Source: an optimization exercise on an open RTL-to-GDS flow (aim: small area and a short achievable clock period). Production flows keep margins and buffers that such runs may drop. In this exercise RTL edits were held to simulation tests only and were not proved equivalent to the original. Some runs may be left out. An edit can pass the tests and still lose a function that they never use.

**design/flow/design.v**
```verilog
module APB_master(input Transfer,               
                  input Wr_Rd,                  
                  input [4:0] Address,          
                  input [31:0] write_data,      
                  output reg [31:0] read_data,  
                  input PCLK,                   
                  input PRESETn,                
                  input PREADY,                 
                  input [31:0] PRDATA,          
                  input PSLVERR,                
                  output [4:0] PADDR,           
                  output PSELx,                 
                  output PENABLE,               
                  output PWRITE,                
                  output [31:0] PWDATA);        
    parameter IDLE = 2'b00, SETUP = 2'b01, ACCESS = 2'b10;
    (* fsm_encoding = "none" *) reg [1:0] ps;
    reg [1:0] ns;
    reg [4:0]  paddr_q;
    reg        pwrite_q;
    reg [31:0] pwdata_q;
    wire setup_open = PRESETn && Transfer && (ps == SETUP);
    always @(posedge PCLK) begin
        if (!PRESETn)
            ps <= IDLE;
        else
            ps <= ns;
    end
    always @(*) begin
        if (!PRESETn  || !Transfer)
            ns = IDLE;
        else
        begin
            case (ps)
                IDLE:    ns = SETUP;
                SETUP:   ns = PSLVERR ? IDLE : ACCESS;
                ACCESS:  ns = PSLVERR ? IDLE : (PREADY ? SETUP : ACCESS);
                default: ns = IDLE;
            endcase
        end
    end
    assign PSELx   = (ps == SETUP) || (ps == ACCESS);
    assign PENABLE = (ps == ACCESS);
    always @(posedge PCLK) begin
        if (setup_open) begin
            paddr_q  <= Address;
            pwrite_q <= Wr_Rd;
            if (Wr_Rd)
                pwdata_q <= write_data;
        end
    end
    assign PADDR  = setup_open ? Address : paddr_q;
    assign PWRITE = setup_open ? Wr_Rd   : pwrite_q;
    assign PWDATA = (setup_open && Wr_Rd) ? write_data : pwdata_q;
    always @(posedge PCLK) begin
        if (PRESETn && PSELx && PENABLE && PREADY && !PSLVERR && !PWRITE)
            read_data <= PRDATA;
    end
endmodule
module APB_slave(input PCLK,                
                 input PRESETn,             
                 input [4:0] PADDR,         
                 input PSELx,               
                 input PENABLE,             
                 input PWRITE,              
                 input [31:0]PWDATA,        
                 output PREADY,             
                 output [31:0] PRDATA,      
                 output PSLVERR);           
    reg [31:0] mem [0:31];  
    assign PREADY  = PRESETn && PSELx && PENABLE;
    assign PSLVERR = 1'b0;
    always @(posedge PCLK) begin
        if (PRESETn && PSELx && PENABLE && PWRITE)
            mem[PADDR] <= PWDATA;
    end
    assign PRDATA = mem[PADDR];
endmodule
module APB_top(input PCLK,
               input PRESETn,
               input Transfer,
               input Wr_Rd,
               input [4:0] Address,
               input [31:0] write_data,
               output [31:0] read_data);
    wire [4:0] PADDR;
    wire [31:0] PWDATA,PRDATA;
    wire PSELx,PENABLE,PWRITE,PREADY,PSLVERR;
    APB_master Design_master(Transfer,Wr_Rd,Address,write_data,read_data,PCLK,PRESETn,PREADY,PRDATA,PSLVERR,PADDR,PSELx,PENABLE,PWRITE,PWDATA);
    APB_slave Design_slave(PCLK,PRESETn,PADDR,PSELx,PENABLE,PWRITE,PWDATA,PREADY,PRDATA,PSLVERR);
endmodule
```
**design/flow/run.sh**
```bash
#!/bin/bash
# synth_recipe.tcl (not shown) runs the flow's synth.tcl, then flattens the netlist and writes it again
# the make line also repeats each setting of config.mk as NAME=value (left out here)
make -C /OpenROAD-flow-scripts/flow DESIGN_CONFIG=/design/flow/config.mk WORK_HOME=/design/flow/orfs CLKGATE_MAP_FILE= SYNTH_SCRIPT=/design/flow/synth_recipe.tcl finish
```
**design/flow/config.mk**
```make
export PLATFORM = sky130hd
export DESIGN_NAME = APB_top
export DESIGN_NICKNAME = APB_top
export VERILOG_FILES = /design/flow/design.v
export SDC_FILE = /design/flow/constraint.sdc
export NUM_CORES = 4
export LEC_CHECK = 0
export CAP_MARGIN = 20
export CORE_MARGIN = 2
export CORE_UTILIZATION = 40
export PLACE_DENSITY = 0.6
export SLEW_MARGIN = 20
```
**design/flow/constraint.sdc**
```tcl
create_clock -name core_clock -period 5.0 [get_ports {PCLK}]
set_input_delay 1.0000 -clock core_clock [delete_from_list [all_inputs] [get_ports {PCLK}]]
set_output_delay 1.0000 -clock core_clock [all_outputs]
set_load 0.01 [all_outputs]
```
Run 1, finished layout with every layer on:
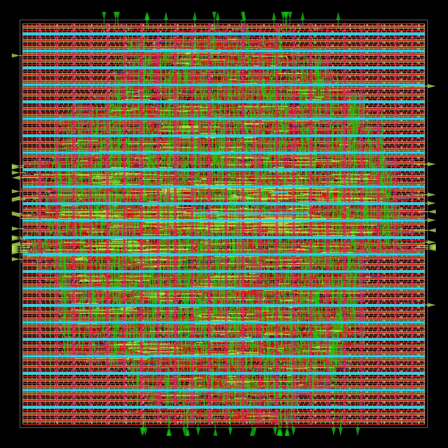
Util after Layout: 46.9%
Ports: 73

Run 1, the metal 1 layer:
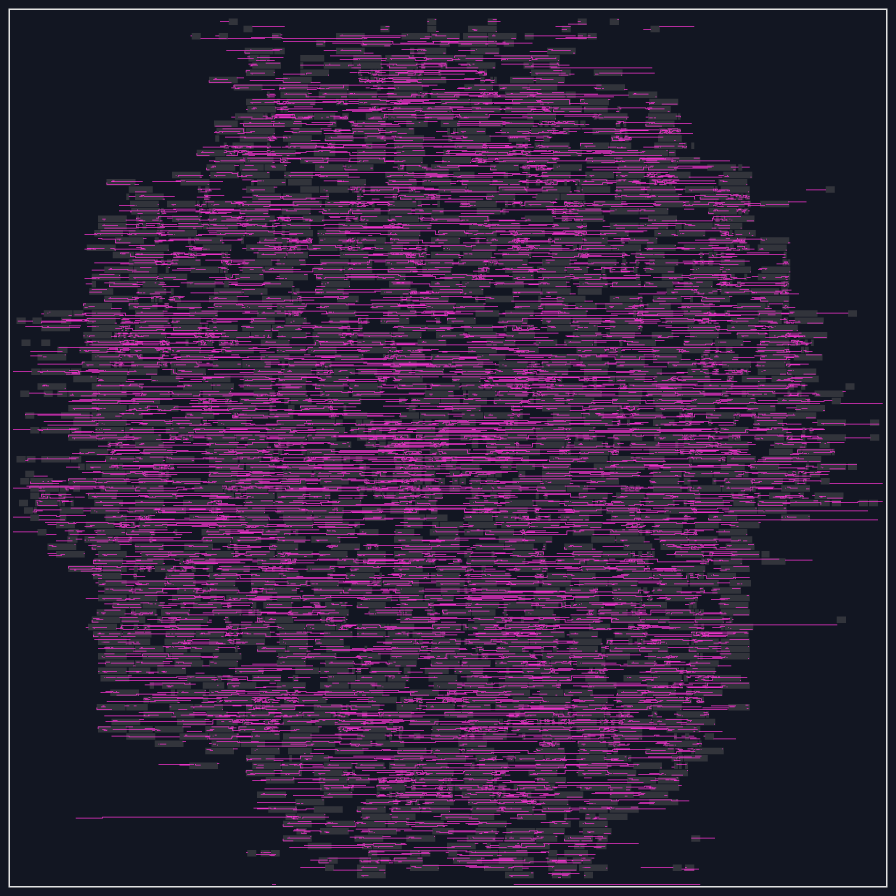
longest straight run = 102 µm
main direction = horizontal
nets with wire on the layer = 2,442
share of all routed wire = 40%

Run 1, signal metal coverage by tile:
Bar = 100 µm. The die is cut into 33 by 33 equal tiles; dark purple is low, yellow is high, scaled to the fullest tile. Values are wire area over tile area, all layers added.
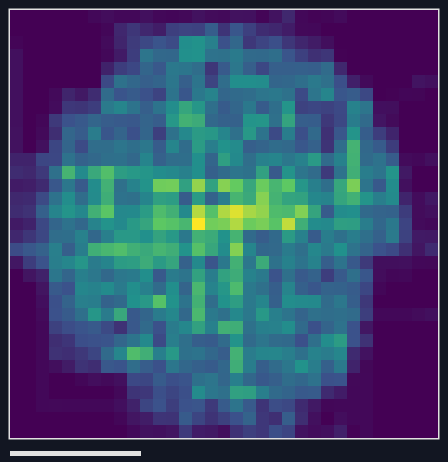
nearly empty tiles = 20%
fullest tile = 0.64
densest ninth of the die = middle
tiles over half the peak = 14%
mean over tiles = 0.17

Run 1, track usage over the die:
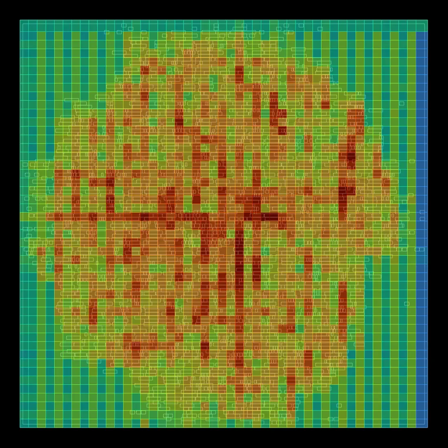
DR WL/cell: 27.4 µm
met1 usage: 27.8%
met2 Use GR: 32.5%
Total GRT Usage: 20.5%

==> impl_metrics.yaml, run 1 <==
min_path:
  hold_path.class: "register to register"
  hold_path_depth: 2
finish:
  layout_commonest_cell: "edfxtp_1"
  comb.multi_input.count: 1102
  seq_area_um2: 32800
  diodes: 1
  nonClockInverterCount: 6
  multi_input_area_um2: 8450
  final_cell_count_no_fill: 3967
  seq_share_pct: 67.7
  layout_common_cells: "edfxtp_1 (1,088), nand2_1 (355), a21oi_1 (241)"
  top_regs: "Design_slave.mem (1024), Design_master.pwdata_q (32), Design_master.read_data (32)"
  multi_input_area_share_pct: 17.4
  n_all_buffers: 181
  clkCellAreaFrac_pct: 7.35
  clkbuf_count: 133
yosys:
  synthCells: 2338
  synth_top_family_by_area: "multiplexers"
  yosys_warnings: 2
  yosysSeqAreaShare_pct: 78.8
  avgSynthCellArea_um2: 17.8
  synth_compound_area_share_pct: 5.00
  synth_area_leader_cell: "edfxtp_1"
  synth_common_cells: "edfxtp_1 (1,088), nand2_1 (356), a21oi_1 (241)"
  async_flop_share_pct: 0
  synth_edf_count: 1088
grt:
  grt_pass1_vias: 22600
  antenna_found_initial: 1
  grt-ovfl-total: 0
drt:
  vias_per_cell: 5.66
  drt_first_pass_iters: 6
  drt_iter0_drc: 2558
  wl_mm: 109
  met3_length_mm: 8.67
  vias: 22500
  wl_met1_mm: 44.0
  ant_nets: 0
placement:
  io_buffers: 72
  dp_cells: 3765
  place_hpwl_mm: 60.9
  pre_cts_ws_ps: 430
timing:
  maxSlewHeadroom_pct: 27.0
  timing.final.crit_share_pct: 77.2
  fin_worst_skew_ps: 32.9
  finalSetupViolCount: 0
  finalHoldViolCount: 0
  min_period_ps: 3860
  layout_setup_ws_ps: 1140
  max_freq_mhz: 259
  tns_ps: 0
worst_setup_path:
  endpoint: "Design_master.read_data[3]$_DFFE_PP_"
  worstPathRequired_ps: 5390
  critPathTopFamily: "multiplexers"
  arrival_ps: 4250
  r2r-end: "Design_master.read_data[3]$_DFFE_PP_"
  cp_slowest_cell: "clkdlybuf4s50_1"
  path_cells: "clkdlybuf4s50_1, nand4b_4, mux2i_4, buf_12, buf_12, mux4_2, a22oi_1, nand4_1"
  cp-start-kind: "primary input"
  crit_buf_inv: 3
  path_max_fanout: 30
die:
  die_w_um: 327
  start_util_pct: 40.3
cts:
  h-tree-depth: 3
  cts_hold_buf: 0
status:
  outcome: "finished clean"
Run 1, power grid:
Pins as bars on the die edge. Tap cells in grey.
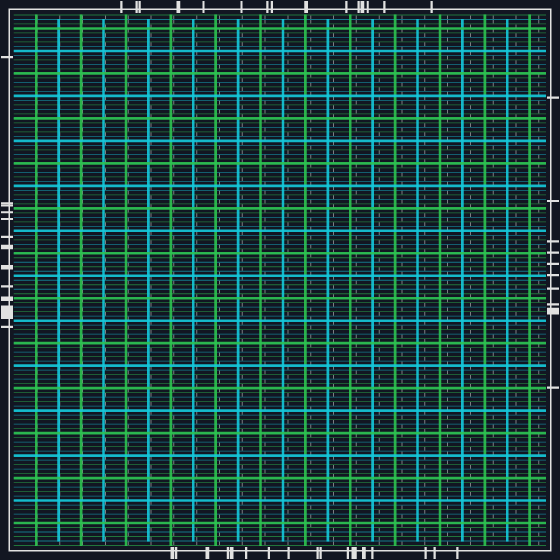

==> inputs of run 2 (changes only) <==
==> design/flow/design.v (replaced) <==
module APB_master(input             PCLK,
                  input             PRESETn,
                  input             Transfer,
                  input             Wr_Rd,
                  input      [4:0]  Address,
                  input      [31:0] write_data,
                  output reg [31:0] read_data,
                  input      [31:0] PRDATA,    
                  output reg [31:0] PSEL_ROW,  
                  output reg [31:0] PWDATA,
                  output            PWEN,      
                  output            PACCESS);
    reg st_setup, st_access;
    reg pwrite_q;
    wire go = PRESETn & Transfer;
    always @(posedge PCLK) begin
        st_setup  <= go & ~st_setup;
        st_access <= go & st_setup;
    end
    always @(posedge PCLK) begin
        PSEL_ROW <= 32'd1 << Address;
        pwrite_q <= Wr_Rd;
        PWDATA   <= write_data;
    end
    assign PACCESS = st_access;
    assign PWEN    = PRESETn & st_access & pwrite_q;
    always @(posedge PCLK) begin
        if (PRESETn & st_access & ~pwrite_q)
            read_data <= PRDATA;
    end
endmodule
module APB_slave(input         PCLK,
                 input  [31:0] PSEL_ROW,
                 input  [31:0] PWDATA,
                 input         PWEN,
                 output [31:0] PRDATA);
    reg [31:0] mem [0:31];
    integer i;
    always @(posedge PCLK) begin
        for (i = 0; i < 32; i = i + 1)
            if (PWEN & PSEL_ROW[i])
                mem[i] <= PWDATA;
    end
    reg [31:0] rd;
    always @(*) begin
        rd = 32'd0;
        for (i = 0; i < 32; i = i + 1)
            rd = rd | (mem[i] & {32{PSEL_ROW[i]}});
    end
    assign PRDATA = rd;
endmodule
module APB_top(input PCLK,
               input PRESETn,
               input Transfer,
               input Wr_Rd,
               input [4:0] Address,
               input [31:0] write_data,
               output [31:0] read_data);
    wire [31:0] PSEL_ROW, PWDATA, PRDATA;
    wire        PWEN, PACCESS;
    APB_master Design_master(.PCLK(PCLK), .PRESETn(PRESETn), .Transfer(Transfer),
                             .Wr_Rd(Wr_Rd), .Address(Address), .write_data(write_data),
                             .read_data(read_data), .PRDATA(PRDATA), .PSEL_ROW(PSEL_ROW),
                             .PWDATA(PWDATA), .PWEN(PWEN), .PACCESS(PACCESS));
    APB_slave Design_slave(.PCLK(PCLK), .PSEL_ROW(PSEL_ROW), .PWDATA(PWDATA),
                           .PWEN(PWEN), .PRDATA(PRDATA));
endmodule
--- a/design/flow/config.mk
+++ b/design/flow/config.mk
@@ -9,4 +9,5 @@
 export CORE_MARGIN = 2
 export CORE_UTILIZATION = 40
 export PLACE_DENSITY = 0.6
+export SETUP_SLACK_MARGIN = 3.0
 export SLEW_MARGIN = 20
Run 2, power grid:
Pins as bars on the die edge. Tap cells in grey.
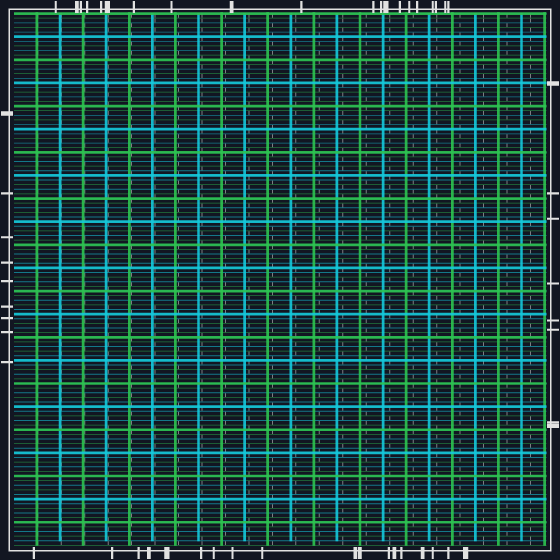
VDD -> cyan
VSS -> green
rows = 115
signal pins = 73
met5 straps = 23
tap cells = 1,287
chip width: 318 µm
chip height: 318 µm

Run 2, track usage over the die:
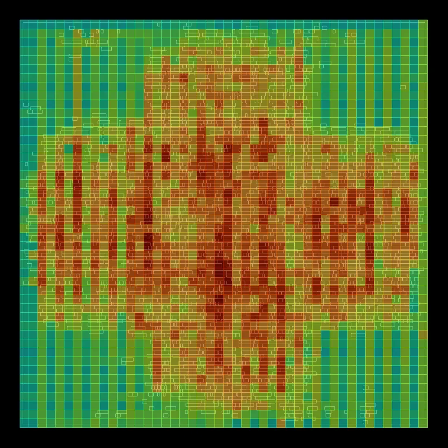
met2 Use GR: 37.5%
global route hottest layer: met2
Util after Layout: 47.0%
Total GRT Usage: 22.5%
met1 usage: 30.4%

==> impl_metrics.yaml, run 2 <==
yosys:
  synth_edf_count: 1056
  synth_area_leader_cell: "edfxtp_1"
  synthCells: 2012
  avgSynthCellArea_um2: 19.6
  async_flop_share_pct: 0
  synth_top_family_by_area: "compound AO/OA/AOI/OAI gates"
  yosysSeqAreaShare_pct: 84.0
  synth_compound_area_share_pct: 9.77
timing:
  max_freq_mhz: 414
  min_period_ps: 2420
  timing.final.crit_share_pct: 48.4
  fin_worst_skew_ps: 29.3
  tns_ps: 0
  maxSlewHeadroom_pct: 28.6
placement:
  dp_cells: 3237
  io_buffers: 72
  pre_cts_ws_ps: 1550
  place_hpwl_mm: 68.8
grt:
  antenna_found_initial: 17
  grt-ovfl-total: 0
worst_setup_path:
  path_max_fanout: 1
  path_cells: "buf_2"
  cp_slowest_cell: "edfxtp_1"
  worstPathRequired_ps: 4000
  crit_buf_inv: 1
  r2r-end: "Design_master.read_data[15]$_DFFE_PP_"
  arrival_ps: 1420
  endpoint: "read_data[26]"
cts:
  cts_hold_buf: 0
  cts-root-buf: "clkbuf_16"
finish:
  seq_share_pct: 72.1
  nonClockInverterCount: 0
  layout_common_cells: "edfxtp_1 (1,056), a22oi_1 (420), nand4_1 (128)"
  comb.multi_input.count: 780
  multi_input_area_share_pct: 13.3
  clkbuf_count: 138
  n_all_buffers: 142
  multi_input_area_um2: 6110
  clkCellAreaFrac_pct: 7.66
  diodes: 13
  fillCellCount: 7969
  seq_area_um2: 33200
drt:
  vias: 21500
  route.detailed.wl_per_inst_um: 34.6
  drt_first_pass_iters: 5
  ant_nets: 0
  met3_length_mm: 12.8
  vias_per_cell: 6.06
  drt_iter0_drc: 3337
status:
  outcome: "finished clean"
min_path:
  hold_path_depth: 1
  hold_path.class: "register to register"
die:
  start_util_pct: 40.1
  ioPinCount: 73
Run 2, the metal 1 layer:
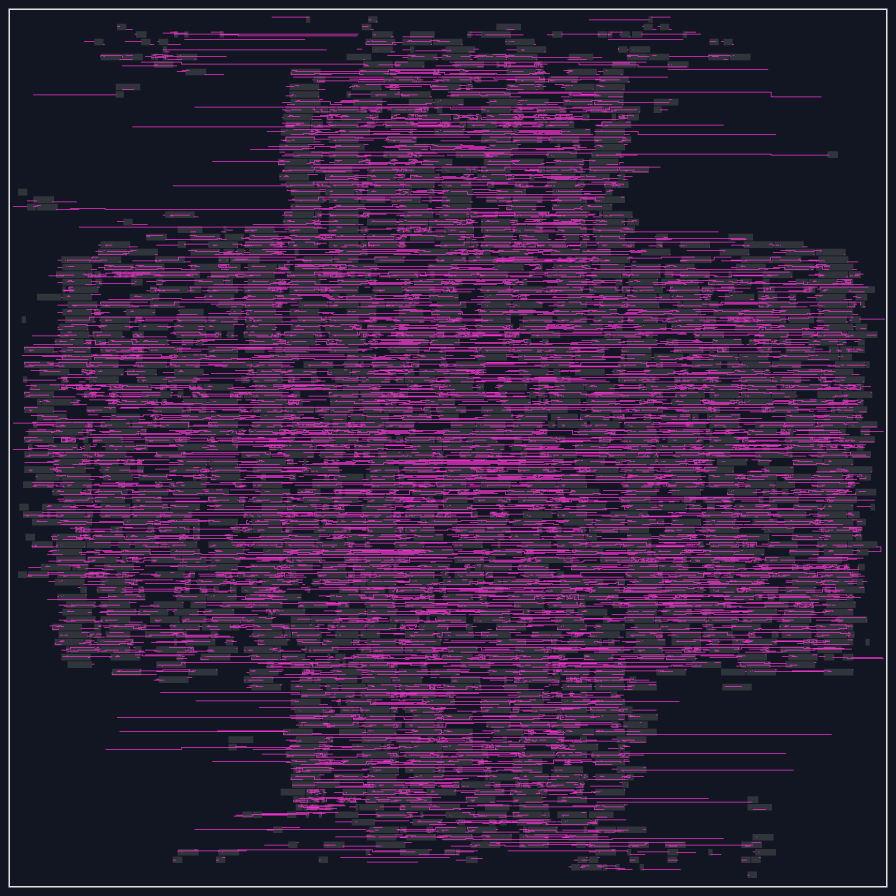
main direction = horizontal
share of all routed wire = 38%
wire length on this layer = 46.7 mm
longest straight run = 151 µm

Run 2, finished layout with every layer on:
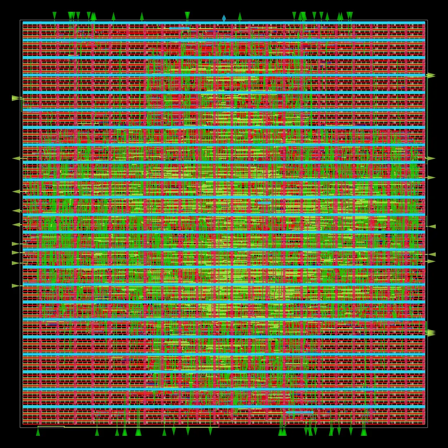
Post-Layout Cell Count: 3,553
die area: 101,000 µm²
row count: 115
Routed WL: 123 mm

Run 2, signal metal coverage by tile:
Bar = 100 µm. The die is cut into 32 by 32 equal tiles; dark purple is low, yellow is high, scaled to the fullest tile. Values are wire area over tile area, all layers added.
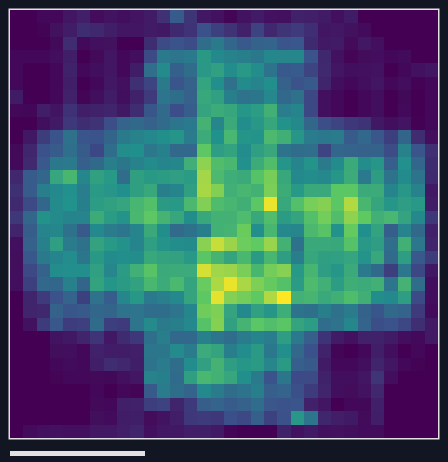

==> inputs of run 3 (changes only) <==
--- a/design/flow/config.mk
+++ b/design/flow/config.mk
@@ -9,5 +9,5 @@
 export CORE_MARGIN = 2
 export CORE_UTILIZATION = 40
 export PLACE_DENSITY = 0.6
-export SETUP_SLACK_MARGIN = 3.0
+export SETUP_SLACK_MARGIN = 2.6
 export SLEW_MARGIN = 20
Run 3, signal metal coverage by tile:
Bar = 100 µm. The die is cut into 32 by 32 equal tiles; dark purple is low, yellow is high, scaled to the fullest tile. Values are wire area over tile area, all layers added.
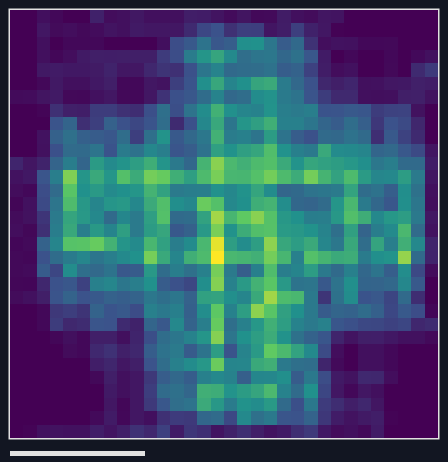
densest ninth of the die = middle
mean over tiles = 0.18
fullest tile = 0.61
tiles over half the peak = 20%
Routed WL: 108 mm
DR WL/cell: 31.3 µm

Run 3, track usage over the die:
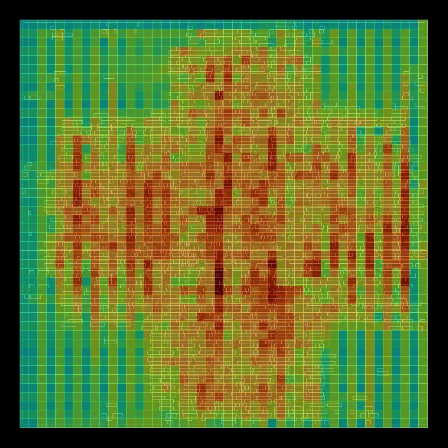
met3 usage: 2.88%
Total GRT Usage: 21.1%
met2 Use GR: 34.2%
met1 usage: 29.4%
Util after Layout: 45.4%

==> impl_metrics.yaml, run 3 <==
status:
  outcome: "finished clean"
finish:
  multi_input_area_share_pct: 12.2
  largest_reg_flops: 1024
  comb.multi_input.count: 755
  nFlopsAndLatches: 1123
  biggestCellCategory: "flip-flops and latches"
  diodes: 12
  n_all_buffers: 74
  clkCellAreaFrac_pct: 8.19
  clkbuf_count: 136
  seq_share_pct: 74.4
  multi_input_area_um2: 5440
  layout_commonest_cell: "edfxtp_1"
  layout_common_cells: "edfxtp_1 (1,056), a22oi_1 (505), nand4_1 (128)"
  nonClockInverterCount: 0
  seq_area_um2: 33100
  fillCellCount: 8133
die:
  die_w_um: 318
  well_tap_count: 1287
  row_count: 115
  fp.dieArea_um2: 101000
  die_h_um: 318
  ioPinCount: 73
  start_util_pct: 40.1
worst_setup_path:
  critPathTopFamily: "buffers and inverters"
  crit_buf_inv: 2
  worst_path_largest_cell_delay_ps: 580
  worstPathRequired_ps: 5310
  cp-start-kind: "primary input"
  endpoint: "Design_slave.mem[23][27]$_DFFE_PP_"
  cp-startpoint: "PRESETn"
  path_cells: "clkdlybuf4s50_1, and3_1, buf_4, and2_4"
  arrival_ps: 2840
  path_max_fanout: 32
  r2r-end: "Design_master.read_data[6]$_DFFE_PP_"
  reg2reg_from: "Design_master.PSEL_ROW[0]$_SDFF_PP0_"
  cp_slowest_cell: "clkdlybuf4s50_1"
placement:
  io_buffers: 72
  pre_cts_ws_ps: 1600
  place_area_um2: 40800
  dp_cells: 3239
  place_hpwl_mm: 67.0
drt:
  ant_nets: 0
  drt_iter0_drc: 2618
  wl_met1_mm: 44.0
  route.top_layer_used: "met4"
  drt_first_pass_iters: 5
  vias: 20500
  drc_errors: 0
  met3_length_mm: 8.45
  vias_per_cell: 5.95
yosys:
  synth.area.mux_share_pct: 0
  synth_top_family_by_area: "compound AO/OA/AOI/OAI gates"
  synth_edf_count: 1056
  synth_top_area_share_pct: 80.6
  ys_types: 21
  synthCells: 2012
  synth_common_cells: "edfxtp_1 (1,056), a22oi_1 (512), nand4_1 (128)"
  yosys_most_used_dff: "edfxtp_1"
  synth_compound_area_share_pct: 9.77
  yosys_warnings: 3
  avgSynthCellArea_um2: 19.6
  yosysSeqAreaShare_pct: 84.0
  synth_area_leader_cell: "edfxtp_1"
  synth-seq-cells: 1123
  async_flop_share_pct: 0
grt:
  grt_pass1_wl_mm: 149
  grt-ovfl-total: 0
  grt_pass1_vias: 19700
  grt-busiest-layer: "met2"
  antenna_found_initial: 10
cts:
  cts.sinks: 1123
  h-tree-depth: 3
  post_cts_buffers: 0
  cts.repair.resized: 72
  clk_transition_reported_paths_ps: 60
  cts-root-buf: "clkbuf_16"
  cts_hold_buf: 0
timing:
  rsz0062_at_grt: "true"
  maxSlewHeadroom_pct: 32.1
  tightest_slew_ps: 1020
  finalHoldViolCount: 0
  max_freq_mhz: 395
  hold_slack_ps: 407
  finalSetupViolCount: 0
  fin_worst_skew_ps: 39.9
  tns_ps: 0
  min_period_ps: 2530
  timing.final.crit_share_pct: 50.7
  layout_setup_ws_ps: 2470
min_path:
  hold_path.class: "register to register"
  hold_path_depth: 1
  hold_end: "Design_master.st_setup$_DFF_P_"
Run 3, finished layout with every layer on:
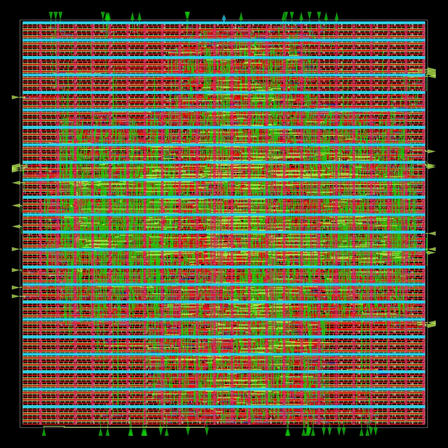
final instance area: 44,500 µm²
Post-Layout Cell Count: 3,452

Run 3, hierarchy map of the flops:
Bar = 100 µm. Other cells in grey.
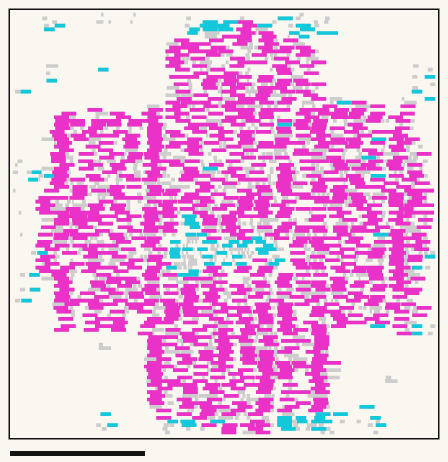
`Design_slave` -> magenta  # placed flops 1,024
`Design_master` -> cyan  # placed flops 99, where widely spread

Run 3, the metal 1 layer:
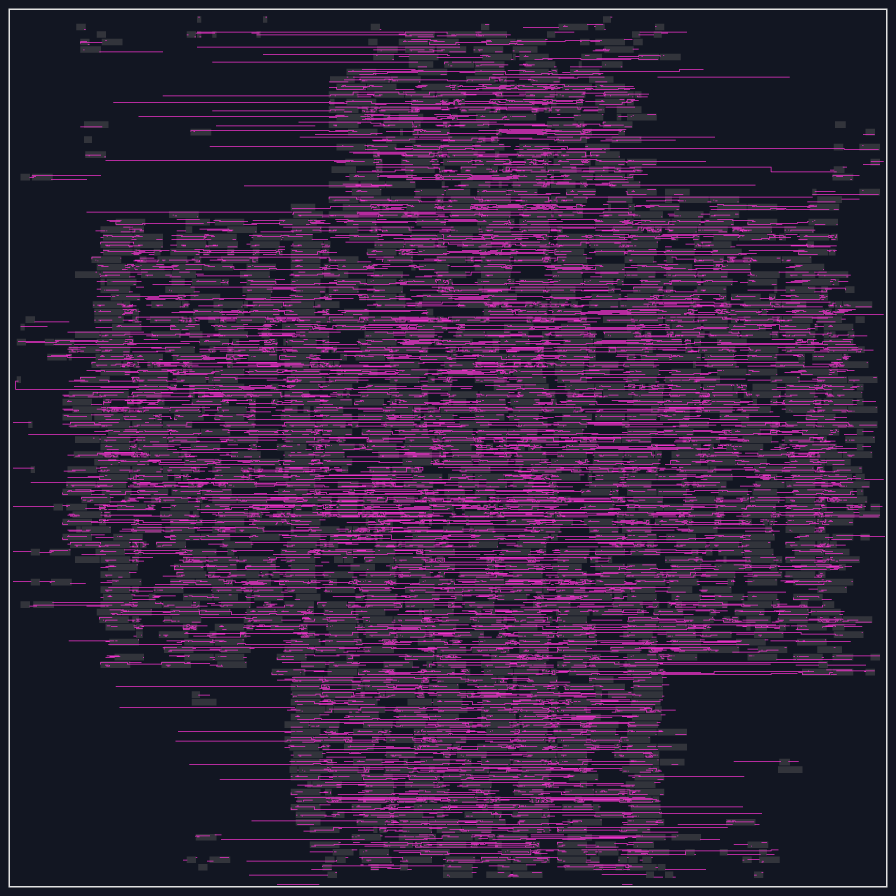

==> inputs of run 4 (changes only) <==
--- a/design/flow/config.mk
+++ b/design/flow/config.mk
@@ -9,5 +9,4 @@
 export CORE_MARGIN = 2
 export CORE_UTILIZATION = 40
 export PLACE_DENSITY = 0.6
-export SETUP_SLACK_MARGIN = 2.6
 export SLEW_MARGIN = 20
Run 4, the metal 1 layer:
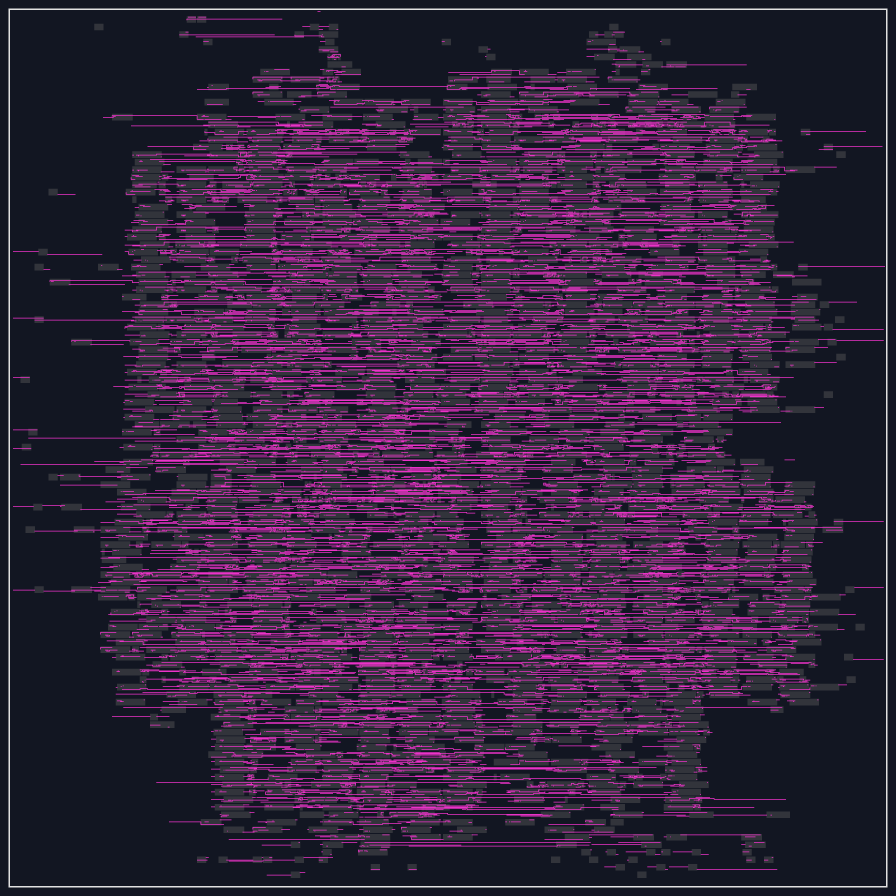
longest straight run = 104 µm
nets with wire on the layer = 2,049
Routed WL: 115 mm
met1 usage: 31.9%

Run 4, track usage over the die:
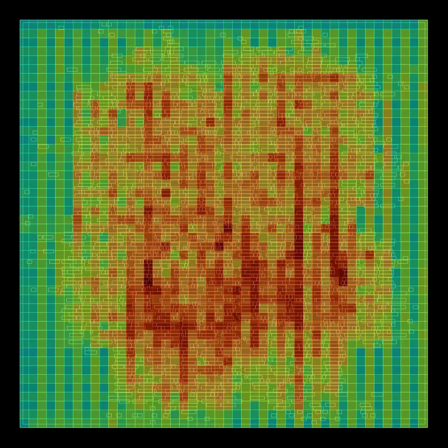
DR WL/cell: 33.2 µm
met3 usage: 4.71%
met2 Use GR: 33.2%
Total GRT Usage: 22.2%
Util after Layout: 45.3%

Run 4, hierarchy map of the flops:
Bar = 100 µm. Other cells in grey.
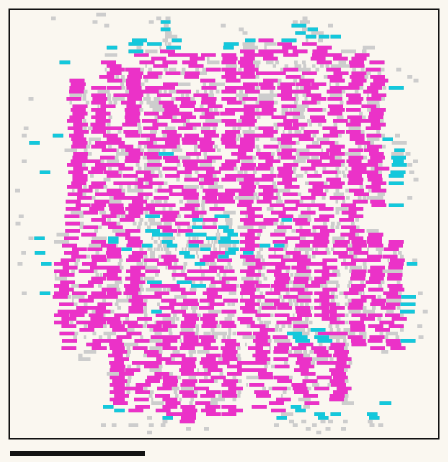
Post-Layout Cell Count: 3,449

Run 4, signal metal coverage by tile:
Bar = 100 µm. The die is cut into 32 by 32 equal tiles; dark purple is low, yellow is high, scaled to the fullest tile. Values are wire area over tile area, all layers added.
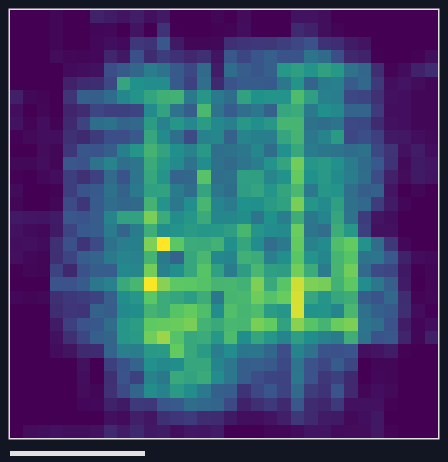
vias: 21.1k

==> impl_metrics.yaml, run 4 <==
status:
  outcome: "finished clean"
finish:
  layout_commonest_cell: "edfxtp_1"
  nFlopsAndLatches: 1123
  clkbuf_count: 152
  comb.multi_input.count: 755
  biggestCellCategory: "flip-flops and latches"
  diodes: 4
  seq_share_pct: 74.6
  seq_area_um2: 33100
  n_all_buffers: 73
  clkCellAreaFrac_pct: 8.06
  multi_input_area_um2: 5360
  stdcell_area_um2: 44400
die:
  start_util_pct: 40.1
  die_w_um: 318
  die_h_um: 318
  ioPinCount: 73
  fp.dieArea_um2: 101000
  well_tap_count: 1287
timing:
  layout_setup_ws_ps: 1940
  max_freq_mhz: 326
  min_period_ps: 3060
  finalHoldViolCount: 0
  fin_worst_skew_ps: 40.3
  maxSlewHeadroom_pct: 23.1
  tightest_slew_ps: 1150
  hold_slack_ps: 405
  rsz0062_at_grt: "false"
  timing.final.crit_share_pct: 61.3
drt:
  met3_length_mm: 12.9
  drc_errors: 0
  drt_iter0_drc: 3288
  route.top_layer_used: "met5"
  vias_per_cell: 6.11
  wl_met1_mm: 45.5
  drt_first_pass_iters: 6
  ant_nets: 0
cts:
  cts.repair.resized: 0
  cts.sinks: 1123
  cts_hold_buf: 0
  h-tree-depth: 3
  clk_transition_reported_paths_ps: 60
  post_cts_buffers: 0
yosys:
  avgSynthCellArea_um2: 19.6
  ys_types: 21
  synth_top_area_share_pct: 80.6
  synthCells: 2012
  syn_nets: 2053
  synth_edf_count: 1056
  synth_area_leader_cell: "edfxtp_1"
  synth.area.mux_share_pct: 0
  synth_common_cells: "edfxtp_1 (1,056), a22oi_1 (512), nand4_1 (128)"
  synth_compound_area_share_pct: 9.77
  yosysSeqAreaShare_pct: 84.0
  yosys_warnings: 3
  yosys_most_used_dff: "edfxtp_1"
  synth-seq-cells: 1123
min_path:
  hold_path.class: "register to register"
  hold_end: "Design_master.st_setup$_DFF_P_"
  hold_path_depth: 1
grt:
  grt-busiest-layer: "met2"
  grt_pass1_wl_mm: 155
worst_setup_path:
  endpoint: "Design_slave.mem[6][31]$_DFFE_PP_"
  critPathTopFamily: "simple AND/OR/NAND/NOR gates"
  cp_slowest_cell: "and3_2"
  worst_path_largest_cell_delay_ps: 890
  arrival_ps: 3340
  worstPathRequired_ps: 5280
  reg2reg_from: "Design_master.PSEL_ROW[21]$_SDFF_PN0_"
  cp-start-kind: "primary input"
  r2r-end: "Design_master.read_data[24]$_DFFE_PP_"
  path_max_fanout: 32
  cp-startpoint: "PRESETn"
placement:
  pre_cts_ws_ps: 1290
  io_buffers: 72
  place_hpwl_mm: 72.3
Run 4, finished layout with every layer on:
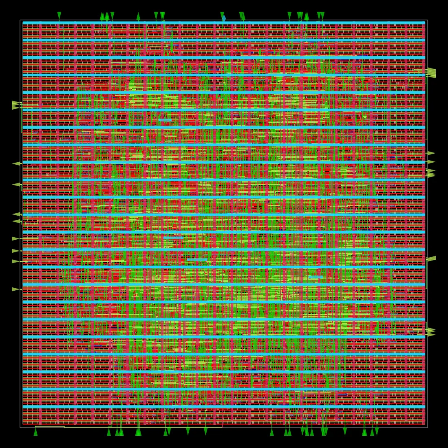

==> inputs of run 5 (changes only) <==
--- a/design/flow/design.v
+++ b/design/flow/design.v
@@ -9,7 +9,8 @@
                   output reg [31:0] PSEL_ROW,  
                   output reg [31:0] PWDATA,
                   output            PWEN,      
-                  output            PACCESS);
+                  output            PACCESS,
+                  output            PREAD);    
     reg st_setup, st_access;
     reg pwrite_q;
     wire go = PRESETn & Transfer;
@@ -23,16 +24,17 @@
         PWDATA   <= write_data;
     end
     assign PACCESS = st_access;
+    assign PREAD   = st_access & ~pwrite_q;
     assign PWEN    = PRESETn & st_access & pwrite_q;
-    always @(posedge PCLK) begin
-        if (PRESETn & st_access & ~pwrite_q)
-            read_data <= PRDATA;
-    end
+    wire rd_hold = ~(PRESETn & st_access & ~pwrite_q);
+    always @(posedge PCLK)
+        read_data <= ({32{PRESETn}} & PRDATA) | ({32{rd_hold}} & read_data);
 endmodule
 module APB_slave(input         PCLK,
                  input  [31:0] PSEL_ROW,
                  input  [31:0] PWDATA,
                  input         PWEN,
+                 input         PREAD,
                  output [31:0] PRDATA);
     reg [31:0] mem [0:31];
     integer i;
@@ -45,7 +47,7 @@
     always @(*) begin
         rd = 32'd0;
         for (i = 0; i < 32; i = i + 1)
-            rd = rd | (mem[i] & {32{PSEL_ROW[i]}});
+            rd = rd | (mem[i] & {32{PSEL_ROW[i] & PREAD}});
     end
     assign PRDATA = rd;
 endmodule
@@ -57,11 +59,12 @@
                input [31:0] write_data,
                output [31:0] read_data);
     wire [31:0] PSEL_ROW, PWDATA, PRDATA;
-    wire        PWEN, PACCESS;
+    wire        PWEN, PACCESS, PREAD;
     APB_master Design_master(.PCLK(PCLK), .PRESETn(PRESETn), .Transfer(Transfer),
                              .Wr_Rd(Wr_Rd), .Address(Address), .write_data(write_data),
                              .read_data(read_data), .PRDATA(PRDATA), .PSEL_ROW(PSEL_ROW),
-                             .PWDATA(PWDATA), .PWEN(PWEN), .PACCESS(PACCESS));
+                             .PWDATA(PWDATA), .PWEN(PWEN), .PACCESS(PACCESS),
+                             .PREAD(PREAD));
     APB_slave Design_slave(.PCLK(PCLK), .PSEL_ROW(PSEL_ROW), .PWDATA(PWDATA),
-                           .PWEN(PWEN), .PRDATA(PRDATA));
+                           .PWEN(PWEN), .PREAD(PREAD), .PRDATA(PRDATA));
 endmodule
--- a/design/flow/config.mk
+++ b/design/flow/config.mk
@@ -8,5 +8,8 @@
 export CAP_MARGIN = 20
 export CORE_MARGIN = 2
 export CORE_UTILIZATION = 40
+export CTS_CLUSTER_DIAMETER = 100
+export CTS_CLUSTER_SIZE = 30
 export PLACE_DENSITY = 0.6
+export SETUP_SLACK_MARGIN = 3.3
 export SLEW_MARGIN = 20
Run 5, finished layout with every layer on:
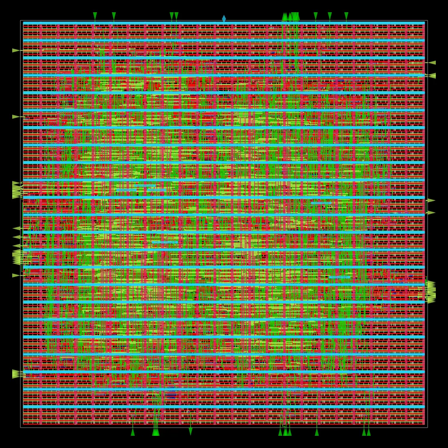
die area: 101,000 µm²
Post-Layout Cell Count: 3,603

Run 5, power grid:
Pins as bars on the die edge. Tap cells in grey.
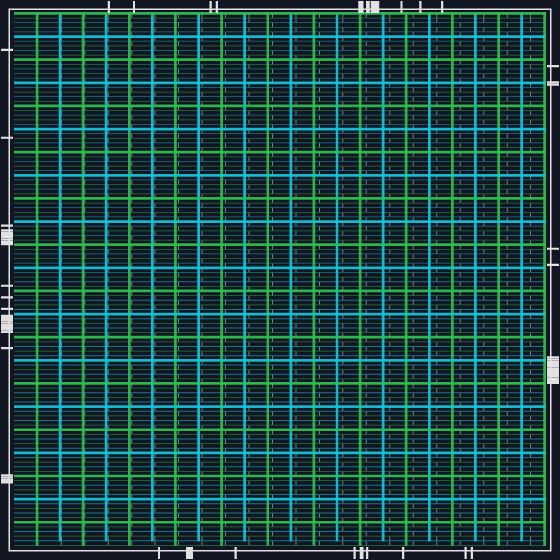
VDD -> cyan
VSS -> green
met5 straps = 23
met1 rails = 116

Run 5, the metal 1 layer:
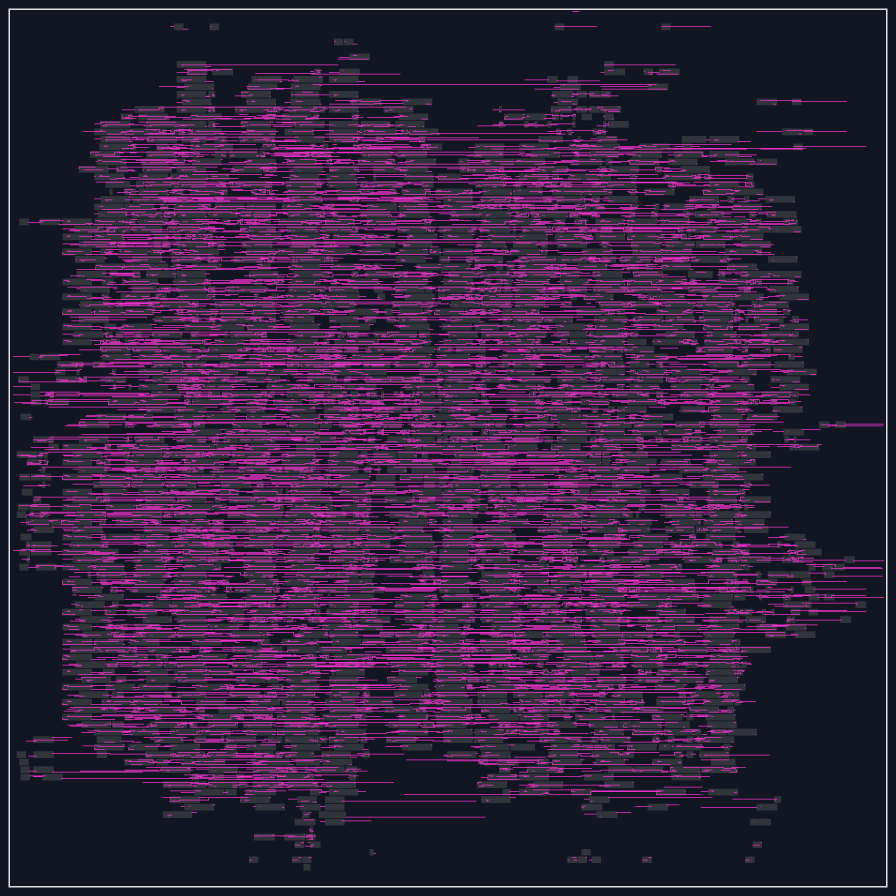
vias: 22.7k
Routed WL: 129 mm
met1 usage: 32.5%

Run 5, hierarchy map of the flops:
Bar = 100 µm. Other cells in grey.
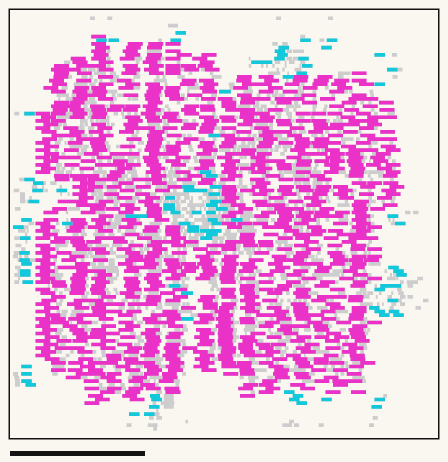
`Design_master` -> cyan  # placed flops 99, where widely spread
`Design_slave` -> magenta  # placed flops 1,024, where widely spread
Util after Layout: 46.9%

==> impl_metrics.yaml, run 5 <==
status:
  outcome: "finished clean"
yosys:
  yosys_warnings: 3
  synthCells: 2081
  synth_common_cells: "edfxtp_1 (1,024), a22oi_1 (512), nand4_1 (128)"
  synth_compound_area_share_pct: 10.2
  yosysSeqAreaShare_pct: 83.2
  syn_nets: 2122
  yosys_most_used_dff: "edfxtp_1"
  synth.area.mux_share_pct: 0
  synth-seq-cells: 1123
  ys_types: 23
  avgSynthCellArea_um2: 18.9
  async_flop_share_pct: 0
  synth_area_leader_cell: "edfxtp_1"
finish:
  seq_area_um2: 32900
  clkbuf_count: 74
  n_all_buffers: 231
  fillCellCount: 8009
  nonClockInverterCount: 0
  stdcell_area_um2: 45900
  diodes: 4
  biggestCellCategory: "flip-flops and latches"
  nFlopsAndLatches: 1123
  multi_input_area_share_pct: 16.0
  seq_share_pct: 71.7
  layout_commonest_cell: "edfxtp_1"
  clkCellAreaFrac_pct: 2.87
  comb.multi_input.count: 878
  layout_common_cells: "edfxtp_1 (1,024), a22oi_1 (346), a22oi_2 (166)"
  multi_input_area_um2: 7330
worst_setup_path:
  cp-start-kind: "register"
  path_max_fanout: 8
  endpoint: "Design_master.read_data[10]$_DFF_P_"
  reg2reg_from: "Design_master.PSEL_ROW[14]$_SDFF_PP0_"
  worstPathRequired_ps: 5510
  cp-startpoint: "Design_master.PSEL_ROW[14]$_SDFF_PP0_"
  critPathTopFamily: "simple AND/OR/NAND/NOR gates"
  arrival_ps: 2730
  path_cells: "buf_12, buf_8, buf_4, a22oi_2, nand4_1, nor4_4, o21ai_1"
  crit_buf_inv: 3
  cp_slowest_cell: "nand4_1"
timing:
  timing.final.crit_share_pct: 44.5
  max_freq_mhz: 449
  tightest_slew_ps: 1210
  tns_ps: 0
  layout_setup_ws_ps: 2770
  hold_slack_ps: 429
  finalHoldViolCount: 0
  rsz0062_at_grt: "true"
  finalSetupViolCount: 0
  min_period_ps: 2230
cts:
  cts.sinks: 1123
  post_cts_buffers: 85
  cts_hold_buf: 0
  clk_transition_reported_paths_ps: 110
  cts.repair.resized: 522
  h-tree-depth: 2
  cts-root-buf: "clkbuf_16"
placement:
  place_area_um2: 40900
  pre_cts_ws_ps: 1880
  io_buffers: 72
  dp_cells: 3318
  place_hpwl_mm: 72.1
grt:
  grt.total_usage_pct: 24.1
  grt_pass1_vias: 20800
  antenna_found_initial: 10
  grt_use_met3_pct: 5.11
  grt-ovfl-total: 0
  met2_usage_pct: 38.6
  grt-busiest-layer: "met2"
min_path:
  hold_path.class: "register to register"
  hold_end: "Design_master.st_setup$_DFF_P_"
die:
  ioPinCount: 73
  row_count: 115
  start_util_pct: 40.2
  die_w_um: 318
  well_tap_count: 1287
  die_h_um: 318
drt:
  wl_met1_mm: 47.7
  drt_first_pass_iters: 5
  route.top_layer_used: "met5"
  drc_errors: 0
  vias_per_cell: 6.31
  drt_iter0_drc: 4079
Run 5, signal metal coverage by tile:
Bar = 100 µm. The die is cut into 32 by 32 equal tiles; dark purple is low, yellow is high, scaled to the fullest tile. Values are wire area over tile area, all layers added.
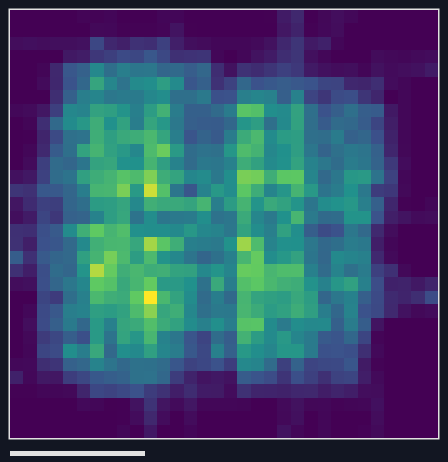

==> inputs of run 6 (changes only) <==
--- a/design/flow/config.mk
+++ b/design/flow/config.mk
@@ -8,8 +8,6 @@
 export CAP_MARGIN = 20
 export CORE_MARGIN = 2
 export CORE_UTILIZATION = 40
-export CTS_CLUSTER_DIAMETER = 100
-export CTS_CLUSTER_SIZE = 30
 export PLACE_DENSITY = 0.6
 export SETUP_SLACK_MARGIN = 3.3
 export SLEW_MARGIN = 20
Run 6, signal metal coverage by tile:
Bar = 100 µm. The die is cut into 32 by 32 equal tiles; dark purple is low, yellow is high, scaled to the fullest tile. Values are wire area over tile area, all layers added.
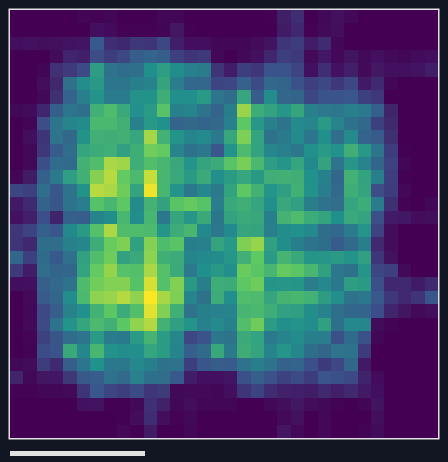
Routed WL: 128 mm
vias: 22.9k
DR WL/cell: 34.5 µm
Total GRT Usage: 24.7%

Run 6, finished layout with every layer on:
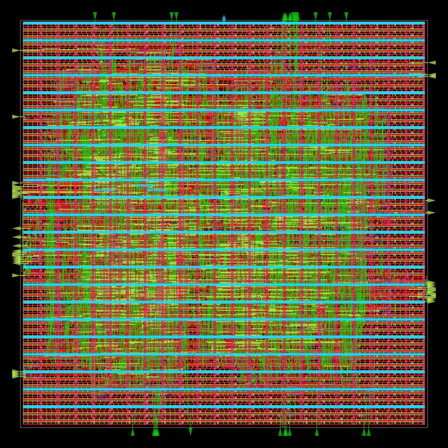
Post-Layout Cell Count: 3,701
final instance area: 48,000 µm²
Util after Layout: 49.0%
chip height: 318 µm

Run 6, the metal 1 layer:
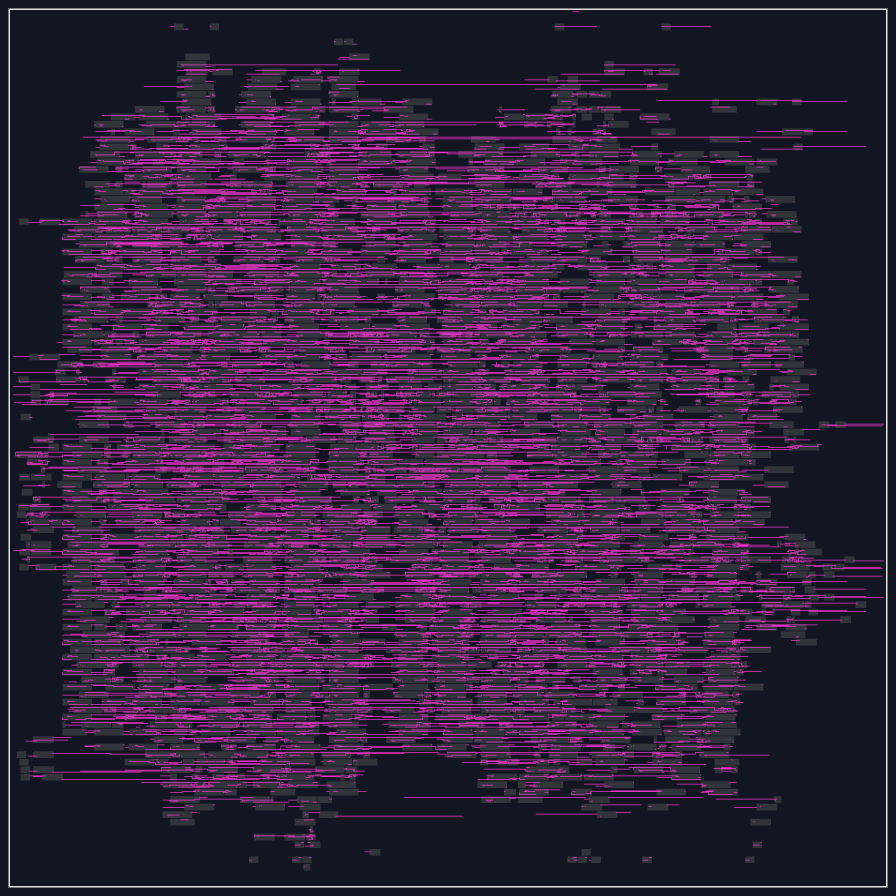
met1 usage: 32.8%

Run 6, track usage over the die:
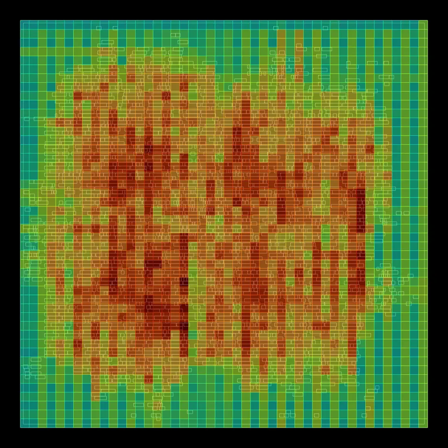
met3 usage: 5.78%
met2 Use GR: 39.4%

==> impl_metrics.yaml, run 6 <==
status:
  outcome: "finished clean"
cts:
  clk_transition_reported_paths_ps: 60
  cts.repair.resized: 522
  post_cts_buffers: 80
  cts_hold_buf: 0
  cts-root-buf: "clkbuf_16"
  cts.sinks: 1123
  h-tree-depth: 3
yosys:
  async_flop_share_pct: 0
  yosys_warnings: 3
  ys_types: 23
  synth_top_family_by_area: "compound AO/OA/AOI/OAI gates"
  avgSynthCellArea_um2: 18.9
  synth.area.mux_share_pct: 0
  synth_area_leader_cell: "edfxtp_1"
  synthCells: 2081
  synth_common_cells: "edfxtp_1 (1,024), a22oi_1 (512), nand4_1 (128)"
  synth_compound_area_share_pct: 10.2
  synth_top_area_share_pct: 78.2
  syn_nets: 2122
  yosys_most_used_dff: "edfxtp_1"
  synth-seq-cells: 1123
  synth_edf_count: 1024
  yosysSeqAreaShare_pct: 83.2
timing:
  finalHoldViolCount: 0
  max_freq_mhz: 454
  tns_ps: 0
  layout_setup_ws_ps: 2800
  timing.final.crit_share_pct: 44.1
  fin_worst_skew_ps: 33.7
  tightest_slew_ps: 1190
  maxSlewHeadroom_pct: 20.6
  hold_slack_ps: 421
  min_period_ps: 2200
placement:
  pre_cts_ws_ps: 1880
  place_hpwl_mm: 72.1
  place_area_um2: 40900
  dp_cells: 3318
  io_buffers: 72
  place.gp.congestion: 0.890
drt:
  wl_met1_mm: 47.2
  drt_iter0_drc: 3615
  route.top_layer_used: "met5"
  drc_errors: 0
  ant_nets: 0
  vias_per_cell: 6.18
  met3_length_mm: 14.7
  drt_first_pass_iters: 5
worst_setup_path:
  path_cells: "buf_12, buf_12, a22oi_2, nand4_1, nor4_4, o21ai_1"
  path_max_fanout: 7
  cp_slowest_cell: "nand4_1"
  worst_path_largest_cell_delay_ps: 610
  cp-start-kind: "register"
  worstPathRequired_ps: 5550
  crit_buf_inv: 2
  arrival_ps: 2750
  endpoint: "Design_master.read_data[10]$_DFF_P_"
  critPathTopFamily: "simple AND/OR/NAND/NOR gates"
  cp-startpoint: "Design_master.PSEL_ROW[14]$_SDFF_PP0_"
  r2r-end: "Design_master.read_data[10]$_DFF_P_"
  reg2reg_from: "Design_master.PSEL_ROW[14]$_SDFF_PP0_"
finish:
  biggestCellCategory: "flip-flops and latches"
  n_all_buffers: 223
  fillCellCount: 7829
  multi_input_area_share_pct: 14.9
  clkCellAreaFrac_pct: 7.62
  drive_above_1_share_pct: 29.6
  nFlopsAndLatches: 1123
  seq_area_um2: 32900
  seq_share_pct: 68.6
  multi_input_area_um2: 7160
  clkbuf_count: 140
  comb.multi_input.count: 854
  diodes: 4
  area_growth_pct: 22.0
  buf_share_pct: 5.46
  layout_common_cells: "edfxtp_1 (1,024), a22oi_1 (337), a22oi_2 (175)"
  nonClockInverterCount: 0
  largest_reg_flops: 1024
grt:
  grt_pass1_vias: 21700
  grt-ovfl-total: 0
  antenna_found_initial: 5
  grt_pass1_wl_mm: 173
  grt-busiest-layer: "met2"
die:
  die_w_um: 318
  fp.dieArea_um2: 101000
  well_tap_count: 1287
  ioPinCount: 73
  start_util_pct: 40.2
  row_count: 115
min_path:
  hold_end: "Design_master.st_setup$_DFF_P_"
  hold_path_depth: 1
  hold_path.class: "register to register"
Run 6, hierarchy map of the flops:
Bar = 100 µm. Other cells in grey.
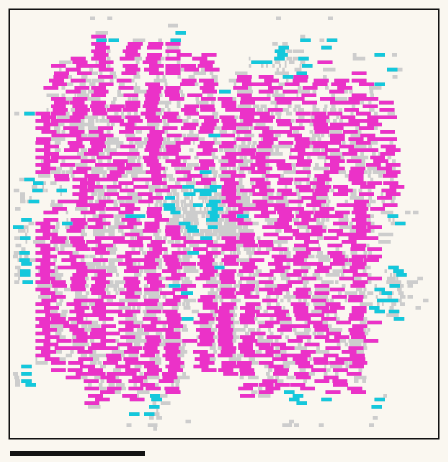

==> inputs of run 7 (changes only) <==
--- a/design/flow/config.mk
+++ b/design/flow/config.mk
@@ -9,5 +9,5 @@
 export CORE_MARGIN = 2
 export CORE_UTILIZATION = 40
 export PLACE_DENSITY = 0.6
-export SETUP_SLACK_MARGIN = 3.3
+export SETUP_SLACK_MARGIN = 3.0
 export SLEW_MARGIN = 20
Run 7, hierarchy map of the flops:
Bar = 100 µm. Other cells in grey.
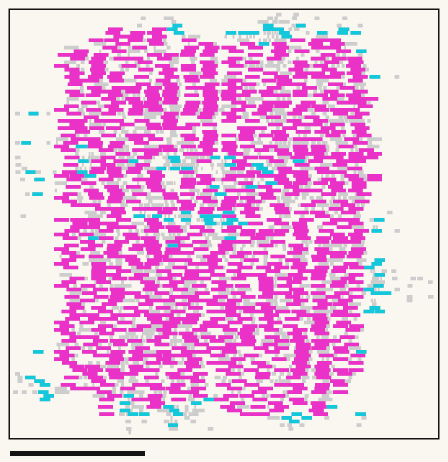
Post-Layout Cell Count: 3,588
Util after Layout: 46.8%

Run 7, the metal 1 layer:
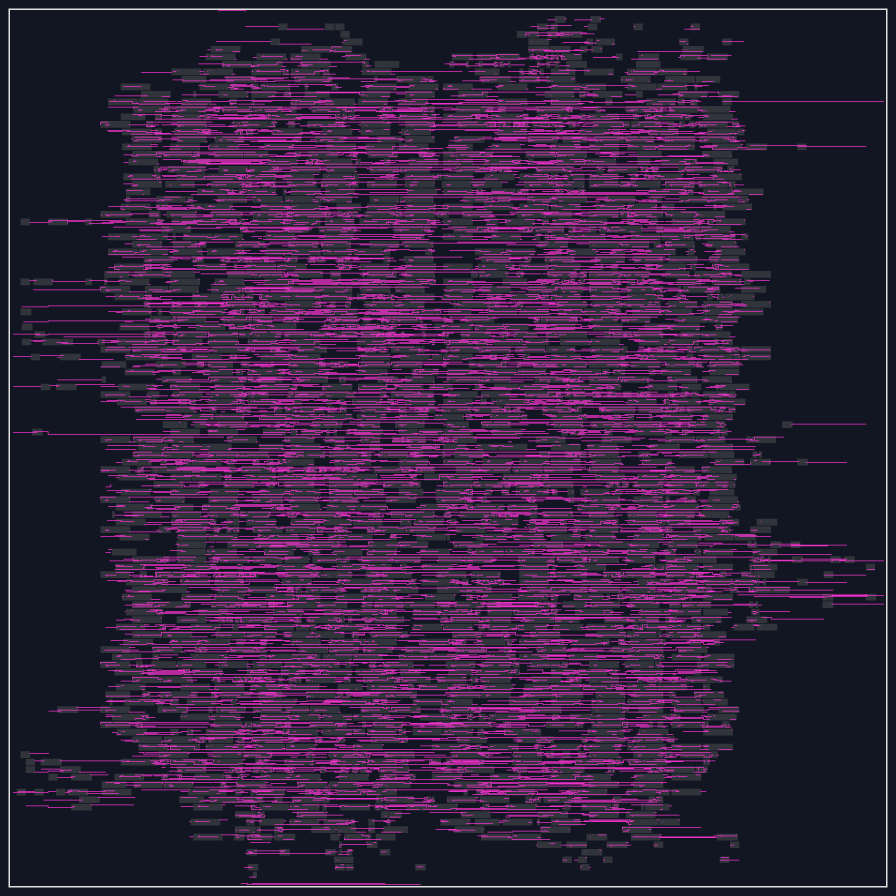
main direction = horizontal
share of all routed wire = 42%
longest straight run = 101 µm

==> impl_metrics.yaml, run 7 <==
finish:
  fillCellCount: 8115
  largest_reg_flops: 1024
  comb.multi_input.count: 845
  multi_input_area_share_pct: 13.8
  area_growth_pct: 16.5
  nonClockInverterCount: 0
  seq_area_um2: 32900
  clkbuf_count: 155
  seq_share_pct: 71.8
  layout_commonest_cell: "edfxtp_1"
  nFlopsAndLatches: 1123
  multi_input_area_um2: 6300
  drive_above_1_share_pct: 19.6
  diodes: 2
die:
  start_util_pct: 40.2
  well_tap_count: 1287
  row_count: 115
  ioPinCount: 73
grt:
  grt_pass1_wl_mm: 152
  grt_use_met3_pct: 4.57
  antenna_found_initial: 3
yosys:
  yosys_most_used_dff: "edfxtp_1"
  async_flop_share_pct: 0
  yosys_warnings: 3
  synth_top_family_by_area: "compound AO/OA/AOI/OAI gates"
  synth_area_leader_cell: "edfxtp_1"
  synth-seq-cells: 1123
  synth_compound_area_share_pct: 10.2
  avgSynthCellArea_um2: 18.9
  synth.area.mux_share_pct: 0
  synth_edf_count: 1024
  ys_types: 23
  syn_nets: 2122
  yosysSeqAreaShare_pct: 83.2
timing:
  tightest_slew_ps: 1000
  hold_slack_ps: 401
  timing.final.crit_share_pct: 42.9
  maxSlewHeadroom_pct: 33.4
  tns_ps: 0
  min_period_ps: 2150
  rsz0062_at_grt: "true"
worst_setup_path:
  cp-start-kind: "register"
  worst_path_largest_cell_delay_ps: 360
  crit_buf_inv: 1
  path_max_fanout: 2
  cp_slowest_cell: "dfxtp_4"
  critPathTopFamily: "flip-flops"
  r2r-end: "Design_master.read_data[20]$_DFF_P_"
  path_cells: "buf_6"
  reg2reg_from: "Design_master.PSEL_ROW[3]$_SDFF_PP0_"
status:
  outcome: "finished clean"
drt:
  drt_iter0_drc: 3339
  met3_length_mm: 11.9
  route.top_layer_used: "met5"
  wl_mm: 112
  vias_per_cell: 5.98
  drc_errors: 0
cts:
  h-tree-depth: 3
  cts.sinks: 1123
min_path:
  hold_path.class: "register to register"
  hold_path_depth: 1
placement:
  place_hpwl_mm: 66.1
  io_buffers: 72
Run 7, track usage over the die:
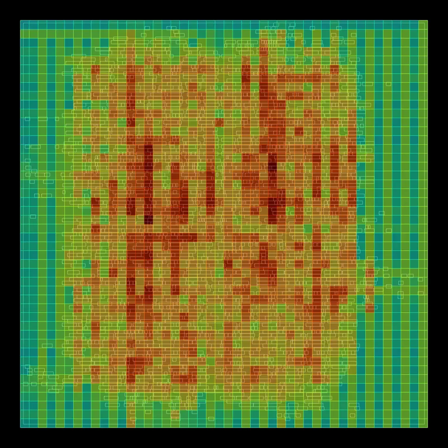
met1 usage: 31.5%
global route hottest layer: met1
Total GRT Usage: 21.2%
met2 Use GR: 31.3%
DR WL/cell: 31.2 µm

Run 7, power grid:
Pins as bars on the die edge. Tap cells in grey.
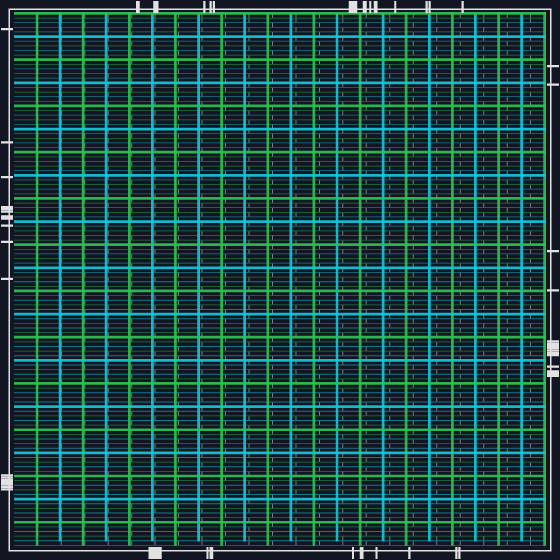
core area: 97,800 µm²
chip width: 318 µm

Run 7, finished layout with every layer on:
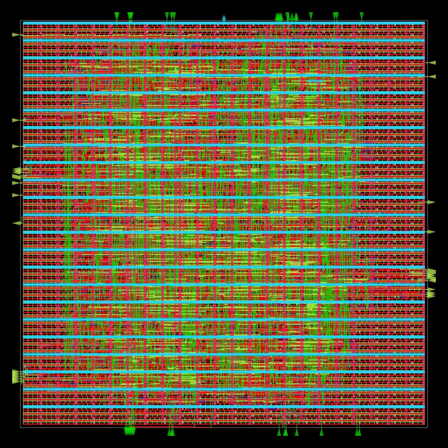

==> inputs of run 8 (changes only) <==
--- a/design/flow/config.mk
+++ b/design/flow/config.mk
@@ -8,6 +8,7 @@
 export CAP_MARGIN = 20
 export CORE_MARGIN = 2
 export CORE_UTILIZATION = 40
+export CTS_BUF_LIST = sky130_fd_sc_hd__clkbuf_8
 export PLACE_DENSITY = 0.6
 export SETUP_SLACK_MARGIN = 3.0
 export SLEW_MARGIN = 20
Run 8, finished layout with every layer on:
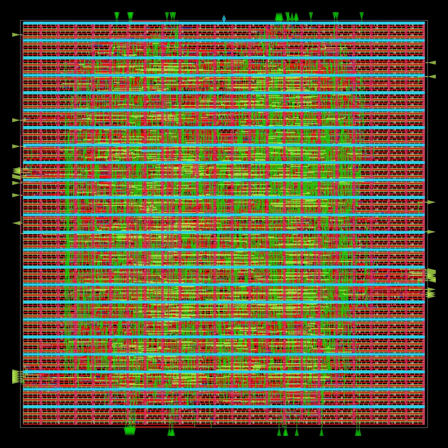
Post-Layout Cell Count: 3,732
final instance area: 45,900 µm²

Run 8, track usage over the die:
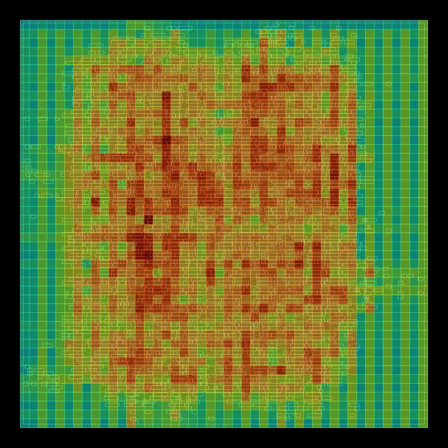
met1 usage: 31.7%
DR WL/cell: 30.9 µm
Total GRT Usage: 21.9%

==> impl_metrics.yaml, run 8 <==
worst_setup_path:
  path_max_fanout: 2
  cp-startpoint: "Design_master.read_data[1]$_DFF_P_"
  critPathTopFamily: "flip-flops"
  worstPathRequired_ps: 4000
  crit_buf_inv: 1
  cp-start-kind: "register"
  path_cells: "buf_6"
  cp_slowest_cell: "dfxtp_4"
  reg2reg_from: "Design_master.PSEL_ROW[8]$_SDFF_PP0_"
  worst_path_largest_cell_delay_ps: 360
  arrival_ps: 1300
cts:
  post_cts_buffers: 9
  h-tree-depth: 4
  cts_hold_buf: 0
  cts.repair.resized: 308
placement:
  io_buffers: 72
  place.gp.congestion: 0.876
  dp_cells: 3333
  pre_cts_ws_ps: 1570
yosys:
  synth_edf_count: 1024
  synth_area_leader_cell: "edfxtp_1"
  synth-seq-cells: 1123
  yosysSeqAreaShare_pct: 83.2
  synth_top_area_share_pct: 78.2
  synthCells: 2081
  async_flop_share_pct: 0
  syn_nets: 2122
  avgSynthCellArea_um2: 18.9
  synth_top_family_by_area: "compound AO/OA/AOI/OAI gates"
finish:
  diodes: 2
  nFlopsAndLatches: 1123
  nonClockInverterCount: 0
  area_growth_pct: 16.7
  seq_share_pct: 71.7
  final_util_pct: 46.9
  n_all_buffers: 146
  seq_area_um2: 32900
  largest_reg_flops: 1024
  buf_share_pct: 3.59
  multi_input_area_um2: 6460
  fillCellCount: 8216
drt:
  drt_first_pass_iters: 7
  wl_met1_mm: 47.3
  drc_errors: 0
  ant_nets: 0
  route.top_layer_used: "met5"
grt:
  antenna_found_initial: 2
  grt-ovfl-total: 0
  grt_pass1_vias: 20800
  grt_pass1_wl_mm: 155
  grt_use_met3_pct: 5.76
  met2_usage_pct: 32.1
timing:
  tightest_slew_ps: 1020
  layout_setup_ws_ps: 2700
  timing.final.crit_share_pct: 46.0
  min_period_ps: 2300
  finalSetupViolCount: 0
  fin_worst_skew_ps: 32.3
  finalHoldViolCount: 0
die:
  ioPinCount: 73
  core_area_um2: 97800
  die_h_um: 318
  start_util_pct: 40.2
  well_tap_count: 1287
status:
  outcome: "finished clean"
min_path:
  hold_end: "Design_master.st_setup$_DFF_P_"
  hold_path.class: "register to register"
  hold_path_depth: 1
Run 8, the metal 1 layer:
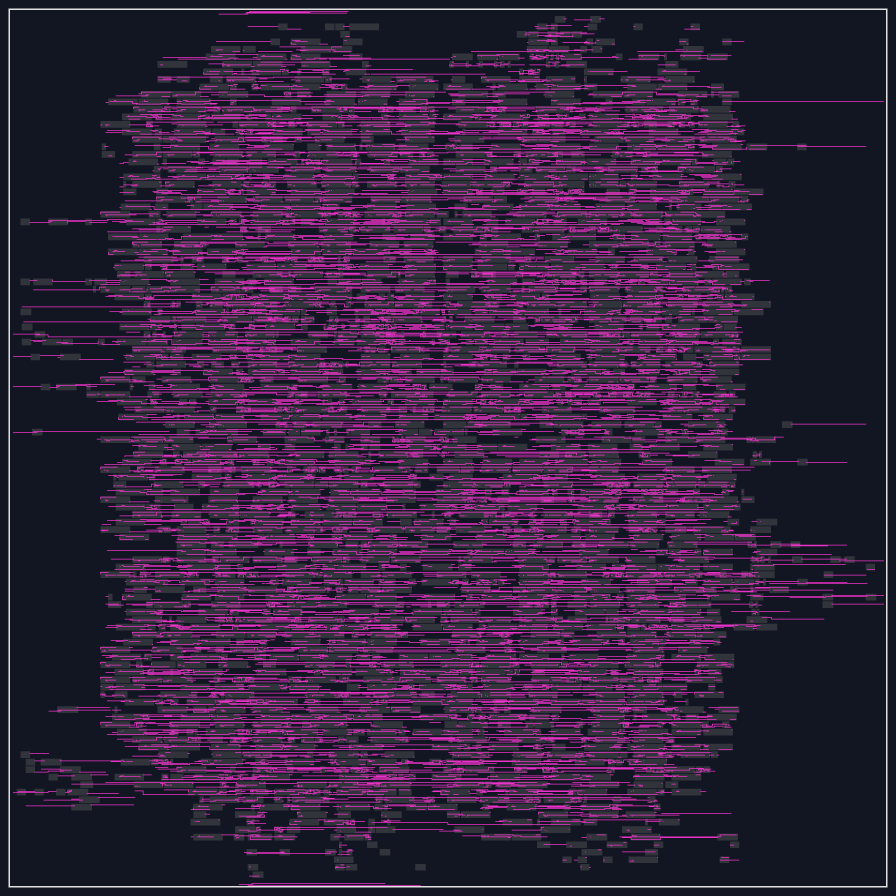
share of all routed wire = 41%
main direction = horizontal
wire length on this layer = 47.3 mm
longest straight run = 101 µm
nets with wire on the layer = 2,285

Run 8, signal metal coverage by tile:
Bar = 100 µm. The die is cut into 32 by 32 equal tiles; dark purple is low, yellow is high, scaled to the fullest tile. Values are wire area over tile area, all layers added.
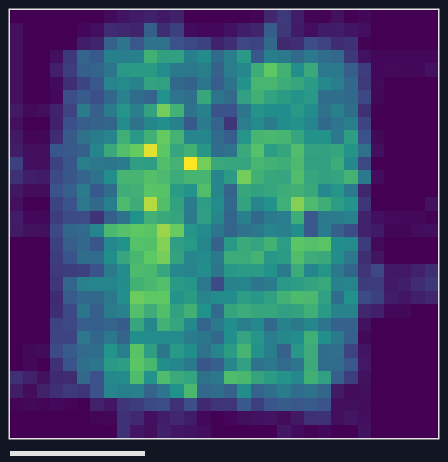
Routed WL: 115 mm
vias: 22.2k

Run 8, hierarchy map of the flops:
Bar = 100 µm. Other cells in grey.
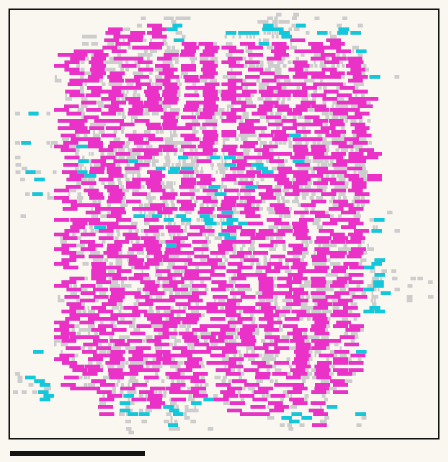

==> inputs of run 9 (changes only) <==
--- a/design/flow/config.mk
+++ b/design/flow/config.mk
@@ -8,7 +8,7 @@
 export CAP_MARGIN = 20
 export CORE_MARGIN = 2
 export CORE_UTILIZATION = 40
-export CTS_BUF_LIST = sky130_fd_sc_hd__clkbuf_8
+export CTS_BUF_LIST = sky130_fd_sc_hd__clkbuf_4
 export PLACE_DENSITY = 0.6
 export SETUP_SLACK_MARGIN = 3.0
 export SLEW_MARGIN = 20
Run 9, hierarchy map of the flops:
Bar = 100 µm. Other cells in grey.
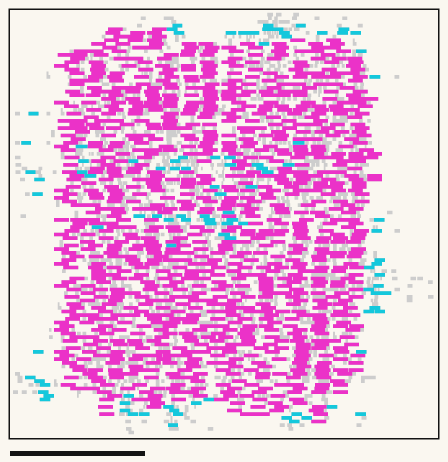
Post-Layout Cell Count: 3,900
Util after Layout: 46.9%

Run 9, finished layout with every layer on:
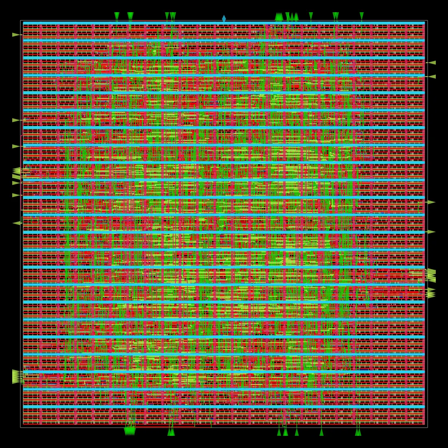
final instance area: 45,900 µm²
Routed WL: 116 mm

Run 9, the metal 1 layer:
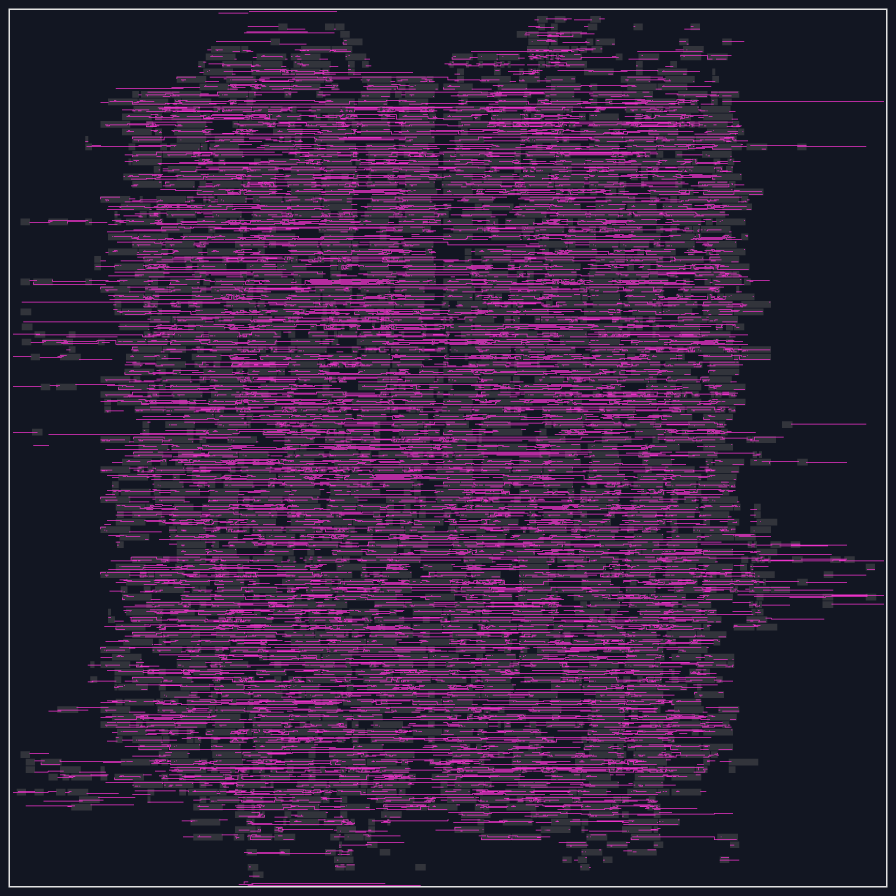
share of all routed wire = 41%
nets with wire on the layer = 2,385
wire length on this layer = 47.7 mm
longest straight run = 90.6 µm

Run 9, signal metal coverage by tile:
Bar = 100 µm. The die is cut into 32 by 32 equal tiles; dark purple is low, yellow is high, scaled to the fullest tile. Values are wire area over tile area, all layers added.
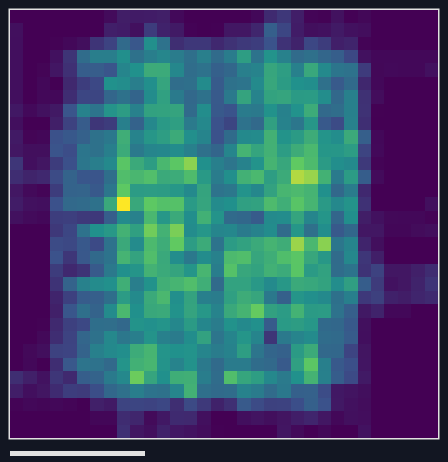
emptiest ninth of the die = bottom right
mean over tiles = 0.19
densest ninth of the die = middle
fullest tile = 0.68
nearly empty tiles = 21%

==> impl_metrics.yaml, run 9 <==
worst_setup_path:
  critPathTopFamily: "flip-flops"
  endpoint: "read_data[21]"
  reg2reg_from: "Design_master.pwrite_q$_DFF_P_"
  path_cells: "buf_6"
  arrival_ps: 1630
  crit_buf_inv: 1
  cp_slowest_cell: "dfxtp_4"
min_path:
  hold_path_depth: 1
  hold_end: "Design_master.PWDATA[1]$_DFF_P_"
  hold_path.class: "primary input to register"
grt:
  grt_pass1_wl_mm: 153
  antenna_found_initial: 4
  grt.total_usage_pct: 21.4
  met2_usage_pct: 30.8
  grt-busiest-layer: "met1"
  grt_pass1_vias: 21700
  grt_use_met3_pct: 5.57
  grtUsageMet1_pct: 31.1
finish:
  layout_common_cells: "edfxtp_1 (1,024), a22oi_1 (468), clkbuf_4 (446)"
  multi_input_area_share_pct: 13.9
  largest_reg_flops: 1024
  seq_share_pct: 71.7
  drive_above_1_share_pct: 29.4
  diodes: 8
  area_growth_pct: 16.7
  seq_area_um2: 32900
  fillCellCount: 8343
  buf_share_pct: 3.01
  nonClockInverterCount: 0
  n_all_buffers: 131
  layout_commonest_cell: "edfxtp_1"
  nFlopsAndLatches: 1123
timing:
  finalSetupViolCount: 0
  finalHoldViolCount: 0
  layout_setup_ws_ps: 2370
  tns_ps: 0
  min_period_ps: 2630
  max_freq_mhz: 381
  rsz0062_at_grt: "true"
  fin_worst_skew_ps: 98.8
  maxSlewHeadroom_pct: 31.0
yosys:
  synth_top_family_by_area: "compound AO/OA/AOI/OAI gates"
  syn_nets: 2122
  synth_area_leader_cell: "edfxtp_1"
  ys_types: 23
  synth_compound_area_share_pct: 10.2
  synthCells: 2081
  async_flop_share_pct: 0
  synth_top_area_share_pct: 78.2
  yosys_warnings: 3
drt:
  route.top_layer_used: "met4"
  ant_nets: 0
  route.detailed.wl_per_inst_um: 29.7
  wl_met1_mm: 47.7
  drc_errors: 0
  drt_iter0_drc: 3082
  met3_length_mm: 12.4
  vias: 22900
cts:
  post_cts_buffers: 11
  h-tree-depth: 5
  clk_transition_reported_paths_ps: 70
  cts_hold_buf: 0
  cts.sinks: 1123
die:
  fp.dieArea_um2: 101000
  row_count: 115
  well_tap_count: 1287
  die_h_um: 318
  start_util_pct: 40.2
  ioPinCount: 73
status:
  outcome: "finished clean"
placement:
  place.gp.congestion: 0.876
  place_hpwl_mm: 66.1
Run 9, track usage over the die:
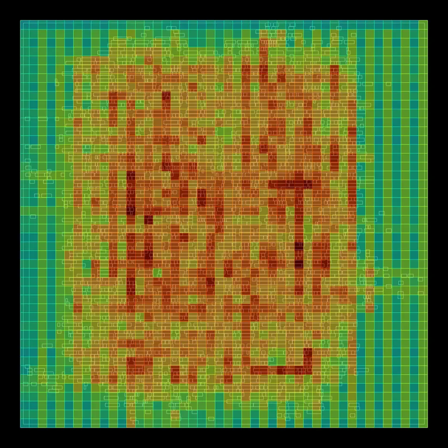

==> inputs of run 10 (changes only) <==
--- a/design/flow/config.mk
+++ b/design/flow/config.mk
@@ -8,7 +8,8 @@
 export CAP_MARGIN = 20
 export CORE_MARGIN = 2
 export CORE_UTILIZATION = 40
-export CTS_BUF_LIST = sky130_fd_sc_hd__clkbuf_4
+export CTS_CLUSTER_DIAMETER = 100
+export CTS_CLUSTER_SIZE = 25
 export PLACE_DENSITY = 0.6
-export SETUP_SLACK_MARGIN = 3.0
+export SETUP_SLACK_MARGIN = 2.9
 export SLEW_MARGIN = 20
Run 10, track usage over the die:
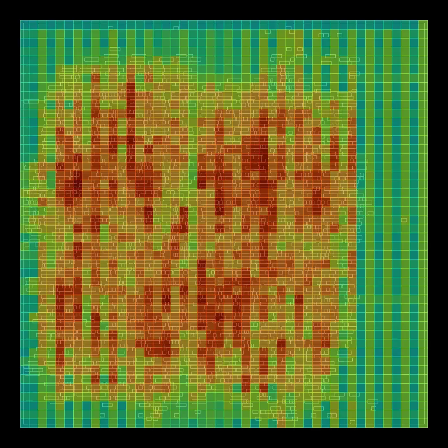
Util after Layout: 44.6%
DR WL/cell: 33.2 µm
met2 Use GR: 37.5%
met1 usage: 28.0%

Run 10, power grid:
Pins as bars on the die edge. Tap cells in grey.
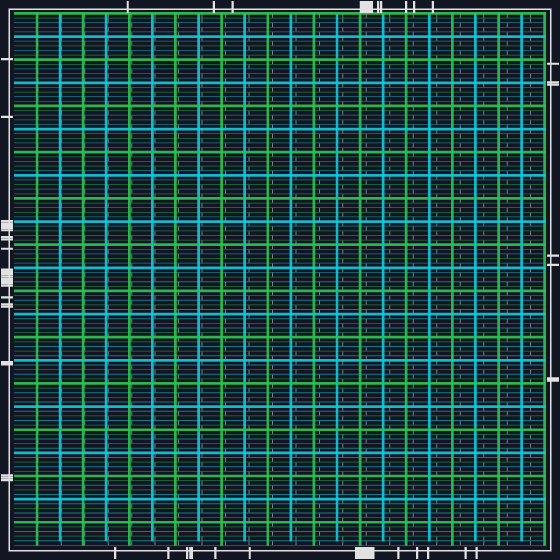
VSS -> green
VDD -> cyan
signal pins = 73
rows = 115
tap cells = 1,287

==> impl_metrics.yaml, run 10 <==
status:
  outcome: "finished clean"
grt:
  grt-busiest-layer: "met2"
  grt_use_met3_pct: 3.86
  antenna_found_initial: 9
  grt_pass1_wl_mm: 155
die:
  row_count: 115
  fp.dieArea_um2: 101000
  well_tap_count: 1287
  die_w_um: 318
  ioPinCount: 73
  die_h_um: 318
finish:
  n_all_buffers: 106
  area_growth_pct: 11.0
  seq_area_um2: 32900
  drive_above_1_share_pct: 16.1
  multi_input_area_share_pct: 14.7
  comb.multi_input.count: 868
  largest_reg_flops: 1024
  multi_input_area_um2: 6420
  layout_common_cells: "edfxtp_1 (1,024), a22oi_1 (482), nand4_1 (128)"
  clkCellAreaFrac_pct: 3.46
cts:
  cts-root-buf: "clkbuf_16"
  h-tree-depth: 2
  cts_hold_buf: 0
  post_cts_buffers: 6
  cts.repair.resized: 293
timing:
  layout_setup_ws_ps: 2750
  rsz0062_at_grt: "true"
  tightest_slew_ps: 1100
  finalHoldViolCount: 0
  fin_worst_skew_ps: 25.6
  max_freq_mhz: 444
  hold_slack_ps: 410
yosys:
  synth_common_cells: "edfxtp_1 (1,024), a22oi_1 (512), nand4_1 (128)"
  ys_types: 23
  synth-seq-cells: 1123
  synth.area.mux_share_pct: 0
  avgSynthCellArea_um2: 18.9
  synth_top_family_by_area: "compound AO/OA/AOI/OAI gates"
  synthCells: 2081
  yosysSeqAreaShare_pct: 83.2
  synth_compound_area_share_pct: 10.2
worst_setup_path:
  path_cells: "buf_6"
  worst_path_largest_cell_delay_ps: 460
  cp_slowest_cell: "dfxtp_4"
  reg2reg_from: "Design_master.PSEL_ROW[30]$_SDFF_PN0_"
placement:
  pre_cts_ws_ps: 1740
  dp_cells: 3314
  io_buffers: 72
drt:
  drt_first_pass_iters: 5
  met3_length_mm: 10.0
min_path:
  hold_path_depth: 1
Run 10, hierarchy map of the flops:
Bar = 100 µm. Other cells in grey.
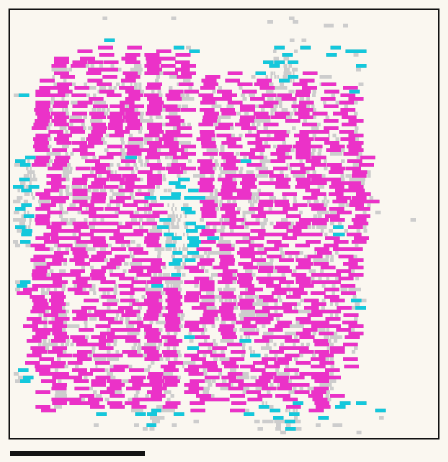
Post-Layout Cell Count: 3,484

Run 10, finished layout with every layer on:
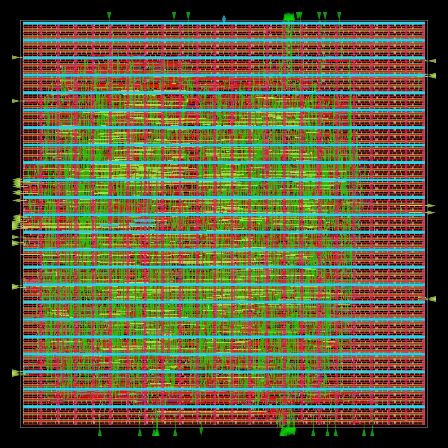
Routed WL: 116 mm
final instance area: 43,700 µm²

Run 10, signal metal coverage by tile:
Bar = 100 µm. The die is cut into 32 by 32 equal tiles; dark purple is low, yellow is high, scaled to the fullest tile. Values are wire area over tile area, all layers added.
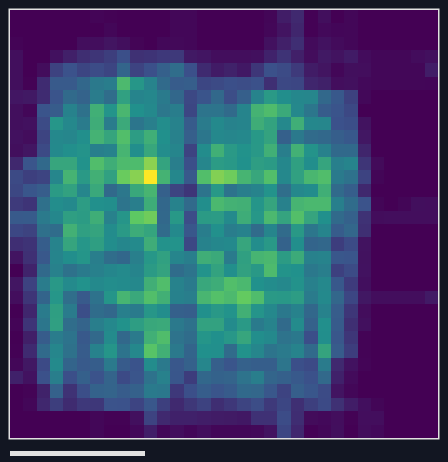

==> inputs of run 11 (changes only) <==
--- a/design/flow/config.mk
+++ b/design/flow/config.mk
@@ -7,9 +7,9 @@
 export LEC_CHECK = 0
 export CAP_MARGIN = 20
 export CORE_MARGIN = 2
-export CORE_UTILIZATION = 40
+export CORE_UTILIZATION = 65
 export CTS_CLUSTER_DIAMETER = 100
 export CTS_CLUSTER_SIZE = 25
-export PLACE_DENSITY = 0.6
+export PLACE_DENSITY = 0.75
 export SETUP_SLACK_MARGIN = 2.9
 export SLEW_MARGIN = 20
Run 11, signal metal coverage by tile:
Bar = 50 µm. The die is cut into 25 by 25 equal tiles; dark purple is low, yellow is high, scaled to the fullest tile. Values are wire area over tile area, all layers added.
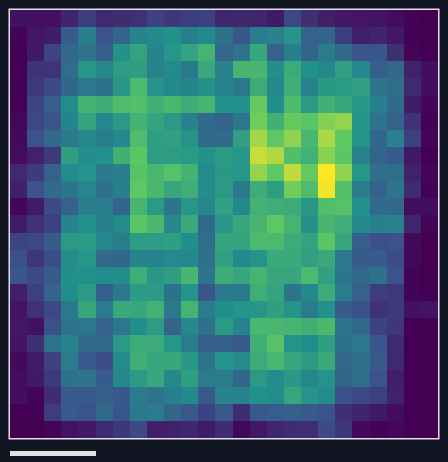
vias: 22.5k
Total GRT Usage: 34.2%
DR WL/cell: 36.7 µm
Routed WL: 112 mm

Run 11, track usage over the die:
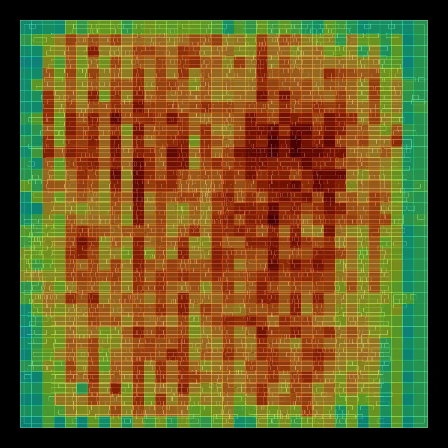
met3 usage: 9.41%
Util after Layout: 72.6%

Run 11, the metal 1 layer:
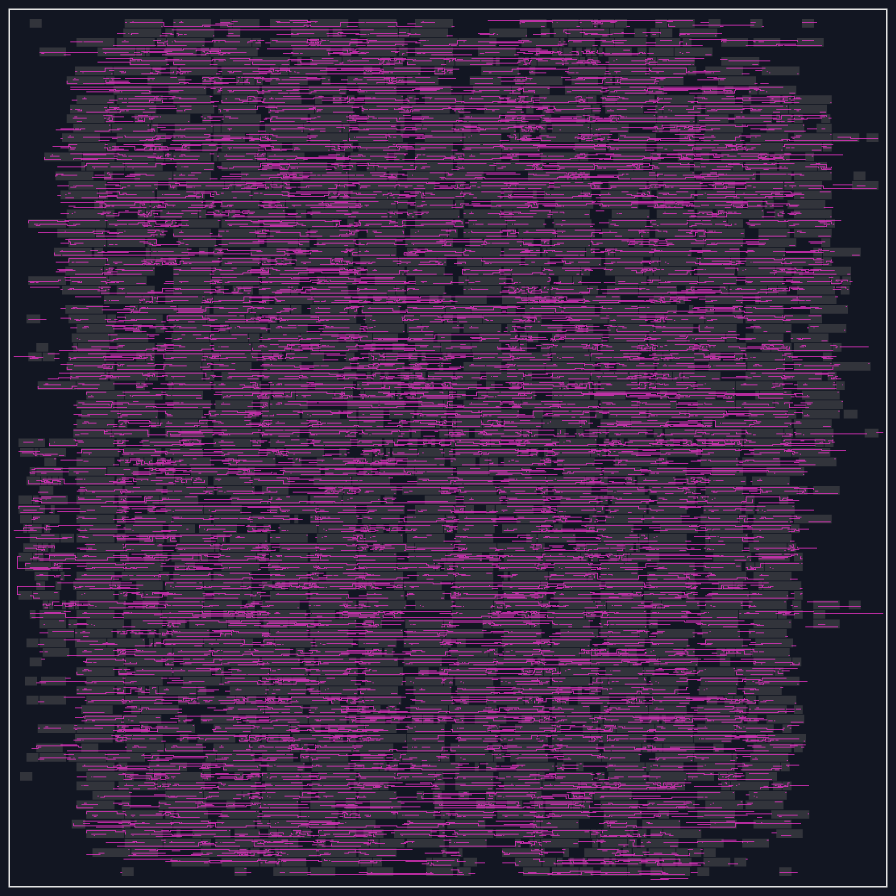
wire length on this layer = 37.9 mm
main direction = horizontal
met1 usage: 48.5%

Run 11, hierarchy map of the flops:
Bar = 50 µm. Other cells in grey.
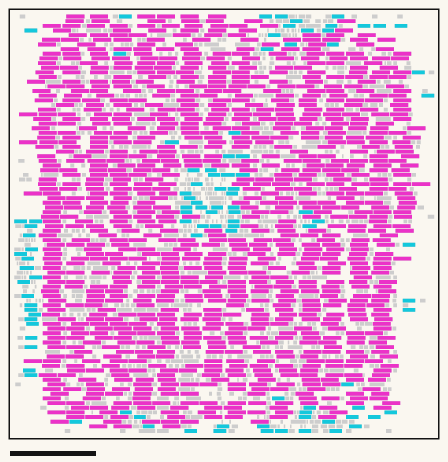
Post-Layout Cell Count: 3,054
die area: 62,500 µm²

==> impl_metrics.yaml, run 11 <==
die:
  core_area_um2: 60100
  die_h_um: 250
  start_util_pct: 65.4
  ioPinCount: 73
  row_count: 90
  well_tap_count: 782
  die_w_um: 250
yosys:
  synth_top_area_share_pct: 78.2
  synth_area_leader_cell: "edfxtp_1"
  ys_types: 23
  synth.area.mux_share_pct: 0
  avgSynthCellArea_um2: 18.9
  async_flop_share_pct: 0
  synth-seq-cells: 1123
  yosys_most_used_dff: "edfxtp_1"
  syn_nets: 2122
  yosysSeqAreaShare_pct: 83.2
  yosys_warnings: 3
  synth_top_family_by_area: "compound AO/OA/AOI/OAI gates"
  synth_common_cells: "edfxtp_1 (1,024), a22oi_1 (512), nand4_1 (128)"
placement:
  io_buffers: 72
  place.gp.congestion: 0.915
  pre_cts_ws_ps: 1670
  place_area_um2: 40400
  place_hpwl_mm: 62.7
finish:
  n_all_buffers: 152
  nonClockInverterCount: 0
  clkbuf_count: 94
  seq_share_pct: 75.2
  multi_input_area_um2: 6550
  biggestCellCategory: "flip-flops and latches"
  seq_area_um2: 32800
  diodes: 7
  clkCellAreaFrac_pct: 3.41
  fillCellCount: 3486
  stdcell_area_um2: 43700
  nFlopsAndLatches: 1123
timing:
  layout_setup_ws_ps: 2790
  finalSetupViolCount: 0
  tns_ps: 0
  tightest_slew_ps: 1050
  min_period_ps: 2210
  maxSlewHeadroom_pct: 30.0
  fin_worst_skew_ps: 19.5
  timing.final.crit_share_pct: 44.3
  rsz0062_at_grt: "true"
  finalHoldViolCount: 0
cts:
  cts.sinks: 1123
  h-tree-depth: 2
  cts-root-buf: "clkbuf_16"
  post_cts_buffers: 17
  cts.repair.resized: 248
  cts_hold_buf: 0
worst_setup_path:
  reg2reg_from: "Design_master.PSEL_ROW[11]$_SDFF_PP0_"
  r2r-end: "Design_master.read_data[3]$_DFF_P_"
  path_cells: "buf_4, a22oi_1, nand4_1, nor4_1, o21ai_1"
  crit_buf_inv: 1
  endpoint: "Design_master.read_data[3]$_DFF_P_"
  cp-start-kind: "register"
drt:
  ant_nets: 0
  met3_length_mm: 17.6
  drc_errors: 0
  route.top_layer_used: "met5"
  drt_iter0_drc: 4234
  vias_per_cell: 7.36
  drt_first_pass_iters: 6
grt:
  grt-busiest-layer: "met2"
  grt-ovfl-total: 0
  grt_pass1_wl_mm: 148
  met2_usage_pct: 50.9
status:
  outcome: "finished clean"
min_path:
  hold_end: "Design_master.st_setup$_DFF_P_"
  hold_path.class: "register to register"
Run 11, power grid:
Pins as bars on the die edge. Tap cells in grey.
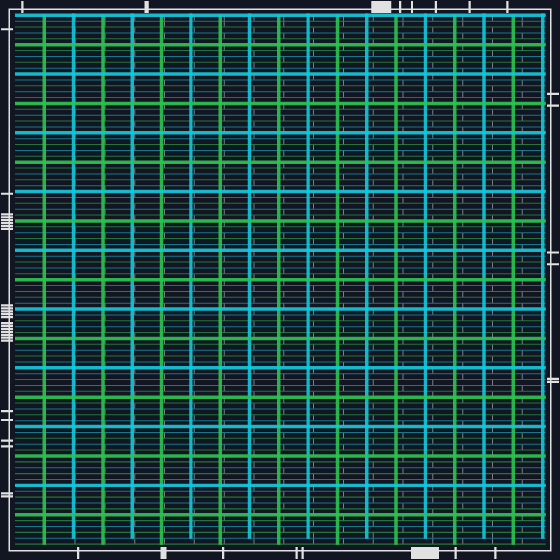

==> inputs of run 12 (changes only) <==
--- a/design/flow/config.mk
+++ b/design/flow/config.mk
@@ -7,9 +7,9 @@
 export LEC_CHECK = 0
 export CAP_MARGIN = 20
 export CORE_MARGIN = 2
-export CORE_UTILIZATION = 65
+export CORE_UTILIZATION = 50
 export CTS_CLUSTER_DIAMETER = 100
 export CTS_CLUSTER_SIZE = 25
-export PLACE_DENSITY = 0.75
+export PLACE_DENSITY = 0.65
 export SETUP_SLACK_MARGIN = 2.9
 export SLEW_MARGIN = 20
Run 12, power grid:
Pins as bars on the die edge. Tap cells in grey.
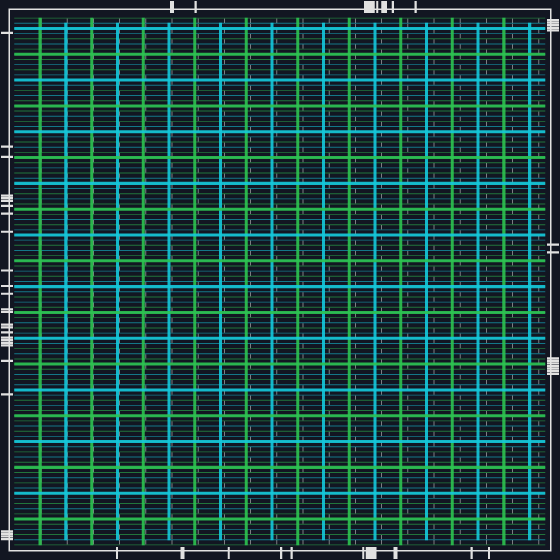
core area: 77,600 µm²
chip width: 284 µm
chip height: 284 µm

Run 12, hierarchy map of the flops:
Bar = 100 µm. Other cells in grey.
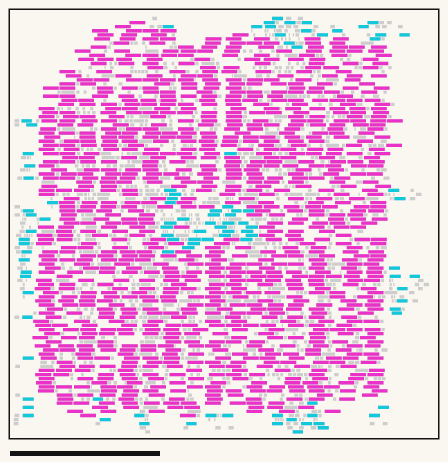
`Design_slave` -> magenta  # placed flops 1,024, where widely spread
`Design_master` -> cyan  # placed flops 99, where widely spread

==> impl_metrics.yaml, run 12 <==
status:
  outcome: "finished clean"
yosys:
  yosys_warnings: 3
  synth-seq-cells: 1123
  synth_top_family_by_area: "compound AO/OA/AOI/OAI gates"
  async_flop_share_pct: 0
  synth_edf_count: 1024
  yosys_most_used_dff: "edfxtp_1"
  synthCells: 2081
  avgSynthCellArea_um2: 18.9
  synth_top_area_share_pct: 78.2
  syn_nets: 2122
  synth_common_cells: "edfxtp_1 (1,024), a22oi_1 (512), nand4_1 (128)"
  synth_compound_area_share_pct: 10.2
  synth.area.mux_share_pct: 0
finish:
  nFlopsAndLatches: 1123
  area_growth_pct: 12.3
  diodes: 2
  layout_common_cells: "edfxtp_1 (1,024), a22oi_1 (490), nand4_1 (128)"
  multi_input_area_um2: 6680
  seq_share_pct: 74.5
  comb.multi_input.count: 897
  drive_above_1_share_pct: 17.5
min_path:
  hold_path_depth: 1
  hold_path.class: "register to register"
  hold_end: "Design_master.st_setup$_DFF_P_"
grt:
  grtUsageMet1_pct: 38.2
  met2_usage_pct: 39.5
  grt_use_met3_pct: 6.79
  grt_pass1_wl_mm: 149
  grt-ovfl-total: 0
  antenna_found_initial: 5
placement:
  place_area_um2: 40600
  place_hpwl_mm: 61.2
  pre_cts_ws_ps: 1670
  dp_cells: 3074
  io_buffers: 72
worst_setup_path:
  worst_path_largest_cell_delay_ps: 620
  arrival_ps: 2690
  cp_slowest_cell: "nand4_1"
  cp-startpoint: "Design_master.PSEL_ROW[25]$_SDFF_PN0_"
  path_max_fanout: 36
  crit_buf_inv: 0
  worstPathRequired_ps: 5490
  endpoint: "Design_master.read_data[6]$_DFF_P_"
  path_cells: "a22oi_1, nand4_1, nor4_2, o21ai_1"
cts:
  cts.sinks: 1123
  post_cts_buffers: 35
  cts.repair.resized: 308
  cts-root-buf: "clkbuf_16"
  h-tree-depth: 2
timing:
  rsz0062_at_grt: "true"
  timing.final.crit_share_pct: 44.0
  tns_ps: 0
  max_freq_mhz: 455
  maxSlewHeadroom_pct: 36.1
  finalHoldViolCount: 0
  fin_worst_skew_ps: 13.7
drt:
  vias_per_cell: 6.54
  met3_length_mm: 15.2
die:
  start_util_pct: 50.7
  well_tap_count: 1040
Run 12, signal metal coverage by tile:
Bar = 100 µm. The die is cut into 28 by 28 equal tiles; dark purple is low, yellow is high, scaled to the fullest tile. Values are wire area over tile area, all layers added.
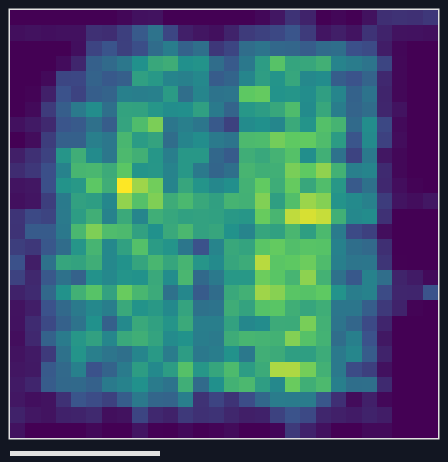
tiles over half the peak = 32%
nearly empty tiles = 13%
mean over tiles = 0.24
densest ninth of the die = middle
fullest tile = 0.68
vias: 21.6k
Total GRT Usage: 26.4%
DR WL/cell: 33.6 µm
Routed WL: 111 mm

Run 12, finished layout with every layer on:
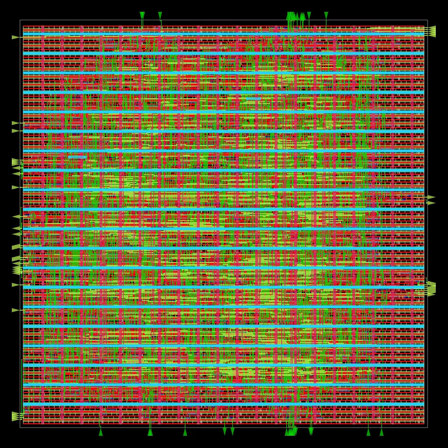
row count: 102
Util after Layout: 56.9%
die area: 80,900 µm²
Post-Layout Cell Count: 3,298

Run 12, track usage over the die:
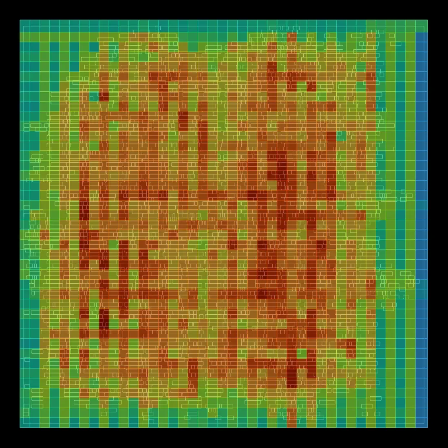

==> inputs of run 13 (changes only) <==
--- a/design/flow/config.mk
+++ b/design/flow/config.mk
@@ -7,9 +7,9 @@
 export LEC_CHECK = 0
 export CAP_MARGIN = 20
 export CORE_MARGIN = 2
-export CORE_UTILIZATION = 50
+export CORE_UTILIZATION = 40
 export CTS_CLUSTER_DIAMETER = 100
 export CTS_CLUSTER_SIZE = 25
-export PLACE_DENSITY = 0.65
-export SETUP_SLACK_MARGIN = 2.9
+export PLACE_DENSITY = 0.7
+export SETUP_SLACK_MARGIN = 3.0
 export SLEW_MARGIN = 20
Run 13, track usage over the die:
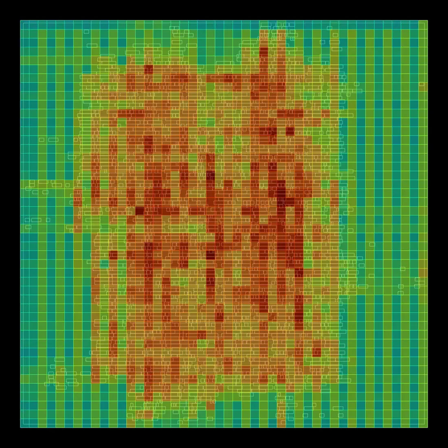
Total GRT Usage: 20.1%
met3 usage: 3.94%
DR WL/cell: 30.0 µm
met1 usage: 29.4%

Run 13, hierarchy map of the flops:
Bar = 100 µm. Other cells in grey.
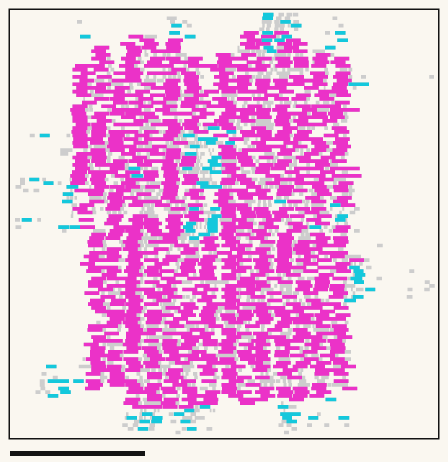
die area: 101,000 µm²
Util after Layout: 44.5%
Post-Layout Cell Count: 3,474

==> impl_metrics.yaml, run 13 <==
worst_setup_path:
  path_cells: "buf_6"
  crit_buf_inv: 1
  worst_path_largest_cell_delay_ps: 400
  reg2reg_from: "Design_master.PSEL_ROW[17]$_SDFF_PN0_"
  r2r-end: "Design_master.read_data[14]$_DFF_P_"
  worstPathRequired_ps: 4000
  path_max_fanout: 2
  endpoint: "read_data[5]"
cts:
  clk_transition_reported_paths_ps: 100
  cts_hold_buf: 0
  h-tree-depth: 2
finish:
  area_growth_pct: 10.6
  seq_share_pct: 75.5
  comb.multi_input.count: 853
  layout_commonest_cell: "edfxtp_1"
  nonClockInverterCount: 0
  largest_reg_flops: 1024
  fillCellCount: 8150
  n_all_buffers: 112
yosys:
  synth-seq-cells: 1123
  yosys_most_used_dff: "edfxtp_1"
  synth_compound_area_share_pct: 10.2
  synth_common_cells: "edfxtp_1 (1,024), a22oi_1 (512), nand4_1 (128)"
  synth_edf_count: 1024
  avgSynthCellArea_um2: 18.9
  async_flop_share_pct: 0
  synthCells: 2081
  yosys_warnings: 3
timing:
  layout_setup_ws_ps: 2840
  tns_ps: 0
  hold_slack_ps: 418
  tightest_slew_ps: 979
min_path:
  hold_end: "Design_master.st_setup$_DFF_P_"
placement:
  dp_cells: 3336
  io_buffers: 72
drt:
  drt_first_pass_iters: 6
  met3_length_mm: 13.1
  drt_iter0_drc: 3693
die:
  die_w_um: 318
  core_area_um2: 97800
status:
  outcome: "finished clean"
Run 13, the metal 1 layer:
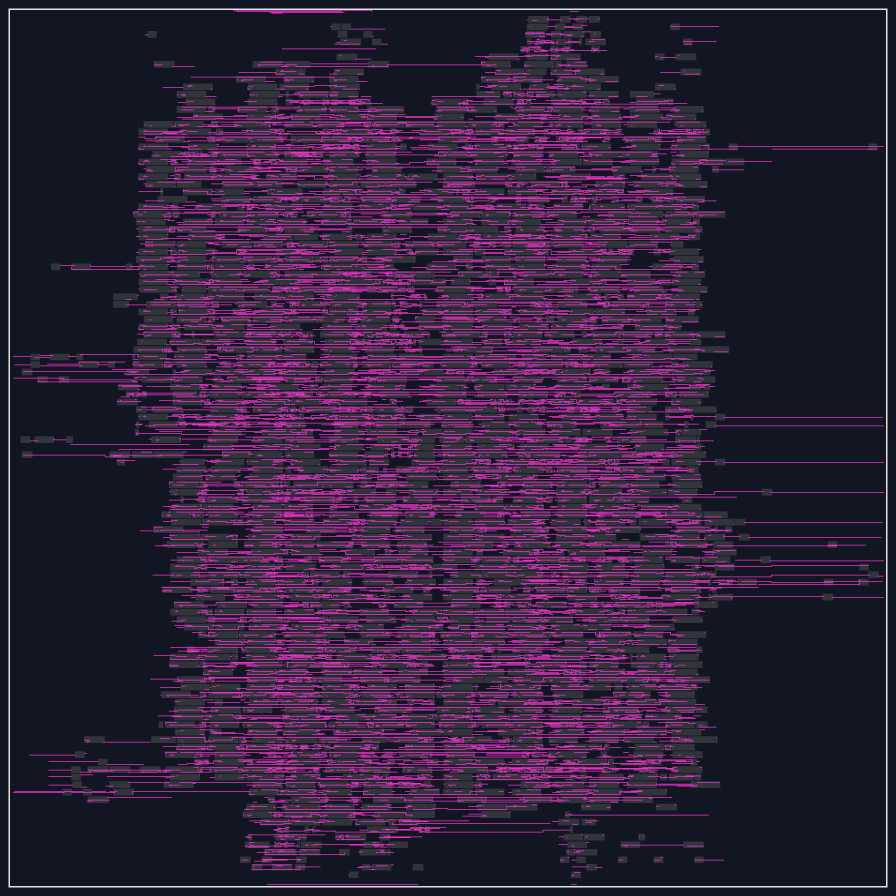
nets with wire on the layer = 2,118
share of all routed wire = 39%

Run 13, power grid:
Pins as bars on the die edge. Tap cells in grey.
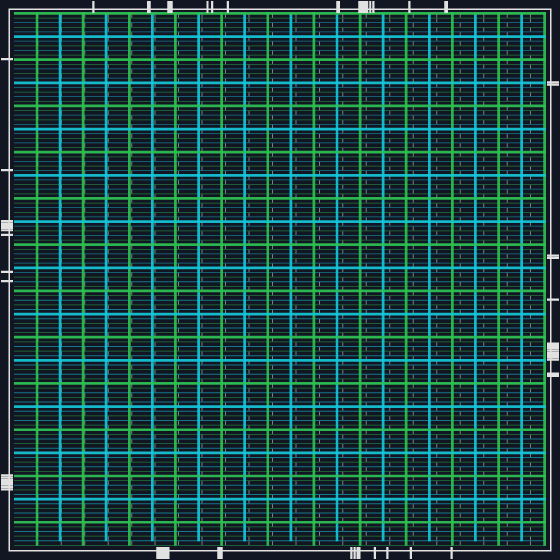
VDD -> cyan
VSS -> green
met5 straps = 23
met4 straps = 23
rows = 115

Run 13, finished layout with every layer on:
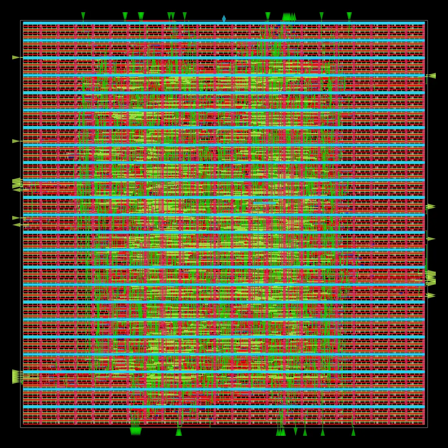

==> inputs of run 14 (changes only) <==
--- a/design/flow/config.mk
+++ b/design/flow/config.mk
@@ -10,6 +10,6 @@
 export CORE_UTILIZATION = 40
 export CTS_CLUSTER_DIAMETER = 100
 export CTS_CLUSTER_SIZE = 25
-export PLACE_DENSITY = 0.7
+export PLACE_DENSITY = 0.6
 export SETUP_SLACK_MARGIN = 3.0
 export SLEW_MARGIN = 20
Run 14, finished layout with every layer on:
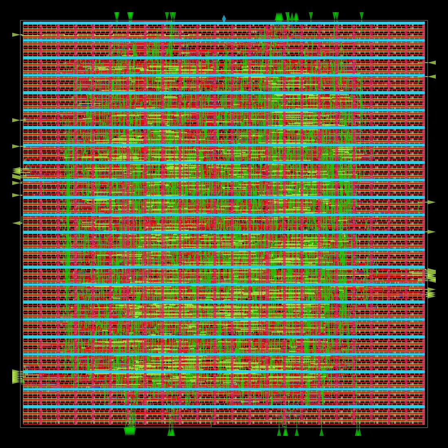
row count: 115
chip width: 318 µm
Routed WL: 113 mm
chip height: 318 µm
Post-Layout Cell Count: 3,508

Run 14, the metal 1 layer:
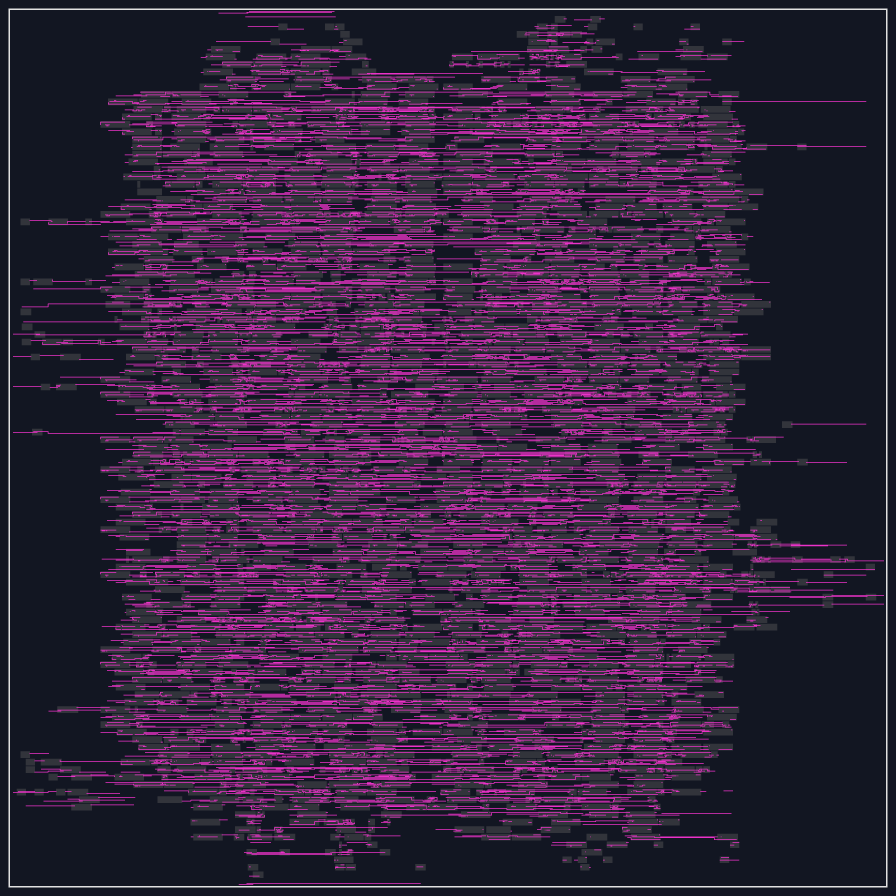
share of all routed wire = 42%
longest straight run = 98.4 µm

==> impl_metrics.yaml, run 14 <==
status:
  outcome: "finished clean"
yosys:
  yosysSeqAreaShare_pct: 83.2
  synth_top_area_share_pct: 78.2
  synth_common_cells: "edfxtp_1 (1,024), a22oi_1 (512), nand4_1 (128)"
  syn_nets: 2122
  async_flop_share_pct: 0
finish:
  fillCellCount: 8313
  nonClockInverterCount: 0
  largest_reg_flops: 1024
  clkbuf_count: 92
  stdcell_area_um2: 44000
  seq_share_pct: 74.7
  buf_share_pct: 3.80
  n_all_buffers: 151
  nFlopsAndLatches: 1123
  seq_area_um2: 32900
  multi_input_area_um2: 6380
  area_growth_pct: 12.0
  clkCellAreaFrac_pct: 3.37
timing:
  max_freq_mhz: 466
  rsz0062_at_grt: "true"
  layout_setup_ws_ps: 2850
  fin_worst_skew_ps: 26.8
  finalSetupViolCount: 0
worst_setup_path:
  path_max_fanout: 2
  cp-startpoint: "Design_master.read_data[1]$_DFF_P_"
  worstPathRequired_ps: 4000
  reg2reg_from: "Design_master.PSEL_ROW[8]$_SDFF_PP0_"
  path_cells: "buf_6"
  critPathTopFamily: "flip-flops"
  endpoint: "read_data[1]"
drt:
  route.top_layer_used: "met4"
  route.detailed.wl_per_inst_um: 32.1
cts:
  cts.repair.resized: 320
  clk_transition_reported_paths_ps: 100
  cts.sinks: 1123
placement:
  place_area_um2: 41000
  pre_cts_ws_ps: 1570
  dp_cells: 3333
  place_hpwl_mm: 66.1
grt:
  grt-ovfl-total: 0
  met2_usage_pct: 32.2
min_path:
  hold_path.class: "register to register"
  hold_path_depth: 1
die:
  well_tap_count: 1287
Run 14, track usage over the die:
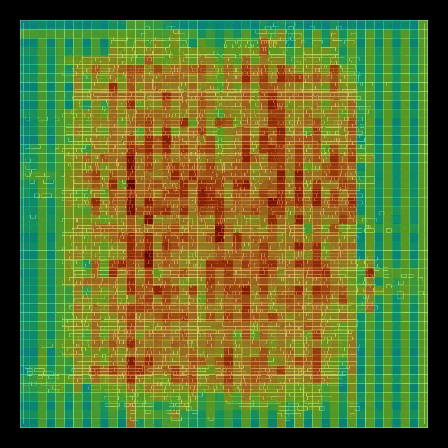
Util after Layout: 45.0%
met3 usage: 3.53%
Total GRT Usage: 21.5%
met1 usage: 32.4%

Run 14, hierarchy map of the flops:
Bar = 100 µm. Other cells in grey.
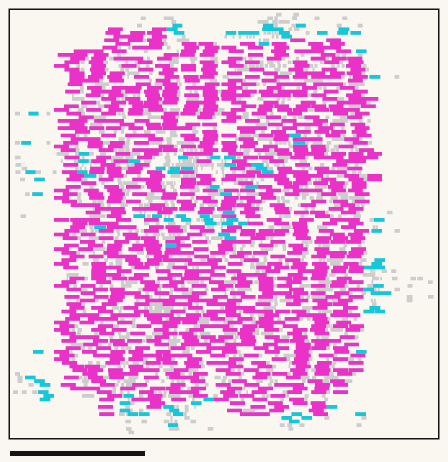
`Design_master` -> cyan  # placed flops 99, where widely spread
`Design_slave` -> magenta  # placed flops 1,024

Run 14, signal metal coverage by tile:
Bar = 100 µm. The die is cut into 32 by 32 equal tiles; dark purple is low, yellow is high, scaled to the fullest tile. Values are wire area over tile area, all layers added.
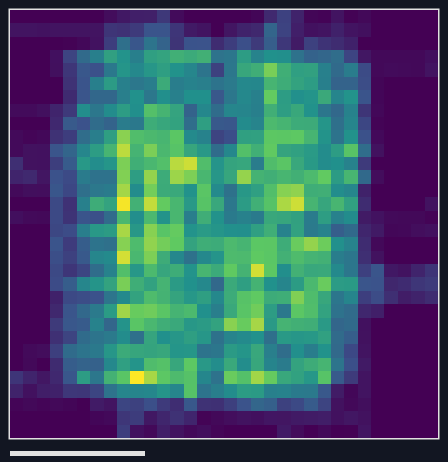

==> inputs of run 15 (changes only) <==
==> design/flow/config.mk (replaced) <==
export PLATFORM = sky130hd
export DESIGN_NAME = APB_top
export DESIGN_NICKNAME = APB_top
export VERILOG_FILES = /design/flow/design.v
export SDC_FILE = /design/flow/constraint.sdc
export NUM_CORES = 4
export LEC_CHECK = 0
export CAP_MARGIN = 20
export CORE_MARGIN = 2
export CORE_UTILIZATION = 65
export PLACE_DENSITY = 0.75
export SETUP_SLACK_MARGIN = 3.0
export SLEW_MARGIN = 20
Run 15, signal metal coverage by tile:
Bar = 50 µm. The die is cut into 25 by 25 equal tiles; dark purple is low, yellow is high, scaled to the fullest tile. Values are wire area over tile area, all layers added.
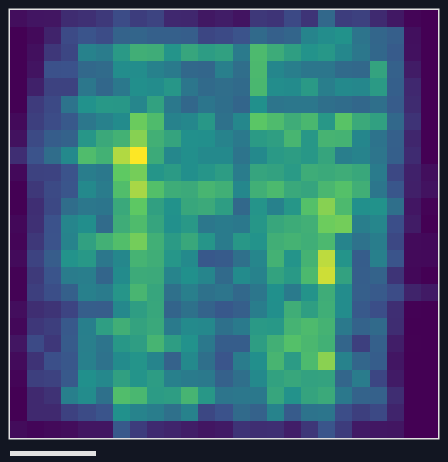
Total GRT Usage: 33.5%
vias: 22.3k
Routed WL: 106 mm

Run 15, hierarchy map of the flops:
Bar = 50 µm. Other cells in grey.
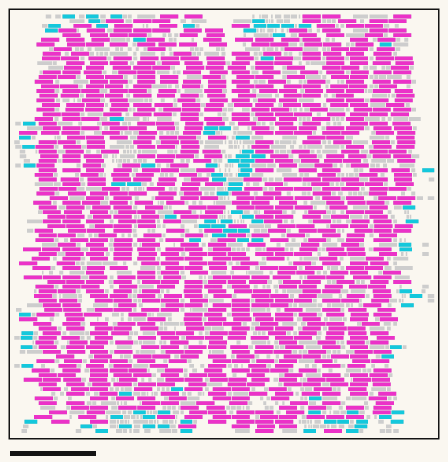
Post-Layout Cell Count: 3,103
Util after Layout: 75.3%
die area: 62,500 µm²

Run 15, the metal 1 layer:
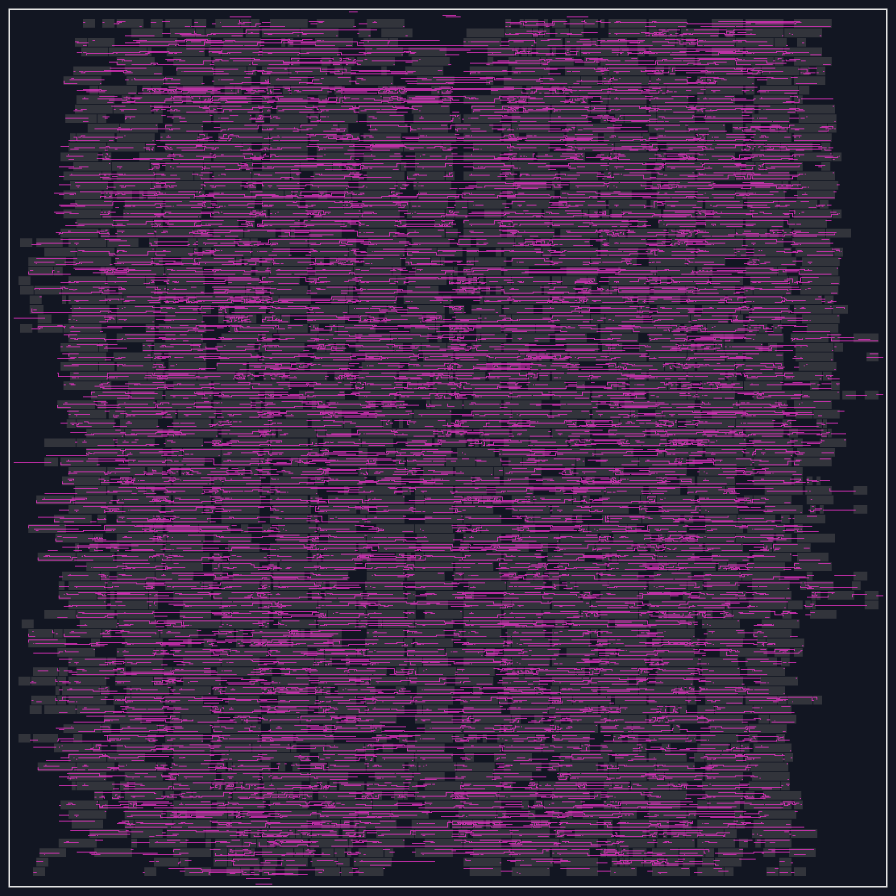
met1 usage: 50.9%

Run 15, power grid:
Pins as bars on the die edge. Tap cells in grey.
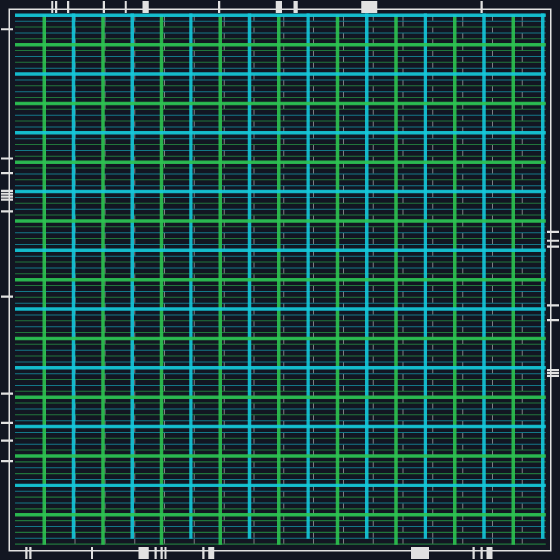
VSS -> green
VDD -> cyan
rows = 90
signal pins = 73
tap cells = 782
met5 straps = 18
core area: 60,100 µm²
chip height: 250 µm

==> impl_metrics.yaml, run 15 <==
status:
  outcome: "finished clean"
drt:
  met3_length_mm: 16.8
  drt_first_pass_iters: 6
  route.top_layer_used: "met5"
  route.detailed.wl_per_inst_um: 34.2
  ant_nets: 0
yosys:
  yosys_warnings: 3
  yosys_most_used_dff: "edfxtp_1"
  yosysSeqAreaShare_pct: 83.2
  synth_common_cells: "edfxtp_1 (1,024), a22oi_1 (512), nand4_1 (128)"
  synth.area.mux_share_pct: 0
  synth-seq-cells: 1123
  synth_compound_area_share_pct: 10.2
  syn_nets: 2122
  synth_edf_count: 1024
worst_setup_path:
  worst_path_largest_cell_delay_ps: 390
  cp_slowest_cell: "dfxtp_4"
  cp-start-kind: "register"
  endpoint: "read_data[1]"
  path_cells: "buf_6"
  arrival_ps: 1160
timing:
  rsz0062_at_grt: "true"
  fin_worst_skew_ps: 21.1
  tightest_slew_ps: 962
  maxSlewHeadroom_pct: 35.8
  min_period_ps: 2160
  layout_setup_ws_ps: 2840
  hold_slack_ps: 440
  max_freq_mhz: 463
  timing.final.crit_share_pct: 43.2
  finalHoldViolCount: 0
min_path:
  hold_end: "Design_master.st_setup$_DFF_P_"
  hold_path_depth: 1
  hold_path.class: "register to register"
finish:
  largest_reg_flops: 1024
  fillCellCount: 3220
  drive_above_1_share_pct: 19.3
  layout_common_cells: "edfxtp_1 (1,024), a22oi_1 (485), nand4_1 (128)"
  area_growth_pct: 15.2
  biggestCellCategory: "flip-flops and latches"
  comb.multi_input.count: 856
  clkCellAreaFrac_pct: 8.00
  diodes: 0
  clkbuf_count: 142
  nonClockInverterCount: 0
  multi_input_area_share_pct: 13.9
  layout_commonest_cell: "edfxtp_1"
die:
  die_w_um: 250
  well_tap_count: 782
  ioPinCount: 73
grt:
  grt-ovfl-total: 0
  grt_use_met3_pct: 8.72
  met2_usage_pct: 48.2
placement:
  place_area_um2: 40400
  place.gp.congestion: 0.917
  pre_cts_ws_ps: 1720
  place_hpwl_mm: 61.2
cts:
  h-tree-depth: 3
  cts_hold_buf: 0
  cts.repair.resized: 260
  cts.sinks: 1123

separate check: timing with driven ports:
How much do the figures lean on ideal ports? The routed layouts below were timed once more, with nothing changed but the port constraints.
Step 1 (the two cells are an assumption about what drives the block):
set clk [get_ports {PCLK}]
set_driving_cell -lib_cell sky130_fd_sc_hd__clkbuf_16 $clk
set_driving_cell -lib_cell sky130_fd_sc_hd__buf_2 [delete_from_list [all_inputs] $clk]
Step 2 adds t to the input delays and takes it off the output delays; t is the mean of the earliest and latest rising clock arrival at the registers after step 1. Input paths then give back, and output paths get back, about the clock's delay inside the block.
Slacks: ideal / step 1 / step 2; pairs: ideal / step 1.
run | shift t [ns] | setup WS [ns] | clock arrival spread, ns | worst slew at a driven data input, ns | pins driven straight from the clock port
run 1 | 0.749 | 1.142 / 1.174 / 0.425 | 0.034 / 0.034 | 0.04 | 1
run 2 | 0.756 | 2.582 / 2.515 / 2.272 | 0.033 / 0.033 | 0.06 | 1
run 3 | 0.744 | 2.467 / 2.490 / 1.761 | 0.044 / 0.044 | 0.11 | 1
run 4 | 0.736 | 1.936 / 1.978 / 1.242 | 0.047 / 0.046 | 0.06 | 1
run 5 | 0.691 | 2.773 / 2.770 / 2.593 | 0.028 / 0.028 | 0.13 | 1
run 6 | 0.743 | 2.796 / 2.777 / 2.573 | 0.038 / 0.038 | 0.15 | 1
run 7 | 0.724 | 2.855 / 2.786 / 2.270 | 0.021 / 0.022 | 0.14 | 1
run 8 | 0.876 | 2.698 / 2.635 / 2.312 | 0.042 / 0.042 | 0.13 | 1
run 9 | 1.177 | 2.374 / 2.315 / 1.692 | 0.102 / 0.101 | 0.13 | 1
run 10 | 0.708 | 2.748 / 2.685 / 2.467 | 0.028 / 0.029 | 0.13 | 1
run 11 | 0.700 | 2.786 / 2.786 / 2.386 | 0.023 / 0.023 | 0.12 | 1
run 12 | 0.693 | 2.801 / 2.801 / 2.512 | 0.015 / 0.016 | 0.15 | 1
run 13 | 0.710 | 2.837 / 2.770 / 2.300 | 0.027 / 0.027 | 0.12 | 1
run 14 | 0.706 | 2.853 / 2.784 / 2.315 | 0.029 / 0.029 | 0.13 | 1
run 15 | 0.716 | 2.840 / 2.778 / 2.350 | 0.025 / 0.025 | 0.08 | 1
After both steps every run listed still meets setup and hold. The setup slack of run 1, which loses most, moves by +0.032 ns with the drivers and by -0.717 ns with both steps.
